Context: an optimization exercise on an open-source flow, tuned for small area, a short achievable clock period and few clock cycles per item. The choices shown serve that exercise and are no tape-out recipe.
Where RTL was checked, it was by simulation tests only, not by an equivalence proof against the original.
The series may have gaps, and a smaller design here may also do less where the tests do not look.
For runs 3 and 4, only the layout was checked, not whether the RTL still works.

## flow/config.mk

```make
export PLATFORM = sky130hd
export DESIGN_NAME = fpu
export DESIGN_NICKNAME = fpu
export VERILOG_FILES = /design/flow/design.v
export SDC_FILE = /design/flow/constraint.sdc
export NUM_CORES = 4
export LEC_CHECK = 0
export CAP_MARGIN = 20
export CORE_MARGIN = 2
export CORE_UTILIZATION = 40
export PLACE_DENSITY = 0.6
export SLEW_MARGIN = 20
```

## flow/constraint.sdc

```tcl
create_clock -name core_clock -period 25.0 [get_ports {clk}]
set_input_delay 5.0000 -clock core_clock [delete_from_list [all_inputs] [get_ports {clk}]]
set_output_delay 5.0000 -clock core_clock [all_outputs]
set_load 0.01 [all_outputs]
```

## flow/design.v

```verilog
`timescale 1ns / 1ps
`default_nettype none
module fpu_expand (
    input wire [31:0] i,
    output reg o_sign,
    output reg [8:0] o_exp,
    output reg [22:0] o_frac,
    output reg o_is_zero,
    output reg o_is_inf,
    output reg o_is_nan
);
    wire [7:0] i_exp = i[30:23];
    assign o_sign = i[31];
    assign o_exp = i_exp - 8'd127;
    assign o_frac = i[22:0];
    wire is_frac_zero = (o_frac == 23'd0);
    wire is_exp_zero = (i_exp == 8'd0);
    wire is_exp_max = (i_exp == 8'hff);
    assign o_is_zero = (is_exp_zero) && (is_frac_zero);
    assign o_is_inf = (is_exp_max) && (is_frac_zero);
    assign o_is_nan = (is_exp_max) && (!is_frac_zero);
endmodule
`timescale 1ns / 1ps
`default_nettype none
module fpu_rsh #(
    parameter WIDTH = 32,
    parameter SWIDTH = 5
) (
    input wire [WIDTH-1:0] data,
    input wire [SWIDTH-1:0] shamt,
    output reg [WIDTH-1:0] shifted
);
    reg [WIDTH-1:0] residual;
    integer i;
    always @(*) begin
        residual[0] = data[0];
        for (i = 1; i < WIDTH; i = i + 1) begin
            residual[i] = residual[i-1] | data[i];
        end
    end
    localparam SWIDTH_BOUNDED = $clog2(WIDTH);
    wire [SWIDTH_BOUNDED-1:0] shamt_bounded = shamt[SWIDTH_BOUNDED-1:0];
    assign shifted = (shamt >= WIDTH) ?
        {{(WIDTH - 1) {1'b0}}, residual[WIDTH-1]} : {data[WIDTH-1:1] >> shamt_bounded, residual[shamt_bounded]};
endmodule
`timescale 1ns / 1ps
`default_nettype none
module fpu_clz #(
    parameter WIDTH = 32,
    localparam SWIDTH = $clog2(WIDTH)
) (
    input wire [WIDTH-1:0] data,
    output reg [SWIDTH-1:0] count
);
    reg [WIDTH-1:0] reversed;
    integer i;
    always @(*) begin
        for (i = 0; i < WIDTH; i = i + 1) reversed[WIDTH-1-i] = data[i];
    end
    wire [WIDTH-1:0] reversed_lsb = reversed & (-reversed);
    /*verilator lint_off WIDTH*/
    always @(*) begin
        count = 0;
        for (i = 0; i < WIDTH; i = i + 1) count |= reversed_lsb[i] ? i : 0;
    end
    /*verilator lint_on WIDTH*/
endmodule
`timescale 1ns / 1ps
`default_nettype none
module fpu_fmul (
    input wire ven,   
    input wire i_valid,
    input wire [4:0] i_tag,
    input wire a_sign,
    input wire [8:0] a_exp,
    input wire [22:0] a_frac,
    input wire a_is_zero,
    input wire a_is_inf,
    input wire a_is_nan,
    input wire b_sign,
    input wire [8:0] b_exp,
    input wire [22:0] b_frac,
    input wire b_is_zero,
    input wire b_is_inf,
    input wire b_is_nan,
    output wire o_valid,
    output wire [4:0] o_tag,
    output wire o_sign,
    output wire [9:0] o_exp,
    output wire [46:0] o_frac,
    output wire o_is_zero,
    output wire o_is_inf,
    output wire o_is_nan,
    output wire invalid
);
    wire signed [9:0] x_exp = $signed(a_exp) + $signed(b_exp);
    wire [47:0] x_frac = {1'b1, a_frac} * {1'b1, b_frac};
    wire [9:0] x_exp_norm = x_exp + (x_frac[47] ? 10'd1 : 10'd0);
    wire [46:0] x_frac_norm = x_frac[47] ? x_frac[46:0] : {x_frac[45:0], 1'b0};
    wire a_is_snan = a_is_nan && a_frac[22];
    wire b_is_snan = b_is_nan && b_frac[22];
    wire invalid_int = a_is_snan || b_is_snan || ((a_is_inf || b_is_inf) && (a_is_zero || b_is_zero));
    assign invalid = invalid_int && ven;
    assign o_valid = i_valid;
    assign o_tag = i_tag;
    assign o_is_nan = a_is_nan || b_is_nan || invalid_int;
    assign o_is_inf = !o_is_nan && (a_is_inf || b_is_inf);
    assign o_is_zero = !o_is_nan && (a_is_zero || b_is_zero);
    assign o_sign = a_sign ^ b_sign;
    assign o_exp = x_exp_norm;   
    assign o_frac = x_frac_norm;
endmodule
`timescale 1ns / 1ps
`default_nettype none
module fpu_fadd (
    input wire ven,   
    input wire i_valid,
    input wire [4:0] i_tag,
    input wire a_sign,
    input wire [9:0] a_exp,
    input wire [24:0] a_frac,
    input wire a_is_zero,
    input wire a_is_inf,
    input wire a_is_nan,
    input wire b_sign,
    input wire [9:0] b_exp,
    input wire [24:0] b_frac,
    input wire b_is_zero,
    input wire b_is_inf,
    input wire b_is_nan,
    output wire o_valid,
    output wire [4:0] o_tag,
    output wire o_sign,
    output wire [10:0] o_exp,
    output wire [24:0] o_frac,
    output wire o_is_zero,
    output wire o_is_inf,
    output wire o_is_nan,
    output wire invalid
);
    wire signed [10:0] exp_diff = $signed(a_exp) - $signed(b_exp);
    wire signed [10:0] neg_exp_diff = -exp_diff;
    wire [25:0] a_frac_ext = {1'b1, a_frac};
    wire [25:0] b_frac_ext = {1'b1, b_frac};
    wire [25:0] a_frac_shifted;
    wire [25:0] b_frac_shifted;
    fpu_rsh #(
        .WIDTH(26),
        .SWIDTH(11)
    ) rsh_a (   
        .data(a_frac_ext),
        .shamt(neg_exp_diff),
        .shifted(a_frac_shifted)
    );
    fpu_rsh #(
        .WIDTH(26),
        .SWIDTH(11)
    ) rsh_b (   
        .data(b_frac_ext),
        .shamt(exp_diff),
        .shifted(b_frac_shifted)
    );
    wire swap_operand = (exp_diff < 0) || ((exp_diff == 0) && (a_frac < b_frac));
    wire [25:0] aa_frac_norm = swap_operand ? b_frac_ext : a_frac_ext;
    wire [25:0] bb_frac_norm = swap_operand ? a_frac_shifted : b_frac_shifted;
    wire same_sign = a_sign == b_sign;
    wire [26:0] frac_sum = same_sign ? (aa_frac_norm + bb_frac_norm) : (aa_frac_norm - bb_frac_norm);
    wire [25:0] frac_sum_truncate = {frac_sum[26:2], frac_sum[1] | frac_sum[0]};
    wire [4:0] frac_shamt;
    fpu_clz #(
        .WIDTH(26)
    ) clz (
        .data(frac_sum_truncate),
        .count(frac_shamt)
    );
    wire [25:0] frac_norm = frac_sum_truncate << frac_shamt;
    wire frac_norm_is_zero = frac_norm == 0;
    wire [10:0] exp_norm = (swap_operand ? b_exp : a_exp) + 1 - frac_shamt;
    wire a_is_snan = a_is_nan && a_frac[22];
    wire b_is_snan = b_is_nan && b_frac[22];
    wire invalid_int = a_is_snan || b_is_snan || (a_is_inf && b_is_inf && !same_sign);
    assign invalid = invalid_int && ven;
    assign o_valid = i_valid;
    assign o_tag = i_tag;
    assign o_sign = a_is_zero ? b_sign : b_is_zero ? a_sign : frac_norm_is_zero ? 1'b0 : swap_operand ? b_sign : a_sign;
    assign o_exp = a_is_zero ? b_exp : b_is_zero ? a_exp : exp_norm;
    assign o_frac = a_is_zero ? b_frac : b_is_zero ? a_frac : frac_norm[24:0];   
    assign o_is_zero = !o_is_nan && ((a_is_zero && b_is_zero) || (frac_norm_is_zero));
    assign o_is_inf = a_is_inf || b_is_inf;   
    assign o_is_nan = a_is_nan || b_is_nan;
endmodule
`timescale 1ns / 1ps
`default_nettype none
module fpu_fcmp (
    input wire ven,
    input wire i_valid,
    input wire a_sign,
    input wire [7:0] a_exp,
    input wire [22:0] a_frac,
    input wire a_is_zero,
    input wire a_is_inf,
    input wire a_is_nan,
    input wire b_sign,
    input wire [7:0] b_exp,
    input wire [22:0] b_frac,
    input wire b_is_zero,
    input wire b_is_inf,
    input wire b_is_nan,
    output wire eq,
    output wire gt,
    output wire invalid,
    output wire unordered
);
    wire exp_eq = a_exp == b_exp;
    wire exp_gt = a_exp > b_exp;
    wire frac_eq = a_frac == b_frac;
    wire frac_gt = a_frac > b_frac;
    wire exp_frac_eq = exp_eq && frac_eq;
    wire exp_frac_gt = exp_gt && frac_gt;
    reg cmp_eq;
    reg cmp_gt;
    always @(*) begin
        cmp_eq = 1'b0;
        cmp_gt = 1'b0;
        if (a_is_zero && b_is_zero) begin
            cmp_eq = 1'b1;
        end else if (a_is_zero) begin
            cmp_gt = b_sign;
        end else if (b_is_zero) begin
            cmp_gt = !a_sign;
        end else if (a_sign != b_sign) begin
            cmp_gt = b_sign;
        end else if (a_is_inf && b_is_inf) begin
            cmp_eq = a_sign == b_sign;
            cmp_gt = a_sign && !b_sign;
        end else if (a_is_inf) begin
            cmp_gt = !a_sign;
        end else if (b_is_inf) begin
            cmp_gt = b_sign;
        end else if (exp_frac_eq) begin
            cmp_eq = 1'b1;
        end else begin
            cmp_gt = exp_frac_gt ^ b_sign;
        end
    end
    wire a_is_snan = a_is_nan && a_frac[22];
    wire b_is_snan = b_is_nan && b_frac[22];
    assign invalid = (a_is_snan || b_is_snan) && ven & i_valid;
    assign unordered = (a_is_nan || b_is_nan) & i_valid;
    assign eq = cmp_eq & i_valid;
    assign gt = cmp_gt & i_valid;
endmodule
`timescale 1ns / 1ps
`default_nettype none
module fpu_round (
    input wire rm,
    input wire i_sign,
    input wire [10:0] i_exp,
    input wire [24:0] i_frac,
    input wire i_is_zero,
    input wire i_is_inf,
    input wire i_is_nan,
    output wire [31:0] o_val,
    output reg overflow,
    output reg underflow,
    output reg inexact
);
    wire signed [11:0] exp_biased = $signed(i_exp) + $signed(11'd127);
    reg o_sign;
    reg [7:0] o_exp;
    reg [22:0] o_frac;
    always @(*) begin
        overflow = 1'b0;
        underflow = 1'b0;
        inexact = 1'b0;
        o_sign = i_sign;
        o_exp = exp_biased[7:0];
        o_frac = i_frac[24:2];
        if (i_is_zero || i_is_inf) begin
        end else if (i_is_nan) begin
            o_exp = 8'hff;
            o_frac = 23'h3fffff;
        end else if (exp_biased[11:8] != 0) begin
            overflow = 1'b1;
            inexact = 1'b1;   
            o_exp = 8'hff;
            o_frac = 23'd0;
        end else if ((o_frac == 23'd0) && (i_frac[1:0] != 0)) begin
            inexact = 1'b1;
            if (o_exp == 8'd127) begin
                underflow = 1'b1;
            end
        end
    end
    assign o_val = {o_sign, o_exp, o_frac};
endmodule
`timescale 1ns / 1ps
`default_nettype none
module fpu_fma (
    input wire clk,
    input wire rst,
    input wire ven,
    input wire i_valid,
    input wire [4:0] i_tag,
    input wire a_sign,
    input wire [8:0] a_exp,
    input wire [22:0] a_frac,
    input wire a_is_zero,
    input wire a_is_inf,
    input wire a_is_nan,
    input wire b_sign,
    input wire [8:0] b_exp,
    input wire [22:0] b_frac,
    input wire b_is_zero,
    input wire b_is_inf,
    input wire b_is_nan,
    input wire c_sign,
    input wire [8:0] c_exp,
    input wire [22:0] c_frac,
    input wire c_is_zero,
    input wire c_is_inf,
    input wire c_is_nan,
    output reg o_valid,
    output reg [4:0] o_tag,
    output reg o_sign,
    output reg [10:0] o_exp,
    output reg [24:0] o_frac,
    output reg o_is_zero,
    output reg o_is_inf,
    output reg o_is_nan,
    output wire invalid
);
    wire mul_invalid;
    wire mul_o_sign;
    wire [9:0] mul_o_exp;
    wire [46:0] mul_o_frac;
    wire mul_o_is_zero;
    wire mul_o_is_inf;
    wire mul_o_is_nan;
    wire mul_o_valid;
    wire [4:0] mul_o_tag;
    fpu_fmul fmul (
        .ven(ven),
        .i_valid(i_valid),
        .i_tag(i_tag),
        .a_sign(a_sign),
        .a_exp(a_exp),
        .a_frac(a_frac),
        .a_is_zero(a_is_zero),
        .a_is_inf(a_is_inf),
        .a_is_nan(a_is_nan),
        .b_sign(b_sign),
        .b_exp(b_exp),
        .b_frac(b_frac),
        .b_is_zero(b_is_zero),
        .b_is_inf(b_is_inf),
        .b_is_nan(b_is_nan),
        .o_valid(mul_o_valid),
        .o_tag(mul_o_tag),
        .o_sign(mul_o_sign),
        .o_exp(mul_o_exp),
        .o_frac(mul_o_frac),
        .o_is_zero(mul_o_is_zero),
        .o_is_inf(mul_o_is_inf),
        .o_is_nan(mul_o_is_nan),
        .invalid(mul_invalid)
    );
    reg adder_a_sign;
    reg [9:0] adder_a_exp;
    reg [24:0] adder_a_frac;
    reg adder_a_is_zero;
    reg adder_a_is_inf;
    reg adder_a_is_nan;
    reg adder_b_sign;
    reg [9:0] adder_b_exp;
    reg [24:0] adder_b_frac;
    reg adder_b_is_zero;
    reg adder_b_is_inf;
    reg adder_b_is_nan;
    reg adder_i_valid;
    reg [4:0] adder_i_tag;
    always @(posedge clk) begin
        adder_i_valid <= mul_o_valid;
        if (mul_o_valid) begin
            adder_a_sign <= mul_o_sign;
            adder_a_exp <= mul_o_exp;
            adder_a_frac <= {mul_o_frac[46:23], |mul_o_frac[22:0]};
            adder_a_is_zero <= mul_o_is_zero;
            adder_a_is_inf <= mul_o_is_inf;
            adder_a_is_nan <= mul_o_is_nan;
            adder_b_sign <= c_sign;
            adder_b_exp <= {c_exp[8], c_exp};
            adder_b_frac <= {c_frac, 2'b0};
            adder_b_is_zero <= c_is_zero;
            adder_b_is_inf <= c_is_inf;
            adder_b_is_nan <= c_is_nan;
            adder_i_tag <= mul_o_tag;
        end
        if (rst) begin
            adder_i_valid <= 1'b0;
        end
    end
    wire adder_o_valid;
    wire [4:0] adder_o_tag;
    wire adder_o_sign;
    wire [10:0] adder_o_exp;
    wire [24:0] adder_o_frac;
    wire adder_o_is_zero;
    wire adder_o_is_inf;
    wire adder_o_is_nan;
    wire adder_invalid;
    fpu_fadd fadd (
        .ven(ven),
        .i_valid(adder_i_valid),
        .i_tag(adder_i_tag),
        .a_sign(adder_a_sign),
        .a_exp(adder_a_exp),
        .a_frac(adder_a_frac),
        .a_is_zero(adder_a_is_zero),
        .a_is_inf(adder_a_is_inf),
        .a_is_nan(adder_a_is_nan),
        .b_sign(adder_b_sign),
        .b_exp(adder_b_exp),
        .b_frac(adder_b_frac),
        .b_is_zero(adder_b_is_zero),
        .b_is_inf(adder_b_is_inf),
        .b_is_nan(adder_b_is_nan),
        .o_valid(adder_o_valid),
        .o_tag(adder_o_tag),
        .o_sign(adder_o_sign),
        .o_exp(adder_o_exp),
        .o_frac(adder_o_frac),
        .o_is_zero(adder_o_is_zero),
        .o_is_inf(adder_o_is_inf),
        .o_is_nan(adder_o_is_nan),
        .invalid(adder_invalid)
    );
    always @(posedge clk) begin
        o_valid <= adder_o_valid;
        if (adder_o_valid) begin
            o_sign <= adder_o_sign;
            o_exp <= adder_o_exp;
            o_frac <= adder_o_frac;
            o_is_zero <= adder_o_is_zero;
            o_is_inf <= adder_o_is_inf;
            o_is_nan <= adder_o_is_nan;
            o_tag <= adder_o_tag;
        end
        if (rst) begin
            o_valid <= 1'b0;
        end
    end
    assign invalid = adder_invalid;   
endmodule
`timescale 1ns / 1ps
`default_nettype none
module fpu (
    input wire clk,
    input wire rst,
    input wire [31:0] fpscr,
    input wire in_valid,
    input wire [15:0] in_raw,
    input wire [3:0] in_fop,
    input wire [31:0] in_frl,
    input wire [31:0] in_frh,
    input wire [31:0] in_fr0,
    output reg out_valid,
    output reg out_t,
    output reg out_t_wen,
    output reg [31:0] out_fpul,
    output reg out_fpul_wen,
    output reg out_wen,
    output reg [3:0] out_wdst,
    output reg out_wbank,
    output reg [31:0] out_wdata
);
    wire fpscr_fr = fpscr[21];
    wire fpscr_v_en = fpscr[11];
    wire fpscr_rm = fpscr[0];
    wire [3:0] rn = in_raw[11:8];
    wire in_l_sign;
    wire [8:0] in_l_exp;
    wire [22:0] in_l_frac;
    wire in_l_is_zero;
    wire in_l_is_inf;
    wire in_l_is_nan;
    wire in_h_sign;
    wire [8:0] in_h_exp;
    wire [22:0] in_h_frac;
    wire in_h_is_zero;
    wire in_h_is_inf;
    wire in_h_is_nan;
    wire in_0_sign;
    wire [8:0] in_0_exp;
    wire [22:0] in_0_frac;
    wire in_0_is_zero;
    wire in_0_is_inf;
    wire in_0_is_nan;
    fpu_expand expand_l (
        .i(in_frl),
        .o_sign(in_l_sign),
        .o_exp(in_l_exp),
        .o_frac(in_l_frac),
        .o_is_zero(in_l_is_zero),
        .o_is_inf(in_l_is_inf),
        .o_is_nan(in_l_is_nan)
    );
    fpu_expand expand_h (
        .i(in_frh),
        .o_sign(in_h_sign),
        .o_exp(in_h_exp),
        .o_frac(in_h_frac),
        .o_is_zero(in_h_is_zero),
        .o_is_inf(in_h_is_inf),
        .o_is_nan(in_h_is_nan)
    );
    fpu_expand expand_0 (
        .i(in_fr0),
        .o_sign(in_0_sign),
        .o_exp(in_0_exp),
        .o_frac(in_0_frac),
        .o_is_zero(in_0_is_zero),
        .o_is_inf(in_0_is_inf),
        .o_is_nan(in_0_is_nan)
    );
    wire const_zero_sign;
    wire [8:0] const_zero_exp;
    wire [22:0] const_zero_frac;
    wire const_zero_is_zero;
    wire const_zero_is_inf;
    wire const_zero_is_nan;
    wire const_one_sign;
    wire [8:0] const_one_exp;
    wire [22:0] const_one_frac;
    wire const_one_is_zero;
    wire const_one_is_inf;
    wire const_one_is_nan;
    fpu_expand const_zero_expand (
        .i(32'h00000000),
        .o_sign(const_zero_sign),
        .o_exp(const_zero_exp),
        .o_frac(const_zero_frac),
        .o_is_zero(const_zero_is_zero),
        .o_is_inf(const_zero_is_inf),
        .o_is_nan(const_zero_is_nan)
    );
    fpu_expand const_one_expand (
        .i(32'h3f800000),
        .o_sign(const_one_sign),
        .o_exp(const_one_exp),
        .o_frac(const_one_frac),
        .o_is_zero(const_one_is_zero),
        .o_is_inf(const_one_is_inf),
        .o_is_nan(const_one_is_nan)
    );
    reg fma_i_valid;
    reg [4:0] fma_i_tag;
    reg fma_a_sign;
    reg [8:0] fma_a_exp;
    reg [22:0] fma_a_frac;
    reg fma_a_is_zero;
    reg fma_a_is_inf;
    reg fma_a_is_nan;
    reg fma_b_sign;
    reg [8:0] fma_b_exp;
    reg [22:0] fma_b_frac;
    reg fma_b_is_zero;
    reg fma_b_is_inf;
    reg fma_b_is_nan;
    reg fma_c_sign;
    reg [8:0] fma_c_exp;
    reg [22:0] fma_c_frac;
    reg fma_c_is_zero;
    reg fma_c_is_inf;
    reg fma_c_is_nan;
    wire fma_o_valid;
    wire [4:0] fma_o_tag;
    wire fma_o_sign;
    wire [10:0] fma_o_exp;
    wire [24:0] fma_o_frac;
    wire fma_o_is_zero;
    wire fma_o_is_inf;
    wire fma_o_is_nan;
    wire fma_invalid;
    fpu_fma fpu_fma (
        .clk(clk),
        .rst(rst),
        .ven(fpscr_v_en),
        .i_valid(fma_i_valid),
        .i_tag(fma_i_tag),
        .a_sign(fma_a_sign),
        .a_exp(fma_a_exp),
        .a_frac(fma_a_frac),
        .a_is_zero(fma_a_is_zero),
        .a_is_inf(fma_a_is_inf),
        .a_is_nan(fma_a_is_nan),
        .b_sign(fma_b_sign),
        .b_exp(fma_b_exp),
        .b_frac(fma_b_frac),
        .b_is_zero(fma_b_is_zero),
        .b_is_inf(fma_b_is_inf),
        .b_is_nan(fma_b_is_nan),
        .c_sign(fma_c_sign),
        .c_exp(fma_c_exp),
        .c_frac(fma_c_frac),
        .c_is_zero(fma_c_is_zero),
        .c_is_inf(fma_c_is_inf),
        .c_is_nan(fma_c_is_nan),
        .o_valid(fma_o_valid),
        .o_tag(fma_o_tag),
        .o_sign(fma_o_sign),
        .o_exp(fma_o_exp),
        .o_frac(fma_o_frac),
        .o_is_zero(fma_o_is_zero),
        .o_is_inf(fma_o_is_inf),
        .o_is_nan(fma_o_is_nan),
        .invalid(fma_invalid)
    );
    wire fma_overflow;
    wire fma_underflow;
    wire fma_inexact;
    wire [31:0] fma_rounded;
    fpu_round fma_round (
        .rm(fpscr_rm),
        .i_sign(fma_o_sign),
        .i_exp(fma_o_exp),
        .i_frac(fma_o_frac),
        .i_is_zero(fma_o_is_zero),
        .i_is_inf(fma_o_is_inf),
        .i_is_nan(fma_o_is_nan),
        .o_val(fma_rounded),
        .overflow(fma_overflow),
        .underflow(fma_underflow),
        .inexact(fma_inexact)
    );
    reg fcmp_i_valid;
    wire fcmp_eq;
    wire fcmp_gt;
    wire fcmp_invalid;
    wire fcmp_unordered;
    fpu_fcmp fpu_fcmp (
        .ven(fpscr_v_en),
        .i_valid(fcmp_i_valid),
        .a_sign(in_h_sign),
        .a_exp(in_h_exp),
        .a_frac(in_h_frac),
        .a_is_zero(in_h_is_zero),
        .a_is_inf(in_h_is_inf),
        .a_is_nan(in_h_is_nan),
        .b_sign(in_l_sign),
        .b_exp(in_l_exp),
        .b_frac(in_l_frac),
        .b_is_zero(in_l_is_zero),
        .b_is_inf(in_l_is_inf),
        .b_is_nan(in_l_is_nan),
        .eq(fcmp_eq),
        .gt(fcmp_gt),
        .invalid(fcmp_invalid),
        .unordered(fcmp_unordered)
    );
    always @(*) begin
        fma_i_valid = 1'b0;
        fma_i_tag = {fpscr_fr, rn};
        fma_a_sign = const_zero_sign;
        fma_a_exp = const_zero_exp;
        fma_a_frac = const_zero_frac;
        fma_a_is_zero = const_zero_is_zero;
        fma_a_is_inf = const_zero_is_inf;
        fma_a_is_nan = const_zero_is_nan;
        fma_b_sign = const_one_sign;
        fma_b_exp = const_one_exp;
        fma_b_frac = const_one_frac;
        fma_b_is_zero = const_one_is_zero;
        fma_b_is_inf = const_one_is_inf;
        fma_b_is_nan = const_one_is_nan;
        fma_c_sign = const_zero_sign;
        fma_c_exp = const_zero_exp;
        fma_c_frac = const_zero_frac;
        fma_c_is_zero = const_zero_is_zero;
        fma_c_is_inf = const_zero_is_inf;
        fma_c_is_nan = const_zero_is_nan;
        out_t = 1'bx;
        out_t_wen = 1'b0;
        fcmp_i_valid = 1'b0;
        if (in_valid) begin
            case (in_fop)
                4'd0: begin
                    fma_i_valid = 1'b1;
                    fma_a_sign = in_h_sign;
                    fma_a_exp = in_h_exp;
                    fma_a_frac = in_h_frac;
                    fma_a_is_zero = in_h_is_zero;
                    fma_a_is_inf = in_h_is_inf;
                    fma_a_is_nan = in_h_is_nan;
                    fma_c_sign = in_l_sign;
                    fma_c_exp = in_l_exp;
                    fma_c_frac = in_l_frac;
                    fma_c_is_zero = in_l_is_zero;
                    fma_c_is_inf = in_l_is_inf;
                    fma_c_is_nan = in_l_is_nan;
                end
                4'd1: begin
                    fcmp_i_valid = 1'b1;
                    out_t = fcmp_eq;
                    out_t_wen = 1'b1;
                end
                4'd2: begin
                    fcmp_i_valid = 1'b1;
                    out_t = fcmp_gt;
                    out_t_wen = 1'b1;
                end
                4'd3: begin
                end
                4'd4: begin
                end
                4'd5: begin
                    fma_i_valid = 1'b1;
                    fma_a_sign = in_0_sign;
                    fma_a_exp = in_0_exp;
                    fma_a_frac = in_0_frac;
                    fma_a_is_zero = in_0_is_zero;
                    fma_a_is_inf = in_0_is_inf;
                    fma_a_is_nan = in_0_is_nan;
                    fma_b_sign = in_l_sign;
                    fma_b_exp = in_l_exp;
                    fma_b_frac = in_l_frac;
                    fma_b_is_zero = in_l_is_zero;
                    fma_b_is_inf = in_l_is_inf;
                    fma_b_is_nan = in_l_is_nan;
                    fma_c_sign = in_h_sign;
                    fma_c_exp = in_h_exp;
                    fma_c_frac = in_h_frac;
                    fma_c_is_zero = in_h_is_zero;
                    fma_c_is_inf = in_h_is_inf;
                    fma_c_is_nan = in_h_is_nan;
                end
                4'd6: begin
                    fma_i_valid = 1'b1;
                    fma_a_sign = in_h_sign;
                    fma_a_exp = in_h_exp;
                    fma_a_frac = in_h_frac;
                    fma_a_is_zero = in_h_is_zero;
                    fma_a_is_inf = in_h_is_inf;
                    fma_a_is_nan = in_h_is_nan;
                    fma_b_sign = in_l_sign;
                    fma_b_exp = in_l_exp;
                    fma_b_frac = in_l_frac;
                    fma_b_is_zero = in_l_is_zero;
                    fma_b_is_inf = in_l_is_inf;
                    fma_b_is_nan = in_l_is_nan;
                    fma_c_sign = fma_a_sign ^ fma_b_sign;   
                end
                4'd7: begin
                end
                4'd8: begin
                    fma_i_valid = 1'b1;
                    fma_a_sign = in_h_sign;
                    fma_a_exp = in_h_exp;
                    fma_a_frac = in_h_frac;
                    fma_a_is_zero = in_h_is_zero;
                    fma_a_is_inf = in_h_is_inf;
                    fma_a_is_nan = in_h_is_nan;
                    fma_c_sign = in_l_sign;
                    fma_c_exp = in_l_exp;
                    fma_c_frac = in_l_frac;
                    fma_c_is_zero = in_l_is_zero;
                    fma_c_is_inf = in_l_is_inf;
                    fma_c_is_nan = in_l_is_nan;
                    fma_c_sign = !fma_c_sign;   
                end
                4'd9: begin
                end
                4'd10: begin
                end
                4'd11: begin
                end
                4'd12: begin
                end
                4'd13: begin
                end
                default: begin
                end
            endcase
        end
    end
    always @(*) begin
        out_fpul_wen = 1'b0;
        out_fpul = 32'b0;
        out_valid = fma_o_valid;
        out_wen = 1'b1;
        out_wdst = fma_o_tag[3:0];
        out_wbank = fma_o_tag[4];
        out_wdata = fma_rounded;
    end
endmodule
```

## flow/run.sh

```bash
#!/bin/bash
# synth_recipe.tcl (not shown) runs the flow's synth.tcl, then flattens the netlist and writes it again
# the make line also repeats each setting of config.mk as NAME=value (left out here)
make -C /OpenROAD-flow-scripts/flow DESIGN_CONFIG=/design/flow/config.mk WORK_HOME=/design/flow/orfs CLKGATE_MAP_FILE= SYNTH_SCRIPT=/design/flow/synth_recipe.tcl finish
```

**Run 1: I/O nets highlighted**

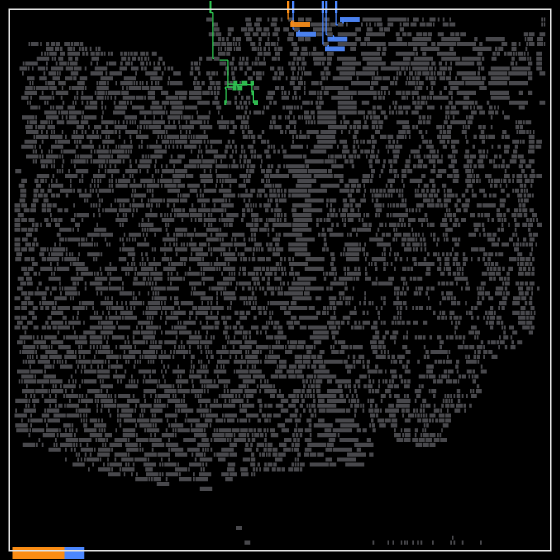
Key: fpscr = orange [bits 32, direction input, edge 31 bottom, 1 top, end cells 1, buffers 1, wire 9.40 µm]; in_valid = green [bits 1, direction input, edge top, end cells 8, buffers 1, wire 90.4 µm]; in_raw = blue [bits 16, direction input, edge 12 bottom, 4 top, end cells 4, buffers 4, wire 63.9 µm]

**Run 1: metal 2**

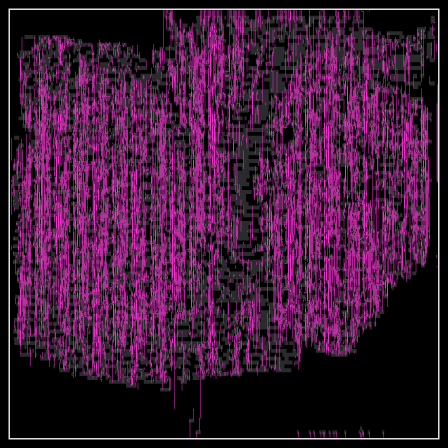
The wires run mostly vertical. 4,306 nets have wire on it.

==> reports/results.md, run 1 <==
| Metric | This run | Unit |
|:---|:---|:---|
| Result of the run | finished clean | - |
| Met3 wire len | 12,260 | µm |
| GRT overflow | 0 | - |
| Clock buffer count from CTS | 17 | - |
| Max clock buf depth | 2 | - |
| Average wire length per cell after detail routing | 23.28 | µm |
| GR met2 Demand/Resource | 44.86 | % |
| Boundary pin count | 225 | - |
| Top cells by count, synth | sky130_fd_sc_hd__inv_1 (628), sky130_fd_sc_hd__nand2_1 (614), sky130_fd_sc_hd__fa_1 (487) | - |
| Post-CTS Resized | 0 | - |
| Via-per-instance ratio | 5.717 | - |
| Hold Buf Count CTS | 0 | - |
| Final Worst Setup Slack | 7.169 | ns |
| Setup Fix Bufs, Post-CTS | 0 | - |
| Top library cells by usage in the layout, fill and taps aside | sky130_fd_sc_hd__inv_1 (627), sky130_fd_sc_hd__nand2_1 (614), sky130_fd_sc_hd__fa_1 (487), sky130_fd_sc_hd__nor2_1 (400), sky130_fd_sc_hd__ha_1 (296) | - |
| Post-placement worst setup slack | 6.834 | ns |
| Placer congestion estimate | 1.019 | - |
| Area fraction in and, or, nand and nor cells after synthesis | 17.62 | % |
| Cell count after placement | 5,425 | - |
| CP Launch Type | input pin | - |
| Critical path data required time | 25.19 | ns |
| Path class of the lowest-slack min-delay path | reg -> reg | - |
| Met1 layer wirelength in the final routing | 51,350 | µm |
| Number of enable-type register cells in the synthesized netlist | 123 | - |
| Total Wirelength | 127,100 | µm |
| Total iterations of the first detailed-routing run | 6 | - |
| Clock input transition at the sequential cells of the worst setup and hold paths | 0.06 | ns |
| Htree depth | 4 | - |
| Critical path startpoint | in_fop[0] | - |
| Met1 Usage GRT | 36.72 | % |
| Most frequent cell after synthesis | sky130_fd_sc_hd__inv_1 | - |
| Critical Path Sink Type | flip-flop | - |
| FFs w/ async S/R, synth | 0 | % |
| Share of the yosys chip area belonging to registers | 10.62 | % |
| Total number of vias | 31,221 | - |
| Half-perimeter wire length after detailed placement | 103,900 | µm |
| Synth Area in Compound Gates | 14.73 | % |
| Synth Register Bits | 125 | - |
| Buf+Inv Stages, Crit Path | 8 | - |
| Syn avg cell area | 8.267 | µm² |
| Dominant combinational cell family by area after synthesis | adder cells | - |
| Top metal layer carrying routed signals | met5 | - |
| Max reg flops | 25 | - |
| Wire length of the first global-routing pass | 192,300 | µm |
Testbench counts for the RTL of run 1, summed over its fixed seeds: cycles 4,104, ops 2,048.
**Run 1: final layout**

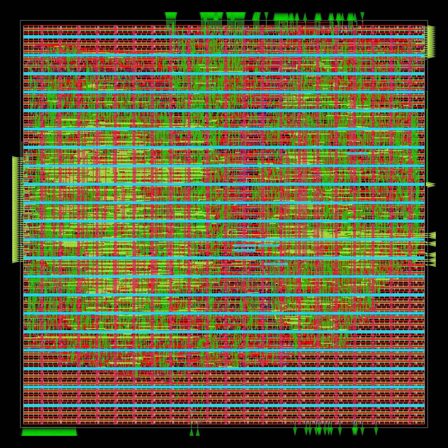
utilization after layout: 44.11%
Chip Height: 300.4 µm
area of all placed cells without fillers: 0.03833 mm²

## run 1: path summary, 6_finish.rpt
check                                     end  cells past startpoint
max          fpu_fma.adder_a_exp[8]$_DFFE_PP_                     45
min reg2reg        fpu_fma.o_tag[1]$_DFFE_PP_                      0
min                fpu_fma.o_tag[1]$_DFFE_PP_                      0
max reg2reg        fpu_fma.o_exp[9]$_DFFE_PP_                     47
## run 1: cell families (layout without fill, tap and decap cells)
family,Yosys count,count (layout)
AND/OR/NAND/NOR,1403,1403
buffers and inverters,864,883
adder cells (fa/ha/maj),784,784
AO/OA/AOI/OAI,774,774
multiplexers,163,163
XOR/XNOR,137,137
flip-flops,125,125
other,2,37
## run 1: cell type report
class                   count  area [µm²]
clock buffers              19       442.9
diodes                      3       7.507
fillers                  8779       48560
multi-input cells        3295       28150
repair buffers            220        2027
flip-flops and latches    125        3735
clock inverters            13       153.9
well taps                1155        1445
inverters                 631        2371
## Run 2: what changed since run 1
--- a/flow/design.v
+++ b/flow/design.v
@@ -381,7 +381,7 @@
     reg [4:0] adder_i_tag;
     always @(posedge clk) begin
         adder_i_valid <= mul_o_valid;
-        if (mul_o_valid) begin
+        begin
             adder_a_sign <= mul_o_sign;
             adder_a_exp <= mul_o_exp;
             adder_a_frac <= {mul_o_frac[46:23], |mul_o_frac[22:0]};
@@ -435,20 +435,15 @@
         .o_is_nan(adder_o_is_nan),
         .invalid(adder_invalid)
     );
-    always @(posedge clk) begin
-        o_valid <= adder_o_valid;
-        if (adder_o_valid) begin
-            o_sign <= adder_o_sign;
-            o_exp <= adder_o_exp;
-            o_frac <= adder_o_frac;
-            o_is_zero <= adder_o_is_zero;
-            o_is_inf <= adder_o_is_inf;
-            o_is_nan <= adder_o_is_nan;
-            o_tag <= adder_o_tag;
-        end
-        if (rst) begin
-            o_valid <= 1'b0;
-        end
+    always @(*) begin
+        o_valid = adder_i_valid;
+        o_sign = adder_o_sign;
+        o_exp = adder_o_exp;
+        o_frac = adder_o_frac;
+        o_is_zero = adder_o_is_zero;
+        o_is_inf = adder_o_is_inf;
+        o_is_nan = adder_o_is_nan;
+        o_tag = adder_o_tag;
     end
     assign invalid = adder_invalid;   
 endmodule
==> run 2 against run 1 <==
Against the previous run: still clean; first-iteration DRC count is 13% lower; core utilization is 0.51 points lower; hold slack improved by 4.7 ns; critical path type is now reg -> out; critical endpoint is now out_wdata[15]; largest cell class unchanged; highest routed layer unchanged.
==> reports/results.md, run 2 <==
| Metric | This run | Unit | Change |
|:---|:---|:---|:---|
| CP Launch Type | flip-flop | - | was input pin |
| Hold Crit Depth | 1 | - | was 0 |
| Met1 layer wirelength in the final routing | 48,620 | µm | was 51,350 µm |
| Syn avg cell area | 7.774 | µm² | was 8.267 µm² |
| Boundary pin count | 225 | - | unchanged |
| Total Wirelength | 119,400 | µm | was 127,100 µm |
| Placer congestion estimate | 1.009 | - | was 1.019 |
| Seq. cell area | 0.001624 | mm² | was 0.003735 mm² |
| Path class of the lowest-slack min-delay path | in -> reg | - | was reg -> reg |
| Inserted Diodes | 5 | - | was 3 |
| Top metal layer carrying routed signals | met5 | - | unchanged |
| Multi-input gate area in the final layout | 0.02795 | mm² | was 0.02815 mm² |
| Max reg flops | 25 | - | unchanged |
| Post-CTS Resized | 0 | - | unchanged |
| Critical path data required time | 20.00 | ns | was 25.19 ns |
| Buffers, non-clock | 224 | - | was 220 |
| Count of inverters other than clock inverters in the layout | 640 | - | was 631 |
| GR met2 Demand/Resource | 45.58 | % | was 44.86% |
| Max clock buf depth | 2 | - | unchanged |
| Number of enable-type register cells in the synthesized netlist | 0 | - | was 123 |
| Most frequent cell after synthesis | sky130_fd_sc_hd__nand2_1 | - | was sky130_fd_sc_hd__inv_1 |
| Dominant combinational cell family by area after synthesis | adder cells | - | unchanged |
| Multi-input logic portion of the cell area | 78.33 | % | was 73.43% |
| Total number of vias | 30,715 | - | was 31,221 |
| Top cell class by occupied area | multi-input combinational cells | - | unchanged |
| Critical Path Sink Type | primary output | - | was flip-flop |
| Clock buffer count from CTS | 9 | - | was 17 |
| Wire length of the first global-routing pass | 184,200 | µm | was 192,300 µm |
| Clock Buffer Count | 9 | - | was 19 |
| Share of the yosys chip area belonging to registers | 4.918 | % | was 10.62% |
| Hold Buf Count CTS | 0 | - | unchanged |
| Multi-input combinational cell count | 3,303 | - | was 3,295 |
| Clock input transition at the sequential cells of the worst setup and hold paths | 0.07 | ns | was 0.06 ns |
| Buf+Inv Stages, Crit Path | 7 | - | was 8 |
| Result of the run | finished clean | - | unchanged |
| Synth Area in Compound Gates | 16.35 | % | was 14.73% |
| Area fraction in and, or, nand and nor cells after synthesis | 18.80 | % | was 17.62% |
| Synth Register Bits | 81 | - | was 125 |
Testbench counts for the RTL of run 2, summed over its fixed seeds: cycles 2,056, ops 2,048.
-- run 2: worst max path at each step --
| stage | start | cells after the start | slack [ns] | endpoint |
|---|---|---|---|---|
| 3_5_place_dp | fpu_fma.adder_b_exp[0]$_SDFF_PN1_ | 56 | 4.57 | out_wdata[15] |
| 4_1_cts | fpu_fma.adder_b_exp[0]$_SDFF_PN1_ | 56 | 4.15 | out_wdata[15] |
| 2_1_floorplan | fpu_fma.adder_a_exp[0]$_DFF_P_ | 55 | 8.39 | out_wdata[18] |
| 5_1_grt | fpu_fma.adder_b_exp[0]$_SDFF_PN1_ | 54 | 2.90 | out_wdata[15] |
| 6_report | fpu_fma.adder_b_exp[0]$_SDFF_PN1_ | 53 | 3.95 | out_wdata[15] |
| 3_3_place_gp | fpu_fma.adder_b_exp[0]$_SDFF_PN1_ | 56 | 4.59 | out_wdata[15] |
-- run 2: per-stage QoR --
stage                     util (%)  setup slack, ns  instances
after floorplan                  -            8.388       4273
after detailed placement     43.20            4.569       5316
after global routing         43.60            2.901       5338
final                        43.60            3.948       5339
after global placement       43.18            4.594       5314
after CTS                    43.56            4.147       5332
**Run 2: routed metal, one colour a layer**

The bar under the picture is 100 µm long.
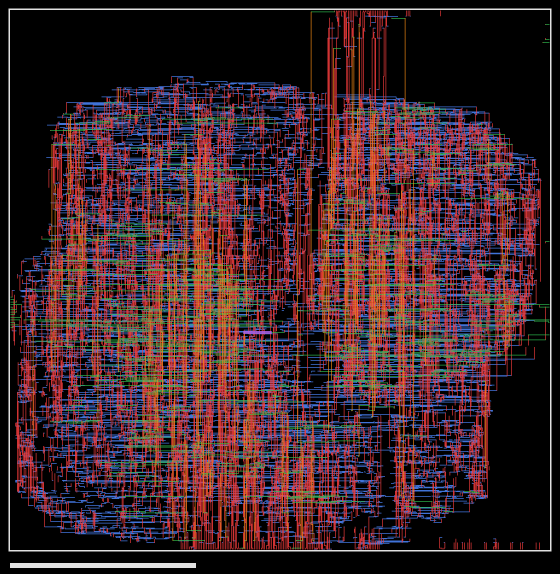
Key: met1 = blue [wire length 48.6 mm]; met2 = red [wire length 54.1 mm]; met5 = purple [wire length 13.8 µm]; met4 = orange [wire length 7,950 µm]; met3 = green [wire length 8,710 µm]

**Run 2: metal 2**

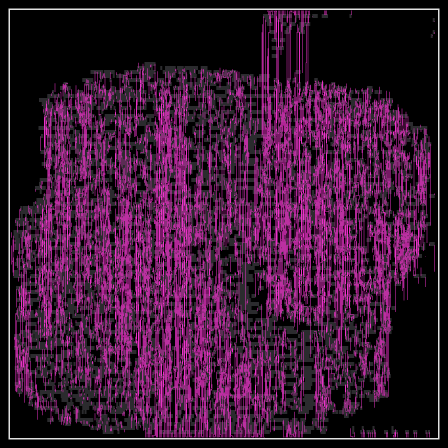
4,236 nets have wire on it. The layer carries 54.1 mm of wire.

**Run 2: layout detail**

Region (133, 191) to (158, 216) µm. Cells in grey, sequential cells in the stronger grey; small squares are vias.
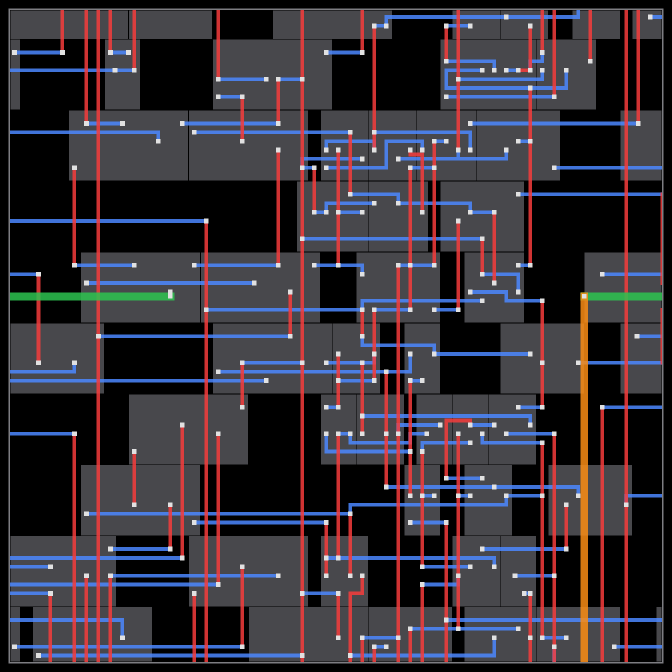
Key: met4 = orange; met3 = green; met1 = blue; met2 = red
Most frequent: ha_1 (13), a21oi_1 (4). 43 logic cells have their middle in the window. Sequential cells in the window: 0.

**Run 2: final layout**

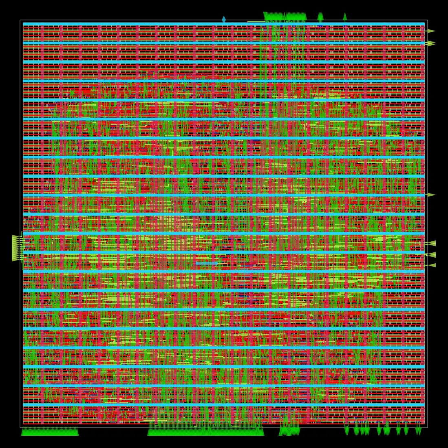
area of all placed cells without fillers: 0.03568 mm²
utilization after layout: 43.60%
Chip Height: 291.1 µm

==> run 3: too many edits to list; what changed since run 2 <==
flow/design.v: 790 -> 4017 lines; modules unchanged: 1
  fpu_rsh: edited, 21 -> 15 lines
  fpu_clz: edited, 20 -> 43 lines
  fpu_mul: new, 3634 lines
  fpu_fadd: edited, 77 -> 73 lines
  fpu_fcmp: edited, 59 -> 37 lines
  fpu_padd: new, 40 lines
  fpu_lt: new, 20 lines
  fpu: edited, 339 -> 119 lines
  removed: fpu_fmul, fpu_round, fpu_fma
==> module fpu_fcmp as of run 3 <==
module fpu_fcmp (
    input wire [31:0] a,
    input wire [31:0] b,
    output wire eq,
    output wire gt
);
    wire sa = a[31];
    wire sb = b[31];
    wire [7:0] ea = a[30:23];
    wire [7:0] eb = b[30:23];
    wire [22:0] fa = a[22:0];
    wire [22:0] fb = b[22:0];
    wire fa_zero = (fa == 23'd0);
    wire fb_zero = (fb == 23'd0);
    wire az = (ea == 8'd0) && fa_zero;
    wire bz = (eb == 8'd0) && fb_zero;
    wire ai = (ea == 8'hff) && fa_zero;
    wire bi = (eb == 8'hff) && fb_zero;
    wire ha = ea[7] | (ea[6:0] == 7'h7f);
    wire hb = eb[7] | (eb[6:0] == 7'h7f);
    wire e_lt, e_eq, f_lt, f_eq;
    fpu_lt #(.W(8)) cmp_e (.a(eb), .b(ea), .lt(e_lt), .eq(e_eq));     
    fpu_lt #(.W(23)) cmp_f (.a(fb), .b(fa), .lt(f_lt), .eq(f_eq));    
    wire exp_gt = (ha != hb) ? hb : e_lt;
    wire exp_frac_gt = exp_gt && f_lt;
    wire same = e_eq && f_eq;
    assign eq = (az && bz) || ((sa == sb) && same);
    assign gt = (az && bz) ? 1'b0 :
                az ? sb :
                bz ? !sa :
                (sa != sb) ? sb :
                (ai && bi) ? 1'b0 :
                ai ? !sa :
                bi ? sb :
                same ? 1'b0 :
                (exp_frac_gt ^ sb);
endmodule
==> module fpu as of run 3 <==
module fpu (
    input wire clk,
    input wire rst,
    input wire [31:0] fpscr,
    input wire in_valid,
    input wire [15:0] in_raw,
    input wire [3:0] in_fop,
    input wire [31:0] in_frl,
    input wire [31:0] in_frh,
    input wire [31:0] in_fr0,
    output reg out_valid,
    output reg out_t,
    output reg out_t_wen,
    output reg [31:0] out_fpul,
    output reg out_fpul_wen,
    output reg out_wen,
    output reg [3:0] out_wdst,
    output reg out_wbank,
    output reg [31:0] out_wdata
);
    wire arith = in_valid && ((in_fop == 4'd0) || (in_fop == 4'd5) ||
                              (in_fop == 4'd6) || (in_fop == 4'd8));
    wire sel_fmac = in_fop[0];
    wire sel_fmul = in_fop[1];
    wire sel_mul = in_fop[2];    
    wire sel_sub = in_fop[3];
    wire cmp_eq, cmp_gt;
    fpu_fcmp fcmp (.a(in_frh), .b(in_frl), .eq(cmp_eq), .gt(cmp_gt));
    always @(*) begin
        out_t_wen = in_valid && ((in_fop == 4'd1) || (in_fop == 4'd2));
        out_t = in_fop[0] ? cmp_eq : cmp_gt;
        out_fpul_wen = 1'b0;
        out_fpul = 32'b0;
        out_wen = 1'b1;
    end
    wire [31:0] wa = sel_fmac ? in_fr0 : in_frh;
    wire [31:0] wc = sel_fmac ? in_frh : in_frl;
    wire [7:0] a_e = wa[30:23];
    wire [7:0] b_e = sel_mul ? in_frl[30:23] : 8'd127;
    wire [22:0] b_f = sel_mul ? in_frl[22:0] : 23'd0;
    wire a_fz = (wa[22:0] == 23'd0);
    wire b_fz = (b_f == 23'd0);
    wire a_z = (a_e == 8'd0) && a_fz;
    wire a_i = (a_e == 8'hff) && a_fz;
    wire a_n = (a_e == 8'hff) && !a_fz;
    wire b_z = (b_e == 8'd0) && b_fz;
    wire b_i = (b_e == 8'hff) && b_fz;
    wire b_n = (b_e == 8'hff) && !b_fz;
    wire [25:0] p_hi;
    wire p_st;
    fpu_mul mul (.a({1'b1, wa[22:0]}), .b({1'b1, b_f}), .hi(p_hi), .sticky(p_st));
    wire p_n = a_n || b_n || ((a_i || b_i) && (a_z || b_z));
    wire p_i = !p_n && (a_i || b_i);
    wire p_z = !p_n && (a_z || b_z);
    wire p_s = wa[31] ^ (sel_mul & in_frl[31]);
    wire [9:0] p_e = {2'b0, a_e} + {2'b0, b_e} - 10'd254;
    wire c_s = sel_fmul ? p_s : (wc[31] ^ sel_sub);
    wire [7:0] c_e = sel_fmul ? 8'd0 : wc[30:23];
    wire [22:0] c_f = sel_fmul ? 23'd0 : wc[22:0];
    wire c_fz = (c_f == 23'd0);
    wire c_z = (c_e == 8'd0) && c_fz;
    wire c_i = (c_e == 8'hff) && c_fz;
    wire c_n = (c_e == 8'hff) && !c_fz;
    wire [8:0] c_e9 = {1'b0, c_e} - 9'd127;
    wire signed [10:0] d0 = $signed({p_e[9], p_e}) - $signed({{2{c_e9[8]}}, c_e9});
    wire signed [10:0] d1 = d0 + 11'sd1;
    wire [10:0] ad0 = d0[10] ? -d0 : d0;
    wire [10:0] ad1 = d1[10] ? -d1 : d1;
    wire [4:0] s0 = (ad0 > 11'd31) ? 5'd31 : ad0[4:0];
    wire [4:0] s1 = (ad1 > 11'd31) ? 5'd31 : ad1[4:0];
    reg r_valid;
    reg [4:0] r_tag;
    reg [25:0] r_xh;
    reg r_xs;
    reg [9:0] r_me;
    reg r_ms, r_mz, r_mi, r_mn;
    reg r_cs;
    reg [8:0] r_ce;
    reg [22:0] r_cf;
    reg r_cz, r_ci, r_cn;
    reg r_neg0, r_neg1, r_ez0, r_ez1;
    reg [4:0] r_sh0, r_sh1;
    always @(posedge clk) begin
        r_valid <= arith && !rst;
        r_tag <= {fpscr[21], in_raw[11:8]};
        r_xh <= p_hi;
        r_xs <= p_st;
        r_me <= p_e;
        r_ms <= p_s;
        r_mz <= p_z;
        r_mi <= p_i;
        r_mn <= p_n;
        r_cs <= c_s;
        r_ce <= c_e9;
        r_cf <= c_f;
        r_cz <= c_z;
        r_ci <= c_i;
        r_cn <= c_n;
        r_neg0 <= d0[10];
        r_neg1 <= d1[10];
        r_ez0 <= (d0 == 11'sd0);
        r_ez1 <= (d1 == 11'sd0);
        r_sh0 <= s0;
        r_sh1 <= s1;
    end
    wire [31:0] result;
    fpu_fadd fadd (
        .xh(r_xh), .xs(r_xs), .me(r_me), .ms(r_ms), .mz(r_mz), .mi(r_mi), .mn(r_mn),
        .cs(r_cs), .ce(r_ce), .cf(r_cf), .cz(r_cz), .ci(r_ci), .cn(r_cn),
        .neg0(r_neg0), .neg1(r_neg1), .ez0(r_ez0), .ez1(r_ez1), .sh0(r_sh0), .sh1(r_sh1),
        .result(result)
    );
    always @(*) begin
        out_valid = r_valid;
        out_wdst = r_tag[3:0];
        out_wbank = r_tag[4];
        out_wdata = result;
    end
endmodule
==> module fpu_lt as of run 3 <==
module fpu_lt #(
    parameter W = 8
) (
    input wire [W-1:0] a,
    input wire [W-1:0] b,
    output wire lt,
    output wire eq
);
    wire [W-1:0] s_unused;
    wire c;
    fpu_padd #(.W(W)) add (
        .a(a),
        .b(~b),
        .cin(1'b1),
        .s(s_unused),
        .cout(c)
    );
    assign lt = !c;
    assign eq = (a == b);
endmodule
==> module fpu_fadd as of run 3 <==
module fpu_fadd (
    input wire [25:0] xh,       
    input wire xs,              
    input wire [9:0] me,        
    input wire ms,
    input wire mz,
    input wire mi,
    input wire mn,
    input wire cs,
    input wire [8:0] ce,
    input wire [22:0] cf,
    input wire cz,
    input wire ci,
    input wire cn,
    input wire neg0,            
    input wire neg1,            
    input wire ez0,             
    input wire ez1,
    input wire [4:0] sh0,       
    input wire [4:0] sh1,
    output wire [31:0] result
);
    wire x47 = xh[25];
    wire [24:0] af = x47 ? {xh[24:1], xh[0] | xs} : {xh[23:0], xs};
    wire [9:0] ae = me + {9'd0, x47};
    wire [9:0] be = {ce[8], ce};
    wire neg = x47 ? neg1 : neg0;
    wire ez = x47 ? ez1 : ez0;
    wire [4:0] sh = x47 ? sh1 : sh0;
    wire [25:0] a_ext = {1'b1, af};
    wire [25:0] b_ext = {1'b1, cf, 2'b00};
    wire flt, feq_unused;
    fpu_lt #(.W(25)) cmp (.a(af), .b({cf, 2'b00}), .lt(flt), .eq(feq_unused));
    wire swap = neg | (ez & flt);
    wire [25:0] shd;
    fpu_rsh rsh (.data(neg ? a_ext : b_ext), .shamt(sh), .shifted(shd));
    wire [25:0] aa = swap ? b_ext : a_ext;
    wire [25:0] bb = (ez & flt) ? a_ext : shd;
    wire same = (ms == cs);
    wire [26:0] sum;
    wire cout_unused;
    fpu_padd #(.W(27)) add (
        .a({1'b0, aa}),
        .b(same ? {1'b0, bb} : {1'b1, ~bb}),
        .cin(!same),
        .s(sum),
        .cout(cout_unused)
    );
    wire [25:0] trunc = {sum[26:2], sum[1] | sum[0]};
    wire [4:0] cnt;
    wire normzero;
    fpu_clz clz (.data(trunc), .count(cnt), .zero(normzero));
    wire [25:0] norm = trunc << cnt;
    wire [9:0] base = swap ? be : ae;
    wire signed [12:0] tg = $signed({3'b0, base}) + 13'sd1 - $signed({8'b0, cnt});
    wire ovf_g = tg > 13'sd128;
    wire [7:0] exp_g = base[7:0] + 8'd128 - {3'd0, cnt};
    wire ovf_b = be > 10'd128;
    wire ovf_a = ae > 10'd128;
    wire [7:0] exp_b = be[7:0] + 8'd127;
    wire [7:0] exp_a = ae[7:0] + 8'd127;
    wire sign = mz ? cs : cz ? ms : normzero ? 1'b0 : swap ? cs : ms;
    wire [7:0] exp8 = mz ? exp_b : cz ? exp_a : exp_g;
    wire [22:0] frac = mz ? cf : cz ? af[24:2] : norm[24:2];
    wire ovf = mz ? ovf_b : cz ? ovf_a : ovf_g;
    wire is_nan = mn | cn;
    wire is_inf = mi | ci;
    wire is_zero = !is_nan && ((mz && cz) || normzero);
    assign result = (is_zero || is_inf) ? {sign, exp8, frac} :
                    is_nan ? {sign, 8'hff, 23'h3fffff} :
                    ovf ? {sign, 8'hff, 23'h0} :
                    {sign, exp8, frac};
endmodule
==> module fpu_clz as of run 3 <==
module fpu_clz (
    input wire [25:0] data,
    output wire [4:0] count,
    output wire zero
);
    wire [31:0] d = {data, 6'b0};
    wire [15:0] v1;
    wire [15:0] c1;
    genvar i;
    generate
        for (i = 0; i < 16; i = i + 1) begin : l1
            assign v1[i] = d[2*i+1] | d[2*i];
            assign c1[i] = !d[2*i+1];
        end
    endgenerate
    wire [7:0] v2;
    wire [15:0] c2;
    generate
        for (i = 0; i < 8; i = i + 1) begin : l2
            assign v2[i] = v1[2*i+1] | v1[2*i];
            assign c2[2*i+:2] = v1[2*i+1] ? {1'b0, c1[2*i+1]} : {1'b1, c1[2*i]};
        end
    endgenerate
    wire [3:0] v3;
    wire [11:0] c3;
    generate
        for (i = 0; i < 4; i = i + 1) begin : l3
            assign v3[i] = v2[2*i+1] | v2[2*i];
            assign c3[3*i+:3] = v2[2*i+1] ? {1'b0, c2[4*i+2+:2]} : {1'b1, c2[4*i+:2]};
        end
    endgenerate
    wire [1:0] v4;
    wire [7:0] c4;
    generate
        for (i = 0; i < 2; i = i + 1) begin : l4
            assign v4[i] = v3[2*i+1] | v3[2*i];
            assign c4[4*i+:4] = v3[2*i+1] ? {1'b0, c3[6*i+3+:3]} : {1'b1, c3[6*i+:3]};
        end
    endgenerate
    wire [4:0] c5 = v4[1] ? {1'b0, c4[7:4]} : {1'b1, c4[3:0]};
    assign zero = !(v4[1] | v4[0]);
    assign count = zero ? 5'd0 : c5;
endmodule
==> module fpu_padd as of run 3 <==
module fpu_padd #(
    parameter W = 8
) (
    input wire [W-1:0] a,
    input wire [W-1:0] b,
    input wire cin,
    output wire [W-1:0] s,
    output wire cout
);
    localparam N = W + 1;   
    localparam L = $clog2(N);
    wire [N-1:0] g0 = {a & b, cin};
    wire [N-1:0] p0 = {a ^ b, 1'b0};
    wire [N-1:0] c;   
    genvar l, i;
    generate
        for (l = 0; l <= L; l = l + 1) begin : lv
            for (i = 0; i < N; i = i + 1) begin : bt
                wire g;
                wire p;
                if (l == 0) begin : init
                    assign g = g0[i];
                    assign p = p0[i];
                end else if (((i >> (l - 1)) & 1) == 1) begin : cmb
                    localparam integer J = ((i >> (l - 1)) << (l - 1)) - 1;
                    assign g = lv[l-1].bt[i].g | (lv[l-1].bt[i].p & lv[l-1].bt[J].g);
                    assign p = lv[l-1].bt[i].p & lv[l-1].bt[J].p;
                end else begin : pas
                    assign g = lv[l-1].bt[i].g;
                    assign p = lv[l-1].bt[i].p;
                end
                if (l == L) begin : out
                    assign c[i] = g;
                end
            end
        end
    endgenerate
    assign s = p0[W:1] ^ c[W-1:0];
    assign cout = c[W];
endmodule
==> module fpu_rsh as of run 3 <==
module fpu_rsh (
    input wire [25:0] data,
    input wire [4:0] shamt,
    output wire [25:0] shifted
);
    wire [25:0] sh = data >> shamt;
    wire [25:0] mask;   
    genvar i;
    generate
        for (i = 0; i < 26; i = i + 1) begin : m
            assign mask[i] = (shamt >= i);
        end
    endgenerate
    assign shifted = {sh[25:1], |(data & mask)};
endmodule
--- a/flow/config.mk
+++ b/flow/config.mk
@@ -6,4 +6,5 @@
 export NUM_CORES = 4
 export LEC_CHECK = 0
+export ABC_AREA = 1
 export CAP_MARGIN = 20
 export CORE_MARGIN = 2
==> run 3 against run 2 <==
Against the previous run: still clean; core utilization is 0.55 points higher; sequential cell count rose by 16; first-iteration DRC count down 9.5%; area after synthesis down 6.3%.
==> reports/results.md, run 3 <==
| Metric | This run | Unit | Change |
|:---|:---|:---|:---|
| Hold Buf Count CTS | 0 | - | unchanged |
| Clock buffer count from CTS | 9 | - | unchanged |
| Setup Fix Bufs, Post-CTS | 0 | - | unchanged |
| Buffers, non-clock | 209 | - | was 224 |
| Signal buf overhead | 5.757 | % | was 5.743% |
| Htree depth | 3 | - | unchanged |
| Well tap count | 1,030 | - | was 1,070 |
| Total iterations of the first detailed-routing run | 5 | - | was 6 |
| GR met2 Demand/Resource | 47.30 | % | was 45.58% |
| Clock tree cell share of total cell area | 0.8777 | % | was 0.8450% |
| Result of the run | finished clean | - | unchanged |
| Multi-input logic portion of the cell area | 73.21 | % | was 78.33% |
| Top library cells by usage in the layout, fill and taps aside | sky130_fd_sc_hd__nand2_1 (945), sky130_fd_sc_hd__inv_1 (906), sky130_fd_sc_hd__fa_1 (493), sky130_fd_sc_hd__nor2_1 (467), sky130_fd_sc_hd__ha_1 (240) | - | was sky130_fd_sc_hd__nand2_1 (646), sky130_fd_sc_hd__inv_1 (636), sky130_fd_sc_hd__fa_1 (486), sky130_fd_sc_hd__nor2_1 (403), sky130_fd_sc_hd__ha_1 (296) |
| Placer congestion estimate | 1.020 | - | was 1.009 |
| Number of enable-type register cells in the synthesized netlist | 0 | - | unchanged |
| Max clock buf depth | 2 | - | unchanged |
| Path class of the lowest-slack min-delay path | in -> reg | - | unchanged |
| Boundary pin count | 225 | - | unchanged |
| CP Launch Type | flip-flop | - | unchanged |
| Seq. cell area | 0.001942 | mm² | was 0.001624 mm² |
| Synth Register Bits | 97 | - | was 81 |
| Top metal layer carrying routed signals | met5 | - | unchanged |
| Most frequent cell after synthesis | sky130_fd_sc_hd__nand2_1 | - | unchanged |
| Top cells by count, synth | sky130_fd_sc_hd__nand2_1 (945), sky130_fd_sc_hd__inv_1 (906), sky130_fd_sc_hd__fa_1 (493) | - | was sky130_fd_sc_hd__nand2_1 (646), sky130_fd_sc_hd__inv_1 (636), sky130_fd_sc_hd__fa_1 (487) |
| Post-Layout Cell Count | 5,516 | - | was 5,339 |
| Clock input transition at the sequential cells of the worst setup and hold paths | 0.07 | ns | about the same |
| Post-CTS Resized | 0 | - | unchanged |
| Syn avg cell area | 7.010 | µm² | was 7.774 µm² |
| Number of sequential storage elements | 97 | - | was 81 |
| Buf+Inv Stages, Crit Path | 11 | - | was 7 |
| Layout filler cell count | 8,000 | - | was 8,345 |
| Top cell class by occupied area | multi-input combinational cells | - | unchanged |
| Flip-flop and latch share of the layout cell area | 5.772 | % | was 4.551% |
| Utilization after layout | 44.15 | % | was 43.60% |
| Final Worst Setup Slack | 8.716 | ns | was 3.948 ns |
| Multi-input combinational cell count | 3,217 | - | was 3,303 |
| Inserted Diodes | 5 | - | unchanged |
| GRT overflow | 0 | - | unchanged |
| Met3 wire len | 8599 | µm | was 8714 µm |
| Max reg flops | 26 | - | was 25 |
[run 3: changes by cell type in the layout (fill, tap and decap cells not counted), sizes merged, moves of 36 or more]
cell	change
nand2	+325
inv	+275
nand3	+149
o21ai	+74
nor2	+71
a21oi	-66
mux2i	-59
ha	-57
a22oi	-48
xnor2	-48
nor3	-43
mux2	-42
a21o	-36
[run 3: cells by family (layout without fill, tap and decap cells)]
| group | Yosys count | in the layout | share of synthesized area [%] |
|---|---|---|---|
| buf+inv | 1125 | 1167 | 14.43 |
| simple gates | 1817 | 1817 | 24.77 |
| other cells | 2 | 39 | 0.02431 |
| xor+xnor | 113 | 113 | 3.204 |
| flops | 97 | 97 | 6.286 |
| compound gates | 518 | 518 | 9.546 |
| mux | 1 | 1 | 0.03240 |
| fa+ha+maj | 734 | 734 | 41.70 |
[run 3: path summary, 6_finish.rpt]
check | from | end | slack (ns) | depth (start not counted)
worst min-delay path | fpscr[21] | r_tag[4]$_DFF_P_ | 5.07 | 1
worst max-delay path | r_xh[25]$_DFF_P_ | out_wdata[22] | 8.72 | 59
**Run 3: I/O nets highlighted**

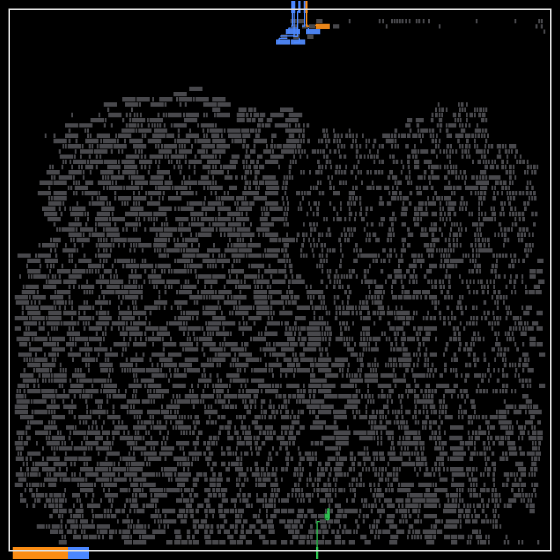
Key: in_raw = blue [bits 16, direction input, edge 12 bottom, 4 top, end cells 4, buffers 4, wire 77.0 µm]; fpscr = orange [bits 32, direction input, edge 31 bottom, 1 top, end cells 1, buffers 1, wire 11.2 µm]; in_valid = green [bits 1, direction input, edge bottom, end cells 2, buffers 1, wire 23.4 µm]

**Run 3: final layout**

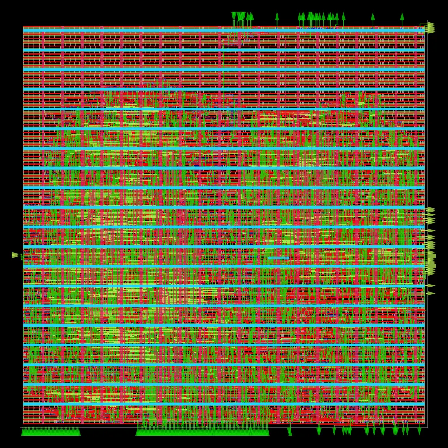
Total Wirelength: 111,000 µm
number of core rows: 101
Chip Height: 281.9 µm

**Run 3: layout detail**

Region (128, 185) to (153, 210) µm. Cells in grey, sequential cells in the stronger grey; small squares are vias.
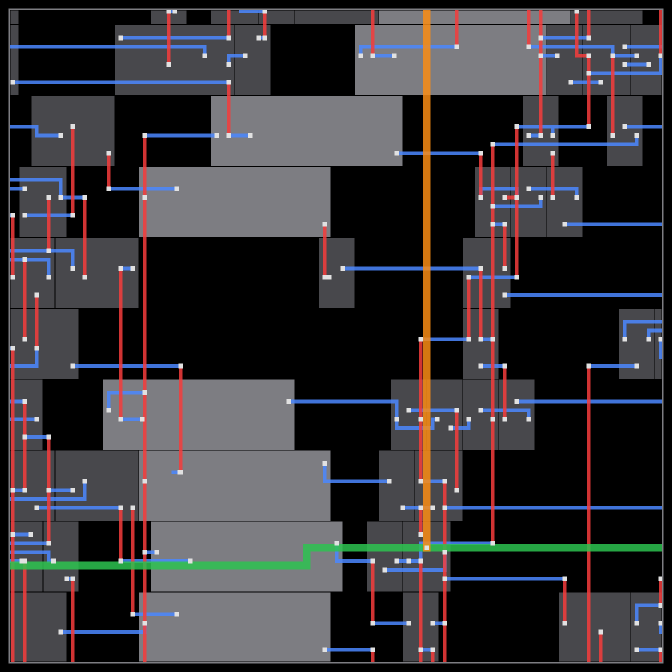
Key: met2 = red; met4 = orange; met3 = green; met1 = blue
Netlist names of flops here include r_xh (7). Sequential cells in the window: 7. Most frequent: nand2_1 (13), inv_1 (7), dfxtp_1 (7). 42 logic cells have their middle in the window.

**Run 3: routed metal, one colour a layer**

The bar under the picture is 100 µm long.
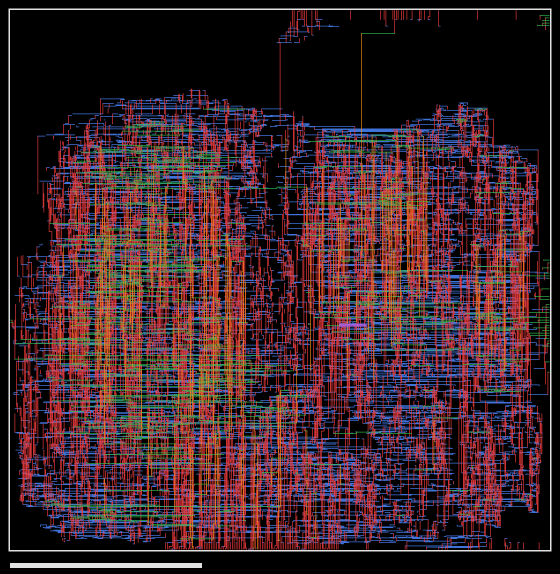
Key: met2 = red [wire length 51.6 mm]; met5 = purple [wire length 12.9 µm]; met4 = orange [wire length 6,060 µm]; met3 = green [wire length 8,600 µm]; met1 = blue [wire length 44.7 mm]
average wire length per cell after detail routing: 20.12 µm
Total GRT Usage: 28.41%
total number of vias: 28,976

## Run 4: what changed since run 3
--- a/flow/config.mk
+++ b/flow/config.mk
@@ -8,6 +8,6 @@
 export ABC_AREA = 1
 export CAP_MARGIN = 20
 export CORE_MARGIN = 2
-export CORE_UTILIZATION = 40
-export PLACE_DENSITY = 0.6
+export CORE_UTILIZATION = 65
+export PLACE_DENSITY = 0.75
 export SLEW_MARGIN = 20
==> run 4 against run 3 <==
Against the previous run: sequential share of layout area is 0.094 points higher; still clean; highest routed layer unchanged; critical endpoint unchanged; final cell count decreased by 7.7%; wire length shrank 4.3%; non-clock buffer count unchanged; setup slack got worse by 0.55 ns; final area decreased by 1.6%; die area down 38%; sequential cell count stayed put.
==> reports/results.md, run 4 <==
| Metric | This run | Unit | Change |
|:---|:---|:---|:---|
| Critical path destination | out_wdata[22] | - | unchanged |
| Met1 Usage GRT | 52.04 | % | was 36.29% |
| Via-per-instance ratio | 5.875 | - | was 5.253 |
| GRT overflow | 0 | - | unchanged |
| Clock input transition at the sequential cells of the worst setup and hold paths | 0.08 | ns | was 0.07 ns |
| Top library cells by usage in the layout, fill and taps aside | sky130_fd_sc_hd__nand2_1 (945), sky130_fd_sc_hd__inv_1 (906), sky130_fd_sc_hd__fa_1 (493), sky130_fd_sc_hd__nor2_1 (467), sky130_fd_sc_hd__ha_1 (240) | - | unchanged |
| Post-Layout Cell Count | 5,090 | - | was 5,516 |
| Post-placement worst setup slack | 8.726 | ns | was 9.222 ns |
| Total GRT Usage | 43.53 | % | was 28.41% |
| Most frequent cell after synthesis | sky130_fd_sc_hd__nand2_1 | - | unchanged |
| GR met2 Demand/Resource | 71.58 | % | was 47.30% |
| Chip Height | 222.0 | µm | was 281.9 µm |
| Syn avg cell area | 7.010 | µm² | unchanged |
| Total iterations of the first detailed-routing run | 8 | - | was 5 |
| Met1 layer wirelength in the final routing | 37,640 | µm | was 44,680 µm |
| Number of enable-type register cells in the synthesized netlist | 0 | - | unchanged |
| Placer congestion estimate | 1.017 | - | was 1.020 |
| Top metal layer carrying routed signals | met5 | - | unchanged |
| Htree depth | 3 | - | unchanged |
| Setup Fix Bufs, Post-CTS | 0 | - | unchanged |
| Result of the run | finished clean | - | unchanged |
| Buf+Inv Stages, Crit Path | 10 | - | was 11 |
| Clock buffer count from CTS | 9 | - | unchanged |
| Critical path startpoint | r_xh[25]$_DFF_P_ | - | unchanged |
| Share of the yosys chip area belonging to registers | 6.286 | % | unchanged |
| Cell count after placement | 5,071 | - | was 5,495 |
| FFs w/ async S/R, synth | 0 | % | unchanged |
| Path class of the lowest-slack min-delay path | in -> reg | - | unchanged |
| Utilization after layout | 70.81 | % | was 44.15% |
| Post-CTS Resized | 0 | - | unchanged |
| Met3 wire len | 11,660 | µm | was 8599 µm |
| Half-perimeter wire length after detailed placement | 82,100 | µm | was 87,710 µm |
| Average wire length per cell after detail routing | 20.86 | µm | was 20.12 µm |
| Critical path data required time | 20.00 | ns | about the same |
| Critical Path Sink Type | primary output | - | unchanged |
| Total Wirelength | 106,200 | µm | was 111,000 µm |
| Total number of vias | 29,904 | - | was 28,976 |
| Max clock buf depth | 2 | - | unchanged |
| Synth Register Bits | 97 | - | unchanged |
| Final Worst Setup Slack | 8.164 | ns | was 8.716 ns |
-- run 4: how the worst min path moves through the flow --
stage | end | cells past startpoint | slack [ns] | start
after floorplan | r_tag[0]$_DFF_P_ | 0 | 5.03 | in_raw[8]
after detailed placement | r_tag[0]$_DFF_P_ | 1 | 5.46 | in_raw[8]
final | r_tag[1]$_DFF_P_ | 1 | 5.06 | in_raw[9]
after global placement | r_tag[2]$_DFF_P_ | 1 | 5.45 | in_raw[10]
after global routing | r_tag[4]$_DFF_P_ | 1 | 5.06 | fpscr[21]
after CTS | r_tag[2]$_DFF_P_ | 1 | 5.05 | in_raw[10]
-- run 4: cells by family after synthesis --
logic type                 after synthesis  synth area share (%)
muxes                                    1               0.03240
DFF                                     97                 6.286
adders and majority gates              734                 41.70
other                                    2               0.02431
AOI/OAI and AO/OA                      518                 9.546
and+or+nand+nor                       1817                 24.77
buffers and inverters                 1125                 14.43
xor gates and xnor gates               113                 3.204
-- run 4: cell type report --
type	instances	area, µm²
sequential	97	1942
multi-input combinational	3217	24620
inverter	942	3536
tap	607	759.5
clock buffer	9	225.2
antenna	2	5.005
timing repair buffer	209	1944
fill	4041	13650
clock inverter	7	70.07
**Run 4: final layout**

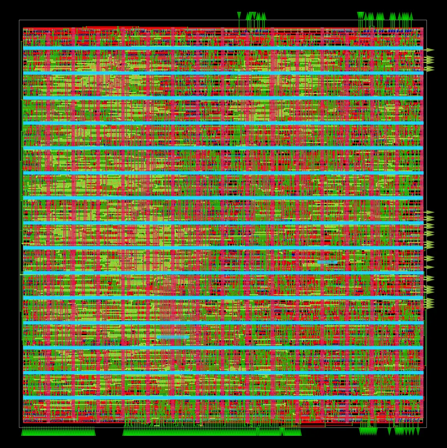
number of core rows: 79
boundary pin count: 225

**Run 4: layout detail**

Region (99, 143) to (124, 168) µm. Cells in grey, sequential cells in the stronger grey; small squares are vias.
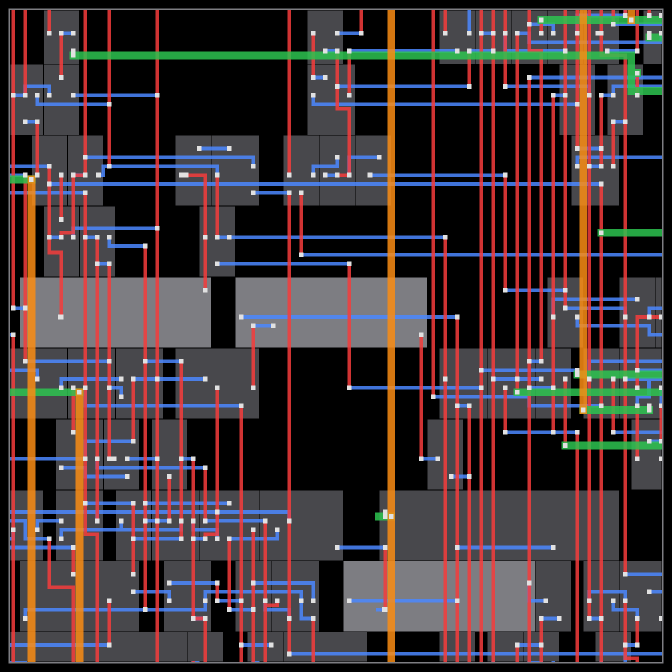
Key: met2 = red; met3 = green; met4 = orange; met1 = blue
54 logic cells have their middle in the window. Netlist names of flops here include r_xh (3). Sequential cells in the window: 3. Most frequent: nand2_1 (23), inv_1 (6).

**Run 4: metal 2**

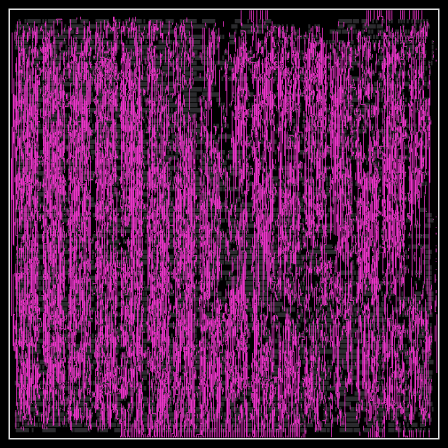
4,298 nets have wire on it. The longest straight run is 84.3 µm.

**Run 4: routed metal, one colour a layer**

The bar under the picture is 50 µm long.
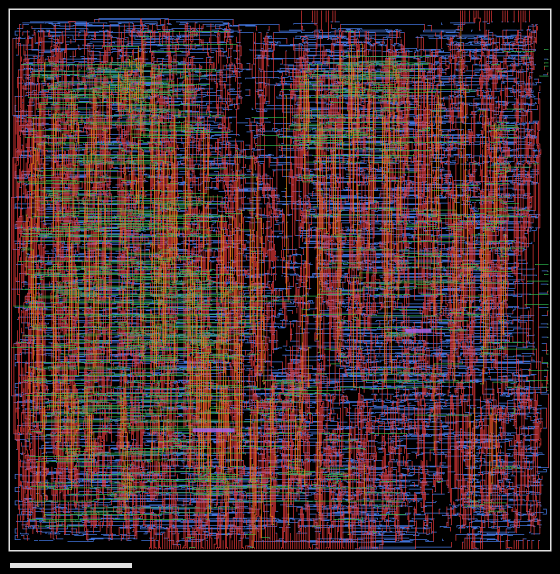
Key: met1 = blue [wire length 37.6 mm]; met2 = red [wire length 48.2 mm]; met4 = orange [wire length 8,600 µm]; met5 = purple [wire length 24.8 µm]; met3 = green [wire length 11,700 µm]

## Run 5: what changed since run 4
--- a/flow/design.v
+++ b/flow/design.v
@@ -3719,9 +3719,8 @@
 `timescale 1ns / 1ps
 `default_nettype none
 module fpu_fadd (
-    input wire [25:0] xh,       
-    input wire xs,              
-    input wire [9:0] me,        
+    input wire [24:0] af,       
+    input wire [9:0] ae,        
     input wire ms,
     input wire mz,
     input wire mi,
@@ -3732,46 +3731,45 @@
     input wire cz,
     input wire ci,
     input wire cn,
-    input wire neg0,            
-    input wire neg1,            
-    input wire ez0,             
-    input wire ez1,
-    input wire [4:0] sh0,       
-    input wire [4:0] sh1,
+    input wire neg,             
+    input wire ez,              
+    input wire [4:0] sh,        
     output wire [31:0] result
 );
-    wire x47 = xh[25];
-    wire [24:0] af = x47 ? {xh[24:1], xh[0] | xs} : {xh[23:0], xs};
-    wire [9:0] ae = me + {9'd0, x47};
     wire [9:0] be = {ce[8], ce};
-    wire neg = x47 ? neg1 : neg0;
-    wire ez = x47 ? ez1 : ez0;
-    wire [4:0] sh = x47 ? sh1 : sh0;
     wire [25:0] a_ext = {1'b1, af};
     wire [25:0] b_ext = {1'b1, cf, 2'b00};
-    wire flt, feq_unused;
-    fpu_lt #(.W(25)) cmp (.a(af), .b({cf, 2'b00}), .lt(flt), .eq(feq_unused));
-    wire swap = neg | (ez & flt);
     wire [25:0] shd;
     fpu_rsh rsh (.data(neg ? a_ext : b_ext), .shamt(sh), .shifted(shd));
-    wire [25:0] aa = swap ? b_ext : a_ext;
-    wire [25:0] bb = (ez & flt) ? a_ext : shd;
+    wire [25:0] aa = neg ? b_ext : a_ext;
     wire same = (ms == cs);
-    wire [26:0] sum;
-    wire cout_unused;
-    fpu_padd #(.W(27)) add (
+    wire [26:0] sum1;
+    wire co1_unused;
+    fpu_padd #(.W(27)) add1 (
         .a({1'b0, aa}),
-        .b(same ? {1'b0, bb} : {1'b1, ~bb}),
+        .b(same ? {1'b0, shd} : {1'b1, ~shd}),
         .cin(!same),
-        .s(sum),
-        .cout(cout_unused)
+        .s(sum1),
+        .cout(co1_unused)
     );
+    wire [26:0] sum2;
+    wire co2_unused;
+    fpu_padd #(.W(27)) add2 (
+        .a({1'b0, b_ext}),
+        .b({1'b1, ~a_ext}),
+        .cin(1'b1),
+        .s(sum2),
+        .cout(co2_unused)
+    );
+    wire flip = ez & !same & sum1[26];
+    wire swap = neg | flip;
+    wire [26:0] sum = flip ? sum2 : sum1;
     wire [25:0] trunc = {sum[26:2], sum[1] | sum[0]};
     wire [4:0] cnt;
     wire normzero;
     fpu_clz clz (.data(trunc), .count(cnt), .zero(normzero));
     wire [25:0] norm = trunc << cnt;
-    wire [9:0] base = swap ? be : ae;
+    wire [9:0] base = neg ? be : ae;
     wire signed [12:0] tg = $signed({3'b0, base}) + 13'sd1 - $signed({8'b0, cnt});
     wire ovf_g = tg > 13'sd128;
     wire [7:0] exp_g = base[7:0] + 8'd128 - {3'd0, cnt};
@@ -3966,24 +3964,26 @@
     wire [10:0] ad1 = d1[10] ? -d1 : d1;
     wire [4:0] s0 = (ad0 > 11'd31) ? 5'd31 : ad0[4:0];
     wire [4:0] s1 = (ad1 > 11'd31) ? 5'd31 : ad1[4:0];
+    wire x47 = p_hi[25];
+    wire [24:0] p_f = x47 ? {p_hi[24:1], p_hi[0] | p_st} : {p_hi[23:0], p_st};
+    wire [9:0] p_e1 = p_e + 10'd1;
+    wire [9:0] p_en = x47 ? p_e1 : p_e;
     reg r_valid;
     reg [4:0] r_tag;
-    reg [25:0] r_xh;
-    reg r_xs;
-    reg [9:0] r_me;
+    reg [24:0] r_af;
+    reg [9:0] r_ae;
     reg r_ms, r_mz, r_mi, r_mn;
     reg r_cs;
     reg [8:0] r_ce;
     reg [22:0] r_cf;
     reg r_cz, r_ci, r_cn;
-    reg r_neg0, r_neg1, r_ez0, r_ez1;
-    reg [4:0] r_sh0, r_sh1;
+    reg r_neg, r_ez;
+    reg [4:0] r_sh;
     always @(posedge clk) begin
         r_valid <= arith && !rst;
         r_tag <= {fpscr[21], in_raw[11:8]};
-        r_xh <= p_hi;
-        r_xs <= p_st;
-        r_me <= p_e;
+        r_af <= p_f;
+        r_ae <= p_en;
         r_ms <= p_s;
         r_mz <= p_z;
         r_mi <= p_i;
@@ -3994,18 +3994,15 @@
         r_cz <= c_z;
         r_ci <= c_i;
         r_cn <= c_n;
-        r_neg0 <= d0[10];
-        r_neg1 <= d1[10];
-        r_ez0 <= (d0 == 11'sd0);
-        r_ez1 <= (d1 == 11'sd0);
-        r_sh0 <= s0;
-        r_sh1 <= s1;
+        r_neg <= x47 ? d1[10] : d0[10];
+        r_ez <= x47 ? (d1 == 11'sd0) : (d0 == 11'sd0);
+        r_sh <= x47 ? s1 : s0;
     end
     wire [31:0] result;
     fpu_fadd fadd (
-        .xh(r_xh), .xs(r_xs), .me(r_me), .ms(r_ms), .mz(r_mz), .mi(r_mi), .mn(r_mn),
+        .af(r_af), .ae(r_ae), .ms(r_ms), .mz(r_mz), .mi(r_mi), .mn(r_mn),
         .cs(r_cs), .ce(r_ce), .cf(r_cf), .cz(r_cz), .ci(r_ci), .cn(r_cn),
-        .neg0(r_neg0), .neg1(r_neg1), .ez0(r_ez0), .ez1(r_ez1), .sh0(r_sh0), .sh1(r_sh1),
+        .neg(r_neg), .ez(r_ez), .sh(r_sh),
         .result(result)
     );
     always @(*) begin
==> flow/flow/run.sh (new file) <==
#!/bin/bash
set -euo pipefail
bash standard.sh SETUP_SLACK_MARGIN=12 finish > standard_flow.log 2>&1
==> flow/standard.sh (new file) <==
#!/bin/bash
# synth_recipe.tcl (not shown) runs the flow's synth.tcl, then flattens the netlist and writes it again
# the make line also repeats each setting of config.mk as NAME=value (left out here)
make -C /OpenROAD-flow-scripts/flow DESIGN_CONFIG=/design/flow/config.mk WORK_HOME=/design/flow/orfs CLKGATE_MAP_FILE= SYNTH_SCRIPT=/design/flow/synth_recipe.tcl "${@:-finish}"
--- a/flow/config.mk
+++ b/flow/config.mk
@@ -8,6 +8,6 @@
 export ABC_AREA = 1
 export CAP_MARGIN = 20
 export CORE_MARGIN = 2
-export CORE_UTILIZATION = 65
-export PLACE_DENSITY = 0.75
+export CORE_UTILIZATION = 40
+export PLACE_DENSITY = 0.6
 export SLEW_MARGIN = 20
removed: flow/run.sh
==> run 5 against run 4 <==
Against the previous run: critical path depth down 41; non-clock buffer count up 156; core utilization down 23 points; critical endpoint is now out_t.
==> reports/results.md, run 5 <==
| Metric | This run | Unit | Change |
|:---|:---|:---|:---|
| FFs w/ async S/R, synth | 0 | % | unchanged |
| Post-placement worst setup slack | 9.248 | ns | was 8.726 ns |
| Hold Crit Depth | 1 | - | unchanged |
| Synth Area in Compound Gates | 9.581 | % | was 9.546% |
| Wire length of the first global-routing pass | 174,800 | µm | was 164,600 µm |
| Boundary pin count | 225 | - | unchanged |
| Post-Layout Cell Count | 5,702 | - | was 5,090 |
| Result of the run | finished clean | - | unchanged |
| Number of core rows | 102 | - | was 79 |
| Chip Height | 282.5 | µm | was 222.0 µm |
| Via-per-instance ratio | 5.309 | - | was 5.875 |
| Critical path destination | out_t | - | was out_wdata[22] |
| Clock input transition at the sequential cells of the worst setup and hold paths | 0.07 | ns | was 0.08 ns |
| Max clock buf depth | 2 | - | unchanged |
| Worst hold path endpoint | r_tag[3]$_DFF_P_ | - | was r_tag[1]$_DFF_P_ |
| Average wire length per cell after detail routing | 20.32 | µm | was 20.86 µm |
| Multi-input gate area in the final layout | 0.02590 | mm² | was 0.02462 mm² |
| Arithmetic-cell share of the synthesized area counting full adders, half adders and majority gates | 41.74 | % | was 41.70% |
| Area of all placed cells without fillers | 0.03656 | mm² | was 0.03311 mm² |
| Met1 Usage GRT | 37.26 | % | was 52.04% |
| Area share of xor/xnor cells in the synthesized design | 3.643 | % | was 3.204% |
| Layout filler cell count | 7,871 | - | was 4,041 |
| Dominant combinational cell family by area after synthesis | adder cells | - | unchanged |
| Critical Path Sink Type | primary output | - | unchanged |
| Syn avg cell area | 7.012 | µm² | was 7.010 µm² |
| Seq. cell area | 0.001789 | mm² | was 0.001942 mm² |
| Top metal layer carrying routed signals | met4 | - | was met5 |
| Synth Register Bits | 88 | - | was 97 |
| Most frequent cell after synthesis | sky130_fd_sc_hd__nand2_1 | - | unchanged |
Testbench counts for the RTL of run 5, summed over its fixed seeds: cycles 2,056, ops 2,048.
run 5: changes by cell type after synthesis, moves of 10 or more:
| cell | previous run | this run |
|---|---|---|
| sky130_fd_sc_hd__a21oi_1 | 116 | 138 |
| sky130_fd_sc_hd__inv_1 | 906 | 916 |
| sky130_fd_sc_hd__nand2_1 | 945 | 921 |
| sky130_fd_sc_hd__nand3_1 | 221 | 201 |
| sky130_fd_sc_hd__nand4_1 | 48 | 38 |
| sky130_fd_sc_hd__o21ai_1 | 57 | 38 |
| sky130_fd_sc_hd__xor2_1 | 83 | 101 |
run 5: final cells by class:
class	instances	share of cell area, %
Inverter	954	10.39
Tap cell	1040	3.560
Timing Repair inverter	8	0.2088
Antenna cell	1	0.006846
Clock buffer	9	0.6161
Multi-Input combinational cell	3230	70.85
Sequential cell	88	4.895
Clock inverter	7	0.1985
Timing Repair Buffer	365	9.279
run 5: what timing repair did:
action | CTS | global route
cloned | 16 | 2
setup buffers | 66 | 90
endpoints found under the setup margin | 75 | 68
hold buffers | 0 | 0
pin swaps | 34 | 90
resized for setup | 268 | 278
**Run 5: layout detail**

Region (129, 185) to (154, 210) µm. Cells in grey, sequential cells in the stronger grey; small squares are vias.
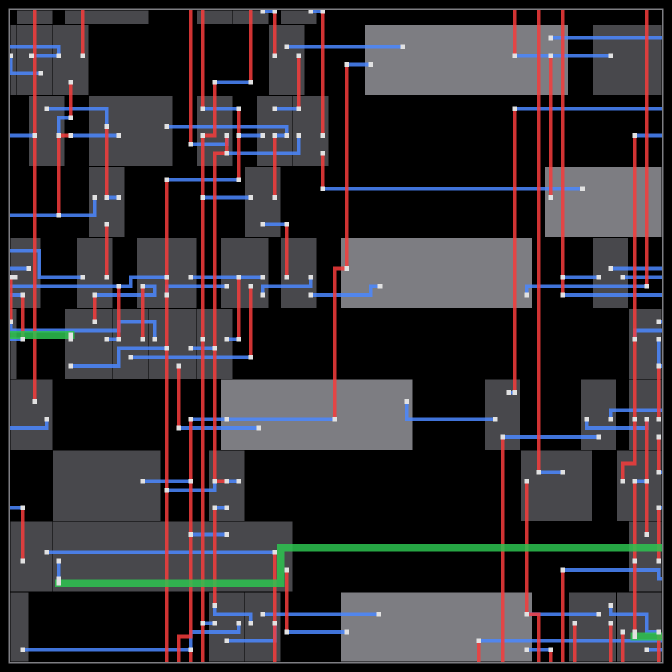
Key: met1 = blue; met2 = red; met3 = green
42 logic cells have their middle in the window. Most frequent: nand2_1 (20), dfxtp_1 (4), inv_1 (3). Netlist names of flops here include r_af (5). Sequential cells in the window: 5.

**Run 5: metal 2**

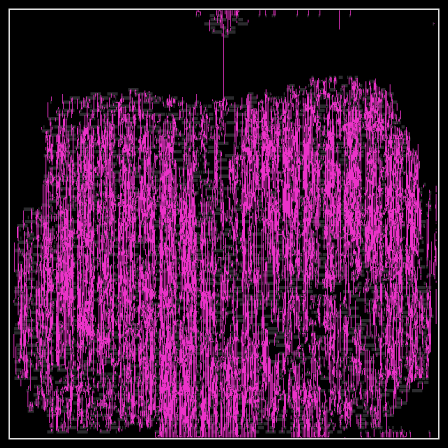
The longest straight run is 79.2 µm. 4,438 nets have wire on it. The wires run mostly vertical. The layer holds 46% of the routed length. The layer carries 53.6 mm of wire.

**Run 5: routed metal, one colour a layer**

The bar under the picture is 100 µm long.
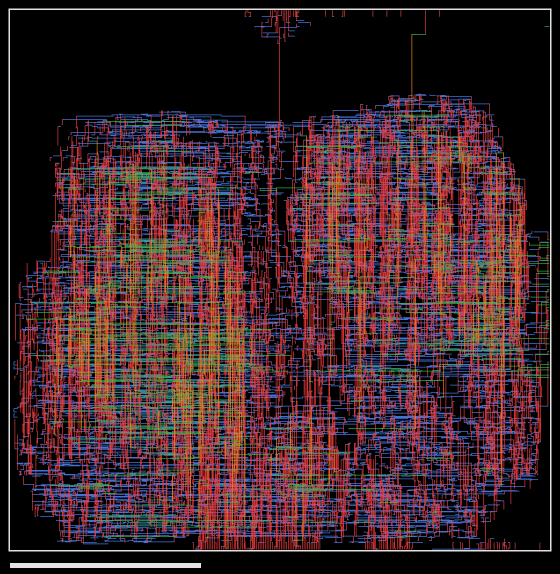
Key: met4 = orange [wire length 6,450 µm]; met2 = red [wire length 53.6 mm]; met1 = blue [wire length 46.1 mm]; met3 = green [wire length 9,740 µm]
total number of vias: 30,272
Total GRT Usage: 28.88%
Total Wirelength: 115,900 µm

**Run 5: I/O nets highlighted**

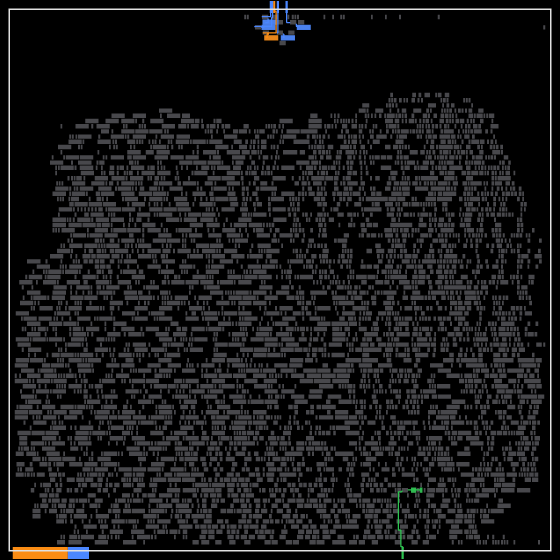
Key: in_raw = blue [bits 16, direction input, edge 12 bottom, 4 top, end cells 4, buffers 4, wire 56.5 µm]; in_valid = green [bits 1, direction input, edge bottom, end cells 2, buffers 1, wire 42.0 µm]; fpscr = orange [bits 32, direction input, edge 31 bottom, 1 top, end cells 1, buffers 1, wire 22.2 µm]

## Run 6: what changed since run 5
==> flow/run.sh (new file) <==
#!/bin/bash
# synth_recipe.tcl (not shown) runs the flow's synth.tcl, then flattens the netlist and writes it again
# the make line also repeats each setting of config.mk as NAME=value (left out here)
make -C /OpenROAD-flow-scripts/flow DESIGN_CONFIG=/design/flow/config.mk WORK_HOME=/design/flow/orfs CLKGATE_MAP_FILE= SYNTH_SCRIPT=/design/flow/synth_recipe.tcl finish
removed: flow/flow/run.sh
removed: flow/standard.sh
==> run 6 against run 5 <==
Against the previous run: area after synthesis unchanged; final area is 7.9% lower; highest routed layer unchanged.
==> reports/results.md, run 6 <==
| Metric | This run | Unit | Change |
|:---|:---|:---|:---|
| Result of the run | finished clean | - | unchanged |
| Half-perimeter wire length after detailed placement | 85,910 | µm | unchanged |
| Boundary pin count | 225 | - | unchanged |
| Seq. cell area | 0.001763 | mm² | was 0.001789 mm² |
| Area share of xor/xnor cells in the synthesized design | 3.643 | % | unchanged |
| Clock buffer count from CTS | 9 | - | unchanged |
| Placer congestion estimate | 1.014 | - | unchanged |
| Multiplexer area fraction after synthesis | 0.3227 | % | unchanged |
| Max clock buf depth | 2 | - | unchanged |
| Top library cells by usage in the layout, fill and taps aside | sky130_fd_sc_hd__nand2_1 (921), sky130_fd_sc_hd__inv_1 (916), sky130_fd_sc_hd__fa_1 (496), sky130_fd_sc_hd__nor2_1 (473), sky130_fd_sc_hd__ha_1 (241) | - | was sky130_fd_sc_hd__inv_1 (882), sky130_fd_sc_hd__nand2_1 (875), sky130_fd_sc_hd__fa_1 (494), sky130_fd_sc_hd__nor2_1 (455), sky130_fd_sc_hd__ha_1 (234) |
| Path class of the lowest-slack min-delay path | in -> reg | - | unchanged |
| Arithmetic-cell share of the synthesized area counting full adders, half adders and majority gates | 41.74 | % | unchanged |
| Hold Buf Count CTS | 0 | - | unchanged |
| Clock input transition at the sequential cells of the worst setup and hold paths | 0.07 | ns | about the same |
| Htree depth | 3 | - | unchanged |
| Max reg flops | 25 | - | unchanged |
| Critical Path Sink Type | primary output | - | unchanged |
| Multi-input gate area in the final layout | 0.02483 | mm² | was 0.02590 mm² |
| FFs w/ async S/R, synth | 0 | % | unchanged |
| Post-CTS Resized | 0 | - | was 268 |
| GRT overflow | 0 | - | unchanged |
| CP Launch Type | flip-flop | - | was input pin |
| Total iterations of the first detailed-routing run | 6 | - | was 8 |
| Most frequent cell after synthesis | sky130_fd_sc_hd__nand2_1 | - | unchanged |
| Number of enable-type register cells in the synthesized netlist | 0 | - | unchanged |
| Via-per-instance ratio | 5.222 | - | was 5.309 |
run 6: area by class of cell:
class | instances | share of cell area, %
multi-input combinational | 3224 | 73.72
inverter | 954 | 10.65
timing repair buffer | 204 | 5.639
sequential | 88 | 5.234
tap | 1040 | 3.863
clock buffer | 9 | 0.6687
clock inverter | 7 | 0.2155
antenna | 1 | 0.007430
run 6: worst paths after layout:
path / startpoint / end / slack (ns) / depth (start not counted)
worst min-delay path: in_raw[11] / r_tag[3]$_DFF_P_ / 5.07 / 1
worst max-delay path: r_neg$_DFF_P_ / out_wdata[6] / 8.78 / 54
run 6: through the flow:
stage / setup WS (ns) / std cells / hold slack [ns]
floorplan: 12.80 / 4455 / 5.028
global placement: 9.314 / 5510 / 5.449
detailed placement: 9.248 / 5510 / 5.452
CTS: 8.827 / 5526 / 5.049
global route: 7.747 / 5526 / 5.057
finish: 8.776 / 5527 / 5.068
run 6: per-layer routing:
metal | vias up | track usage [%] | part of all wire [%]
met5 | - | 0 | 0
met4 | 0 | 9.944 | 4.0
met3 | 262 | 4.130 | 8.2
met2 | 1220 | 46.31 | 47
met1 | 13836 | 36.21 | 41
li1 | 13542 | - | -
**Run 6: I/O nets highlighted**

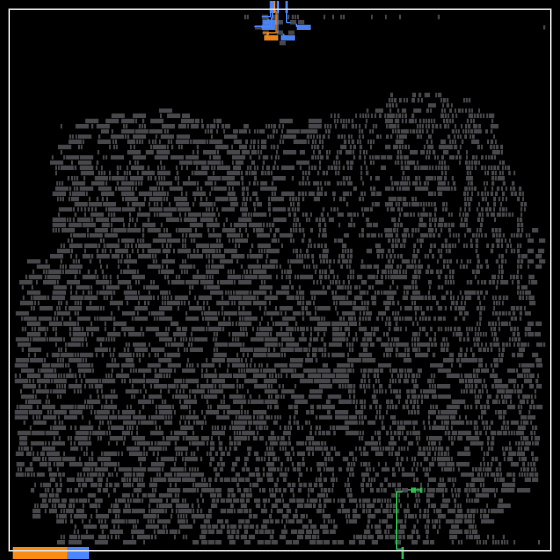
Key: in_raw = blue [bits 16, direction input, edge 12 bottom, 4 top, end cells 4, buffers 4, wire 56.5 µm]; fpscr = orange [bits 32, direction input, edge 31 bottom, 1 top, end cells 1, buffers 1, wire 22.2 µm]; in_valid = green [bits 1, direction input, edge bottom, end cells 2, buffers 1, wire 43.9 µm]
buffers added on ports: 147

**Run 6: routed metal, one colour a layer**

The bar under the picture is 100 µm long.
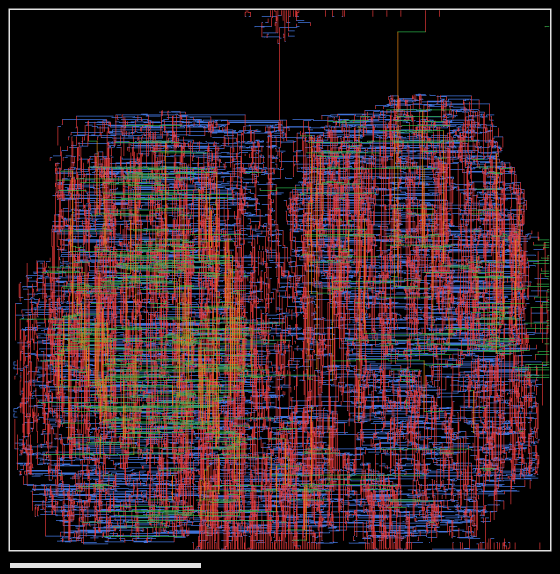
Key: met2 = red [wire length 50.7 mm]; met3 = green [wire length 8,910 µm]; met4 = orange [wire length 4,310 µm]; met1 = blue [wire length 44.8 mm]
total number of vias: 28,860
Total Wirelength: 108,700 µm
average wire length per cell after detail routing: 19.67 µm

**Run 6: metal 2**

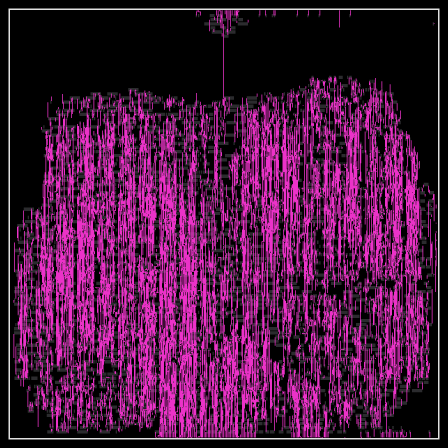
The wires run mostly vertical. The longest straight run is 78.9 µm. 4,195 nets have wire on it. The layer carries 50.7 mm of wire.

**Run 6: final layout**

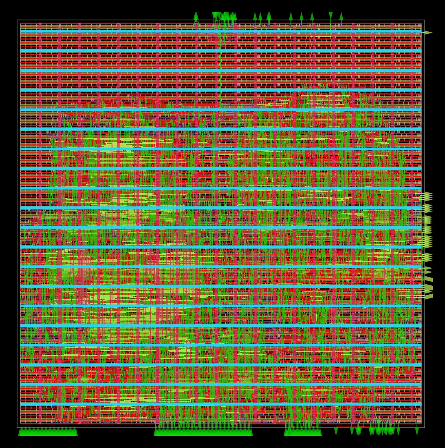
area of all placed cells without fillers: 0.03368 mm²
number of core rows: 102
utilization after layout: 43.69%
Post-Layout Cell Count: 5,527

## Run 7: what changed since run 6
--- a/flow/design.v
+++ b/flow/design.v
@@ -3719,34 +3719,32 @@
 `timescale 1ns / 1ps
 `default_nettype none
 module fpu_fadd (
-    input wire [24:0] af,       
-    input wire [9:0] ae,        
-    input wire ms,
-    input wire mz,
-    input wire mi,
-    input wire mn,
-    input wire cs,
-    input wire [8:0] ce,
-    input wire [22:0] cf,
-    input wire cz,
-    input wire ci,
-    input wire cn,
-    input wire neg,             
+    input wire [24:0] big,      
+    input wire [24:0] sml,    
+    input wire [9:0] base,      
+    input wire [7:0] zexp,      
+    input wire zovf,            
+    input wire zsign,           
+    input wire zbig,            
+    input wire sbig,            
+    input wire cs,              
+    input wire same,            
+    input wire spec,            
+    input wire nan,             
+    input wire inf,             
+    input wire zz,              
     input wire ez,              
     input wire [4:0] sh,        
     output wire [31:0] result
 );
-    wire [9:0] be = {ce[8], ce};
-    wire [25:0] a_ext = {1'b1, af};
-    wire [25:0] b_ext = {1'b1, cf, 2'b00};
+    wire [25:0] b_ext = {1'b1, big};
+    wire [25:0] s_ext = {1'b1, sml};
     wire [25:0] shd;
-    fpu_rsh rsh (.data(neg ? a_ext : b_ext), .shamt(sh), .shifted(shd));
-    wire [25:0] aa = neg ? b_ext : a_ext;
-    wire same = (ms == cs);
+    fpu_rsh rsh (.data(s_ext), .shamt(sh), .shifted(shd));
     wire [26:0] sum1;
     wire co1_unused;
     fpu_padd #(.W(27)) add1 (
-        .a({1'b0, aa}),
+        .a({1'b0, b_ext}),
         .b(same ? {1'b0, shd} : {1'b1, ~shd}),
         .cin(!same),
         .s(sum1),
@@ -3755,37 +3753,29 @@
     wire [26:0] sum2;
     wire co2_unused;
     fpu_padd #(.W(27)) add2 (
-        .a({1'b0, b_ext}),
-        .b({1'b1, ~a_ext}),
+        .a({1'b0, s_ext}),
+        .b({1'b1, ~b_ext}),
         .cin(1'b1),
         .s(sum2),
         .cout(co2_unused)
     );
     wire flip = ez & !same & sum1[26];
-    wire swap = neg | flip;
     wire [26:0] sum = flip ? sum2 : sum1;
     wire [25:0] trunc = {sum[26:2], sum[1] | sum[0]};
     wire [4:0] cnt;
     wire normzero;
     fpu_clz clz (.data(trunc), .count(cnt), .zero(normzero));
     wire [25:0] norm = trunc << cnt;
-    wire [9:0] base = neg ? be : ae;
     wire signed [12:0] tg = $signed({3'b0, base}) + 13'sd1 - $signed({8'b0, cnt});
     wire ovf_g = tg > 13'sd128;
     wire [7:0] exp_g = base[7:0] + 8'd128 - {3'd0, cnt};
-    wire ovf_b = be > 10'd128;
-    wire ovf_a = ae > 10'd128;
-    wire [7:0] exp_b = be[7:0] + 8'd127;
-    wire [7:0] exp_a = ae[7:0] + 8'd127;
-    wire sign = mz ? cs : cz ? ms : normzero ? 1'b0 : swap ? cs : ms;
-    wire [7:0] exp8 = mz ? exp_b : cz ? exp_a : exp_g;
-    wire [22:0] frac = mz ? cf : cz ? af[24:2] : norm[24:2];
-    wire ovf = mz ? ovf_b : cz ? ovf_a : ovf_g;
-    wire is_nan = mn | cn;
-    wire is_inf = mi | ci;
-    wire is_zero = !is_nan && ((mz && cz) || normzero);
-    assign result = (is_zero || is_inf) ? {sign, exp8, frac} :
-                    is_nan ? {sign, 8'hff, 23'h3fffff} :
+    wire sign = spec ? zsign : normzero ? 1'b0 : flip ? cs : sbig;
+    wire [7:0] exp8 = spec ? zexp : exp_g;
+    wire [22:0] frac = spec ? (zbig ? big[24:2] : sml[24:2]) : norm[24:2];
+    wire ovf = spec ? zovf : ovf_g;
+    wire is_zero = !nan && (zz || normzero);
+    assign result = (is_zero || inf) ? {sign, exp8, frac} :
+                    nan ? {sign, 8'hff, 23'h3fffff} :
                     ovf ? {sign, 8'hff, 23'h0} :
                     {sign, exp8, frac};
 endmodule
@@ -3916,9 +3906,11 @@
 );
     wire arith = in_valid && ((in_fop == 4'd0) || (in_fop == 4'd5) ||
                               (in_fop == 4'd6) || (in_fop == 4'd8));
-    wire sel_fmac = in_fop[0];
+    wire sel_fmac_a = in_fop[0];                  
+    wire sel_fmac_c = in_fop[2] & !in_fop[1];     
     wire sel_fmul = in_fop[1];
-    wire sel_mul = in_fop[2];    
+    wire sel_mul = in_fop[2];                     
+    wire sel_mul_e = in_fop[0] | in_fop[1];       
     wire sel_sub = in_fop[3];
     wire cmp_eq, cmp_gt;
     fpu_fcmp fcmp (.a(in_frh), .b(in_frl), .eq(cmp_eq), .gt(cmp_gt));
@@ -3929,10 +3921,10 @@
         out_fpul = 32'b0;
         out_wen = 1'b1;
     end
-    wire [31:0] wa = sel_fmac ? in_fr0 : in_frh;
-    wire [31:0] wc = sel_fmac ? in_frh : in_frl;
+    wire [31:0] wa = sel_fmac_a ? in_fr0 : in_frh;
+    wire [31:0] wc = sel_fmac_c ? in_frh : in_frl;
     wire [7:0] a_e = wa[30:23];
-    wire [7:0] b_e = sel_mul ? in_frl[30:23] : 8'd127;
+    wire [7:0] b_e = sel_mul_e ? in_frl[30:23] : 8'd127;
     wire [22:0] b_f = sel_mul ? in_frl[22:0] : 23'd0;
     wire a_fz = (wa[22:0] == 23'd0);
     wire b_fz = (b_f == 23'd0);
@@ -3948,7 +3940,7 @@
     wire p_n = a_n || b_n || ((a_i || b_i) && (a_z || b_z));
     wire p_i = !p_n && (a_i || b_i);
     wire p_z = !p_n && (a_z || b_z);
-    wire p_s = wa[31] ^ (sel_mul & in_frl[31]);
+    wire p_s = wa[31] ^ (sel_mul_e & in_frl[31]);
     wire [9:0] p_e = {2'b0, a_e} + {2'b0, b_e} - 10'd254;
     wire c_s = sel_fmul ? p_s : (wc[31] ^ sel_sub);
     wire [7:0] c_e = sel_fmul ? 8'd0 : wc[30:23];
@@ -3968,41 +3960,56 @@
     wire [24:0] p_f = x47 ? {p_hi[24:1], p_hi[0] | p_st} : {p_hi[23:0], p_st};
     wire [9:0] p_e1 = p_e + 10'd1;
     wire [9:0] p_en = x47 ? p_e1 : p_e;
+    wire [9:0] be = {c_e9[8], c_e9};
+    wire neg = x47 ? d1[10] : d0[10];    
+    wire ez = x47 ? (d1 == 11'sd0) : (d0 == 11'sd0);
+    wire [24:0] c_fx = {c_f, 2'b00};
+    wire [24:0] big = neg ? c_fx : p_f;
+    wire [24:0] sml = neg ? p_f : c_fx;
+    wire [9:0] base = neg ? be : p_en;
+    wire [9:0] z_e0 = p_z ? be : p_e;
+    wire [9:0] z_e1 = p_z ? be : p_e1;
+    wire [7:0] z_exp = x47 ? z_e1[7:0] + 8'd127 : z_e0[7:0] + 8'd127;
+    wire z_ovf = x47 ? (z_e1 > 10'd128) : (z_e0 > 10'd128);
+    wire z_sign = p_z ? c_s : p_s;
+    wire z_big = (p_z == neg);            
     reg r_valid;
     reg [4:0] r_tag;
-    reg [24:0] r_af;
-    reg [9:0] r_ae;
-    reg r_ms, r_mz, r_mi, r_mn;
-    reg r_cs;
-    reg [8:0] r_ce;
-    reg [22:0] r_cf;
-    reg r_cz, r_ci, r_cn;
-    reg r_neg, r_ez;
+    reg [24:0] r_big, r_sml;
+    reg [9:0] r_base;
+    reg [7:0] r_zexp;
+    reg r_zovf, r_zsign, r_zbig;
+    reg r_sbig, r_cs, r_same;
+    reg r_spec, r_nan, r_inf, r_zz;
+    reg r_ez;
     reg [4:0] r_sh;
     always @(posedge clk) begin
         r_valid <= arith && !rst;
         r_tag <= {fpscr[21], in_raw[11:8]};
-        r_af <= p_f;
-        r_ae <= p_en;
-        r_ms <= p_s;
-        r_mz <= p_z;
-        r_mi <= p_i;
-        r_mn <= p_n;
+        r_big <= big;
+        r_sml <= sml;
+        r_base <= base;
+        r_zexp <= z_exp;
+        r_zovf <= z_ovf;
+        r_zsign <= z_sign;
+        r_zbig <= z_big;
+        r_sbig <= neg ? c_s : p_s;
         r_cs <= c_s;
-        r_ce <= c_e9;
-        r_cf <= c_f;
-        r_cz <= c_z;
-        r_ci <= c_i;
-        r_cn <= c_n;
-        r_neg <= x47 ? d1[10] : d0[10];
-        r_ez <= x47 ? (d1 == 11'sd0) : (d0 == 11'sd0);
+        r_same <= (p_s == c_s);
+        r_spec <= p_z | c_z;
+        r_nan <= p_n | c_n;
+        r_inf <= p_i | c_i;
+        r_zz <= p_z & c_z;
+        r_ez <= ez;
         r_sh <= x47 ? s1 : s0;
     end
     wire [31:0] result;
     fpu_fadd fadd (
-        .af(r_af), .ae(r_ae), .ms(r_ms), .mz(r_mz), .mi(r_mi), .mn(r_mn),
-        .cs(r_cs), .ce(r_ce), .cf(r_cf), .cz(r_cz), .ci(r_ci), .cn(r_cn),
-        .neg(r_neg), .ez(r_ez), .sh(r_sh),
+        .big(r_big), .sml(r_sml), .base(r_base),
+        .zexp(r_zexp), .zovf(r_zovf), .zsign(r_zsign), .zbig(r_zbig),
+        .sbig(r_sbig), .cs(r_cs), .same(r_same),
+        .spec(r_spec), .nan(r_nan), .inf(r_inf), .zz(r_zz),
+        .ez(r_ez), .sh(r_sh),
         .result(result)
     );
     always @(*) begin
==> flow/flow/run.sh (new file) <==
#!/bin/bash
set -euo pipefail
bash standard.sh SETUP_SLACK_MARGIN=13.5 "BUFFER_PORTS_ARGS=-buffer_cell sky130_fd_sc_hd__buf_4" finish > standard_flow.log 2>&1
==> flow/standard.sh (new file) <==
#!/bin/bash
# synth_recipe.tcl (not shown) runs the flow's synth.tcl, then flattens the netlist and writes it again
# the make line also repeats each setting of config.mk as NAME=value (left out here)
make -C /OpenROAD-flow-scripts/flow DESIGN_CONFIG=/design/flow/config.mk WORK_HOME=/design/flow/orfs CLKGATE_MAP_FILE= SYNTH_SCRIPT=/design/flow/synth_recipe.tcl "${@:-finish}"
removed: flow/run.sh
==> run 7 against run 6 <==
Against the previous run: wire length is 21% higher; global-route usage is 4.1 points higher; sequential cell count is 2 higher; synthesized cell count is 1.2% higher; fmax is 30% higher; sequential share of layout area is 0.69 points lower; final area is 18% higher; hold slack worse by 0.31 ns; die area is 1.0% higher; critical endpoint is now out_wdata[16].
==> reports/results.md, run 7 <==
| Metric | This run | Unit | Change |
|:---|:---|:---|:---|
| Result of the run | finished clean | - | unchanged |
| Average wire length per cell after detail routing | 22.22 | µm | was 19.67 µm |
| Met1 Usage GRT | 40.59 | % | was 36.21% |
| GR met2 Demand/Resource | 49.68 | % | was 46.31% |
| Clock input transition at the sequential cells of the worst setup and hold paths | 0.07 | ns | about the same |
| Wire length of the first global-routing pass | 194,200 | µm | was 168,200 µm |
| Number of sequential storage elements | 90 | - | was 88 |
| Critical path destination | out_wdata[16] | - | was out_wdata[6] |
| FFs w/ async S/R, synth | 0 | % | unchanged |
| Smallest hold slack | 4.758 | ns | was 5.068 ns |
| Worst min-delay path startpoint | fpscr[21] | - | was in_raw[11] |
| Hold Buf Count CTS | 0 | - | unchanged |
| Seq. cell area | 0.001812 | mm² | was 0.001763 mm² |
| Htree depth | 3 | - | unchanged |
| Flip-flop and latch share of the layout cell area | 4.549 | % | was 5.234% |
| Met2 wire length | 57,290 | µm | was 50,700 µm |
| GRT overflow | 0 | - | unchanged |
| Placer congestion estimate | 0.9758 | - | was 1.014 |
| Critical path startpoint | r_sh[1]$_DFF_P_ | - | was r_neg$_DFF_P_ |
| Multi-input combinational cell count | 3,329 | - | was 3,224 |
| Worst hold path endpoint | r_tag[4]$_DFF_P_ | - | was r_tag[3]$_DFF_P_ |
| Number of core rows | 102 | - | unchanged |
| Total iterations of the first detailed-routing run | 7 | - | was 6 |
| Met3 wire len | 14,250 | µm | was 8908 µm |
| Path class of the lowest-slack min-delay path | in -> reg | - | unchanged |
Testbench counts for the RTL of run 7, summed over its fixed seeds: cycles 2,056, ops 2,048.
-- run 7: changes by cell type in the layout (fill, tap and decap cells not counted), moves of 36 or more --
cell                              change
sky130_fd_sc_hd__buf_4              +310
sky130_fd_sc_hd__buf_6               +79
sky130_fd_sc_hd__clkdlybuf4s50_1    -147
sky130_fd_sc_hd__inv_1              -103
sky130_fd_sc_hd__nand2_1            -115
sky130_fd_sc_hd__nand2_2             +94
sky130_fd_sc_hd__nand2_4             +44
sky130_fd_sc_hd__nor2_1              -41
sky130_fd_sc_hd__o21ai_0             -71
sky130_fd_sc_hd__o21ai_1             +36
sky130_fd_sc_hd__o21ai_2             +67
-- run 7: metrics by stage --
step / instances / utilization, % / setup slack [ns]
2_1_floorplan: 4508 / - / 12.76
3_3_place_gp: 5555 / 43.41 / 9.491
3_5_place_dp: 5555 / 43.42 / 9.395
4_1_cts: 5824 / 49.15 / 12.60
5_1_grt: 5902 / 51.40 / 12.12
6_report: 5906 / 51.41 / 12.53
-- run 7: cell families after synthesis --
family | count (synthesis)
fa+ha+maj | 739
simple gates | 1840
mux | 5
other cells | 2
flops | 90
buf+inv | 1108
compound gates | 554
xor+xnor | 138
**Run 7: metal 2**

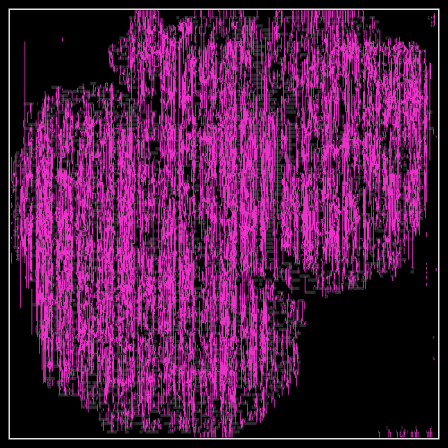
4,725 nets have wire on it. The longest straight run is 81.6 µm.

**Run 7: layout detail**

Region (129, 186) to (154, 211) µm. Cells in grey, sequential cells in the stronger grey; small squares are vias.
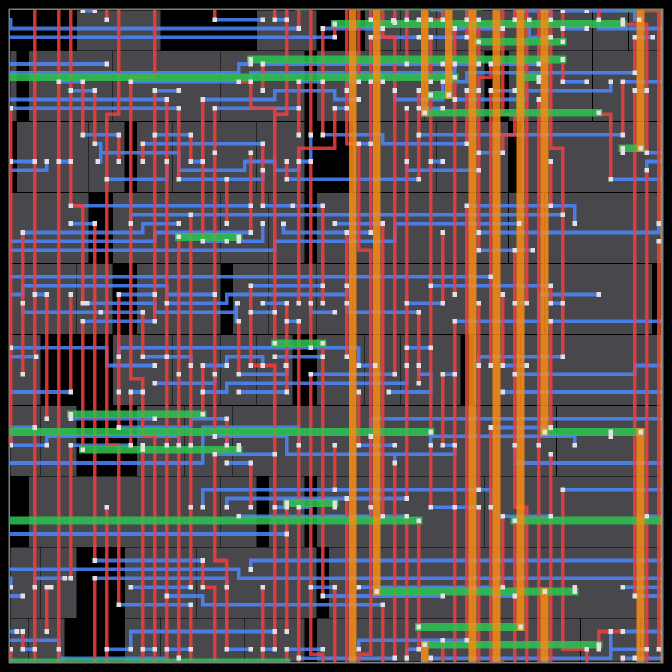
Key: met1 = blue; met2 = red; met4 = orange; met3 = green
Sequential cells in the window: 0. 72 logic cells have their middle in the window. Most frequent: nand2_1 (11), inv_1 (7).

**Run 7: final layout**

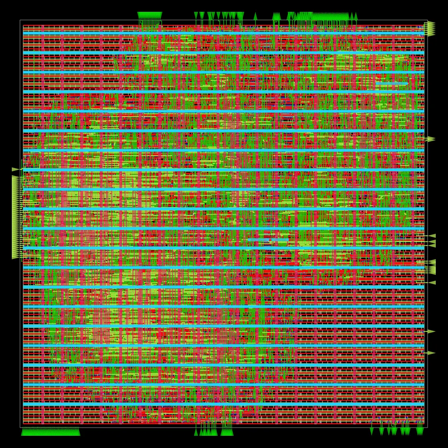
Die ar.: 0.08061 mm²
Post-Layout Cell Count: 5,906
Die Width: 283.9 µm

**Run 7: I/O nets highlighted**

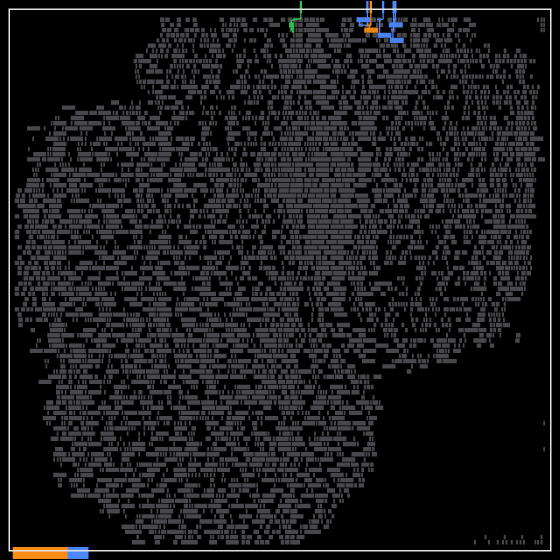
Key: in_raw = blue [bits 16, direction input, edge 12 bottom, 4 top, end cells 4, buffers 4, wire 60.1 µm]; fpscr = orange [bits 32, direction input, edge 31 bottom, 1 top, end cells 1, buffers 1, wire 12.7 µm]; in_valid = green [bits 1, direction input, edge top, end cells 2, buffers 1, wire 16.2 µm]

## Run 8: what changed since run 7
==> flow/flow/run.sh (replaced) <==
#!/bin/bash
set -euo pipefail
bash standard.sh SETUP_SLACK_MARGIN=12.5 "BUFFER_PORTS_ARGS=-buffer_cell sky130_fd_sc_hd__buf_4" finish > standard_flow.log 2>&1
==> run 8 against run 7 <==
Against the previous run: global-route usage shrank 1.4 points; final area shrank 2.9%; non-clock buffer count shrank 3; via count shrank 1.6%.
==> reports/results.md, run 8 <==
| Metric | This run | Unit | Change |
|:---|:---|:---|:---|
| Seq. cell area | 0.001808 | mm² | was 0.001812 mm² |
| Signal buf overhead | 12.19 | % | was 12.02% |
| Hold Buf Count CTS | 0 | - | unchanged |
| Via-per-instance ratio | 5.444 | - | was 5.506 |
| Clock Buffer Count | 9 | - | was 10 |
| Area fraction in and, or, nand and nor cells after synthesis | 24.96 | % | unchanged |
| Result of the run | finished clean | - | unchanged |
| Total GRT Usage | 30.37 | % | was 31.75% |
| Inserted Diodes | 1 | - | was 4 |
| Utilization after layout | 49.92 | % | was 51.41% |
| Number of sequential storage elements | 90 | - | unchanged |
| Placer congestion estimate | 0.9765 | - | was 0.9758 |
| Average wire length per cell after detail routing | 21.74 | µm | was 22.22 µm |
| Clock input transition at the sequential cells of the worst setup and hold paths | 0.08 | ns | was 0.07 ns |
| Well tap count | 1,040 | - | unchanged |
| Path class of the lowest-slack min-delay path | in -> reg | - | unchanged |
| Clock buffer count from CTS | 9 | - | unchanged |
| Total iterations of the first detailed-routing run | 5 | - | was 7 |
| Layout filler cell count | 7,615 | - | was 7,482 |
| Critical path data required time | 20.00 | ns | about the same |
| Buffers added on ports | 147 | - | unchanged |
| Synth Register Bits | 90 | - | unchanged |
| Met1 Usage GRT | 41.02 | % | was 40.59% |
| Number of core rows | 102 | - | unchanged |
| Multi-input combinational cell count | 3,315 | - | was 3,329 |
| Multi-input logic portion of the cell area | 69.48 | % | was 69.60% |
| Met2 wire length | 55,400 | µm | was 57,290 µm |
| Top cell class by occupied area | multi-input combinational cells | - | unchanged |
| Smallest hold slack | 4.746 | ns | was 4.758 ns |
| Wire length of the first global-routing pass | 186,900 | µm | was 194,200 µm |
| Met1 layer wirelength in the final routing | 51,570 | µm | was 50,450 µm |
| Arithmetic-cell share of the synthesized area counting full adders, half adders and majority gates | 41.40 | % | unchanged |
| Share of the yosys chip area belonging to registers | 5.749 | % | unchanged |
| Top cells by count, synth | sky130_fd_sc_hd__nand2_1 (939), sky130_fd_sc_hd__inv_1 (874), sky130_fd_sc_hd__fa_1 (497) | - | unchanged |
| Die ar. | 0.08061 | mm² | unchanged |
| Met3 Usage GRT | 6.656 | % | was 7.315% |
| Post-CTS Resized | 265 | - | was 475 |
| Multi-input gate area in the final layout | 0.02687 | mm² | was 0.02772 mm² |
| Clock tree cell share of total cell area | 0.7701 | % | was 0.7414% |
run 8: cell counts after synthesis:
No cell type changed its count.
run 8: cells by family (layout without fill, tap and decap cells):
| logic type | after synthesis | after routing |
|---|---|---|
| xor+xnor | 138 | 138 |
| fa+ha+maj | 739 | 739 |
| mux | 5 | 5 |
| simple gates | 1840 | 1843 |
| compound gates | 554 | 556 |
| buf+inv | 1108 | 1429 |
| other cells | 2 | 35 |
| flops | 90 | 90 |
run 8: worst paths after layout:
| check | to | slack [ns] | cells after the start |
|---|---|---|---|
| min | r_tag[1]$_DFF_P_ | 4.75 | 1 |
| max | out_wdata[22] | 12.41 | 56 |
run 8: critical path, delay by kind of cell, from the launching register on:
kind                     cells  cell delay (ns)
flip-flops                   1             0.43
AND/OR/NAND/NOR             14             1.19
buffers and inverters       31             3.71
XOR/XNOR                     1             0.20
AO/OA/AOI/OAI                9             1.39
adder cells (fa/ha/maj)      1             0.29
**Run 8: layout detail**

Region (129, 186) to (154, 211) µm. Cells in grey, sequential cells in the stronger grey; small squares are vias.
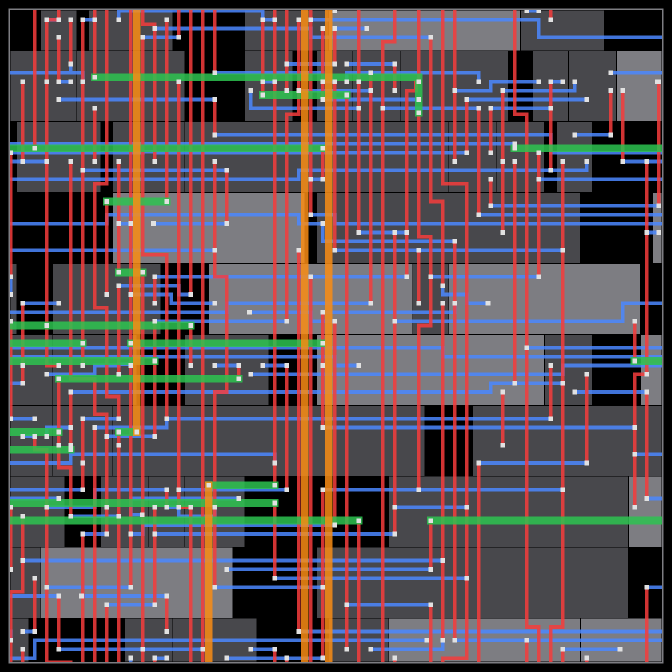
Key: met2 = red; met4 = orange; met1 = blue; met3 = green
Netlist names of flops here include r_sml (3), r_big (2), r_sh (2). Most frequent: o21ai_2 (8), o21ai_1 (6), nand2_1 (6). Sequential cells in the window: 7. 46 logic cells have their middle in the window.

**Run 8: routed metal, one colour a layer**

The bar under the picture is 100 µm long.
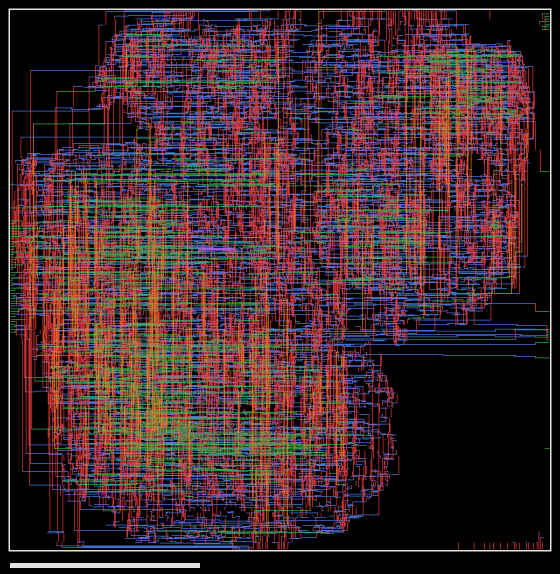
Key: met5 = purple [wire length 17.5 µm]; met3 = green [wire length 13,800 µm]; met1 = blue [wire length 51.6 mm]; met4 = orange [wire length 6,910 µm]; met2 = red [wire length 55.4 mm]

**Run 8: metal 2**

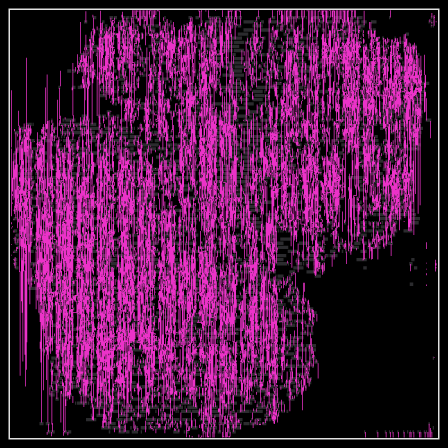
The layer carries 55.4 mm of wire. 4,674 nets have wire on it. The layer holds 43% of the routed length. The wires run mostly vertical. The longest straight run is 82.8 µm.
Total Wirelength: 127,700 µm
GR met2 Demand/Resource: 46.70%
total number of vias: 31,985

**Run 8: final layout**

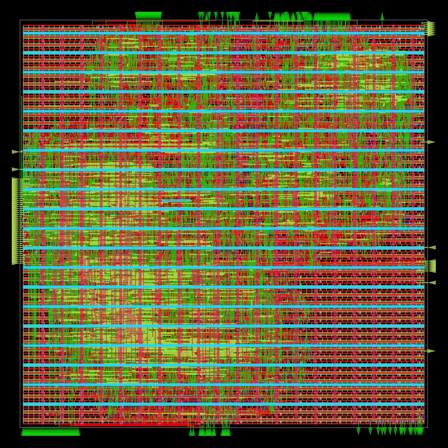
Post-Layout Cell Count: 5,875
Chip Height: 283.9 µm
area of all placed cells without fillers: 0.03867 mm²


==> gallery <==
I/O nets highlighted.
shot_01.png
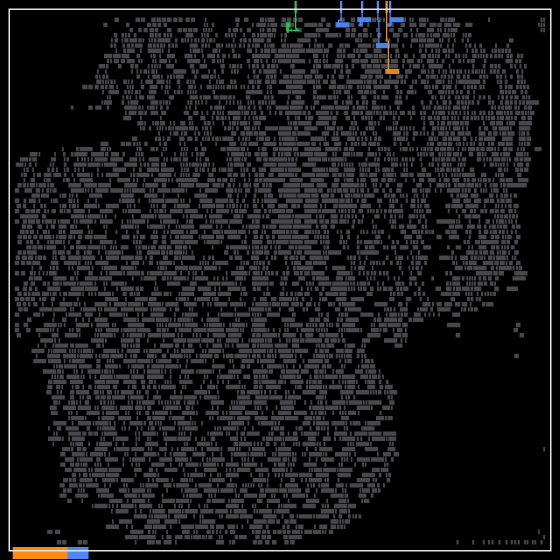
shot_02.png
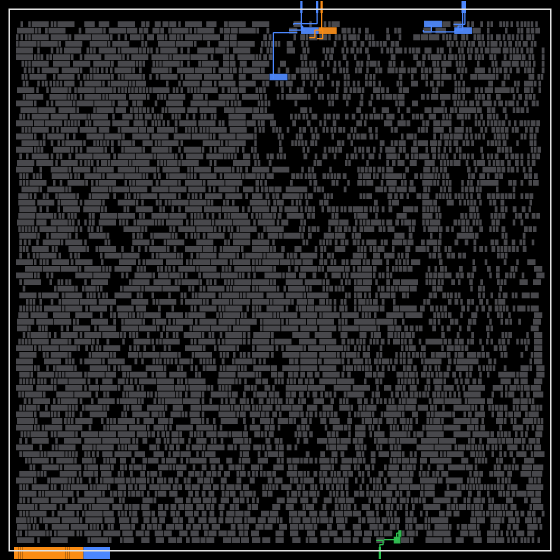
shot_03.png
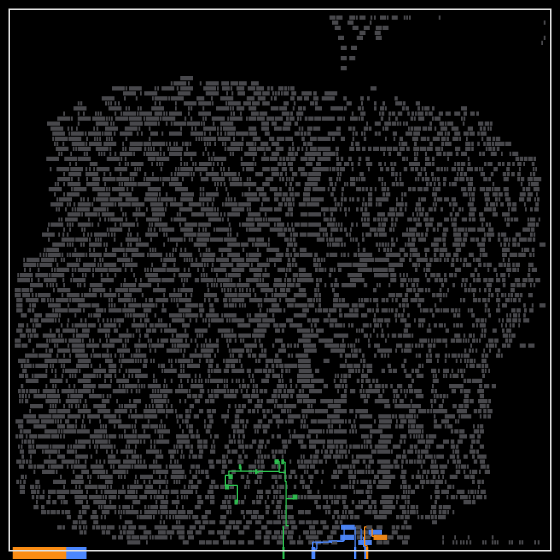
shot_03.png is run 2.
shot_01.png is run 8.
shot_02.png is run 4.

afterwards: timing with drivers on the ports:
How much do the figures lean on ideal ports? The routed layouts below were timed once more, with nothing changed but the port constraints.
Step 1 sets driving cells, clkbuf_16 on the clock port and buf_2 on the other inputs (assumed; they add their load-dependent delay and slew).
Step 2 moves the port delays by t, midway between the first and last clock arrival at a register: inputs arrive t later, outputs are due t later. That takes back most of the time a late clock gives input paths.
a / b / c = ideal ports / drivers / drivers and shift; a / b = the first two.
run | shift t [ns] | slack for setup (ns) | latest minus earliest clock arrival (ns)
run 1 | 0.482 | 7.169 / 7.190 / 6.708 | 0.020 / 0.019
run 2 | 0.407 | 3.948 / 3.896 / 4.304 | 0.011 / 0.011
run 3 | 0.411 | 8.716 / 8.670 / 9.081 | 0.020 / 0.020
run 4 | 0.415 | 8.164 / 8.113 / 8.528 | 0.015 / 0.015
run 5 | 0.422 | 12.132 / 12.080 / 12.025 | 0.018 / 0.018
run 6 | 0.418 | 8.776 / 8.729 / 9.147 | 0.018 / 0.018
run 7 | 0.383 | 12.530 / 12.484 / 12.111 | 0.009 / 0.009
run 8 | 0.386 | 12.409 / 12.366 / 12.005 | 0.014 / 0.015
After both steps setup and hold are still met in every run listed. The setup slack of run 1, which loses most, moves by +0.021 ns with the drivers and by -0.461 ns with both steps.
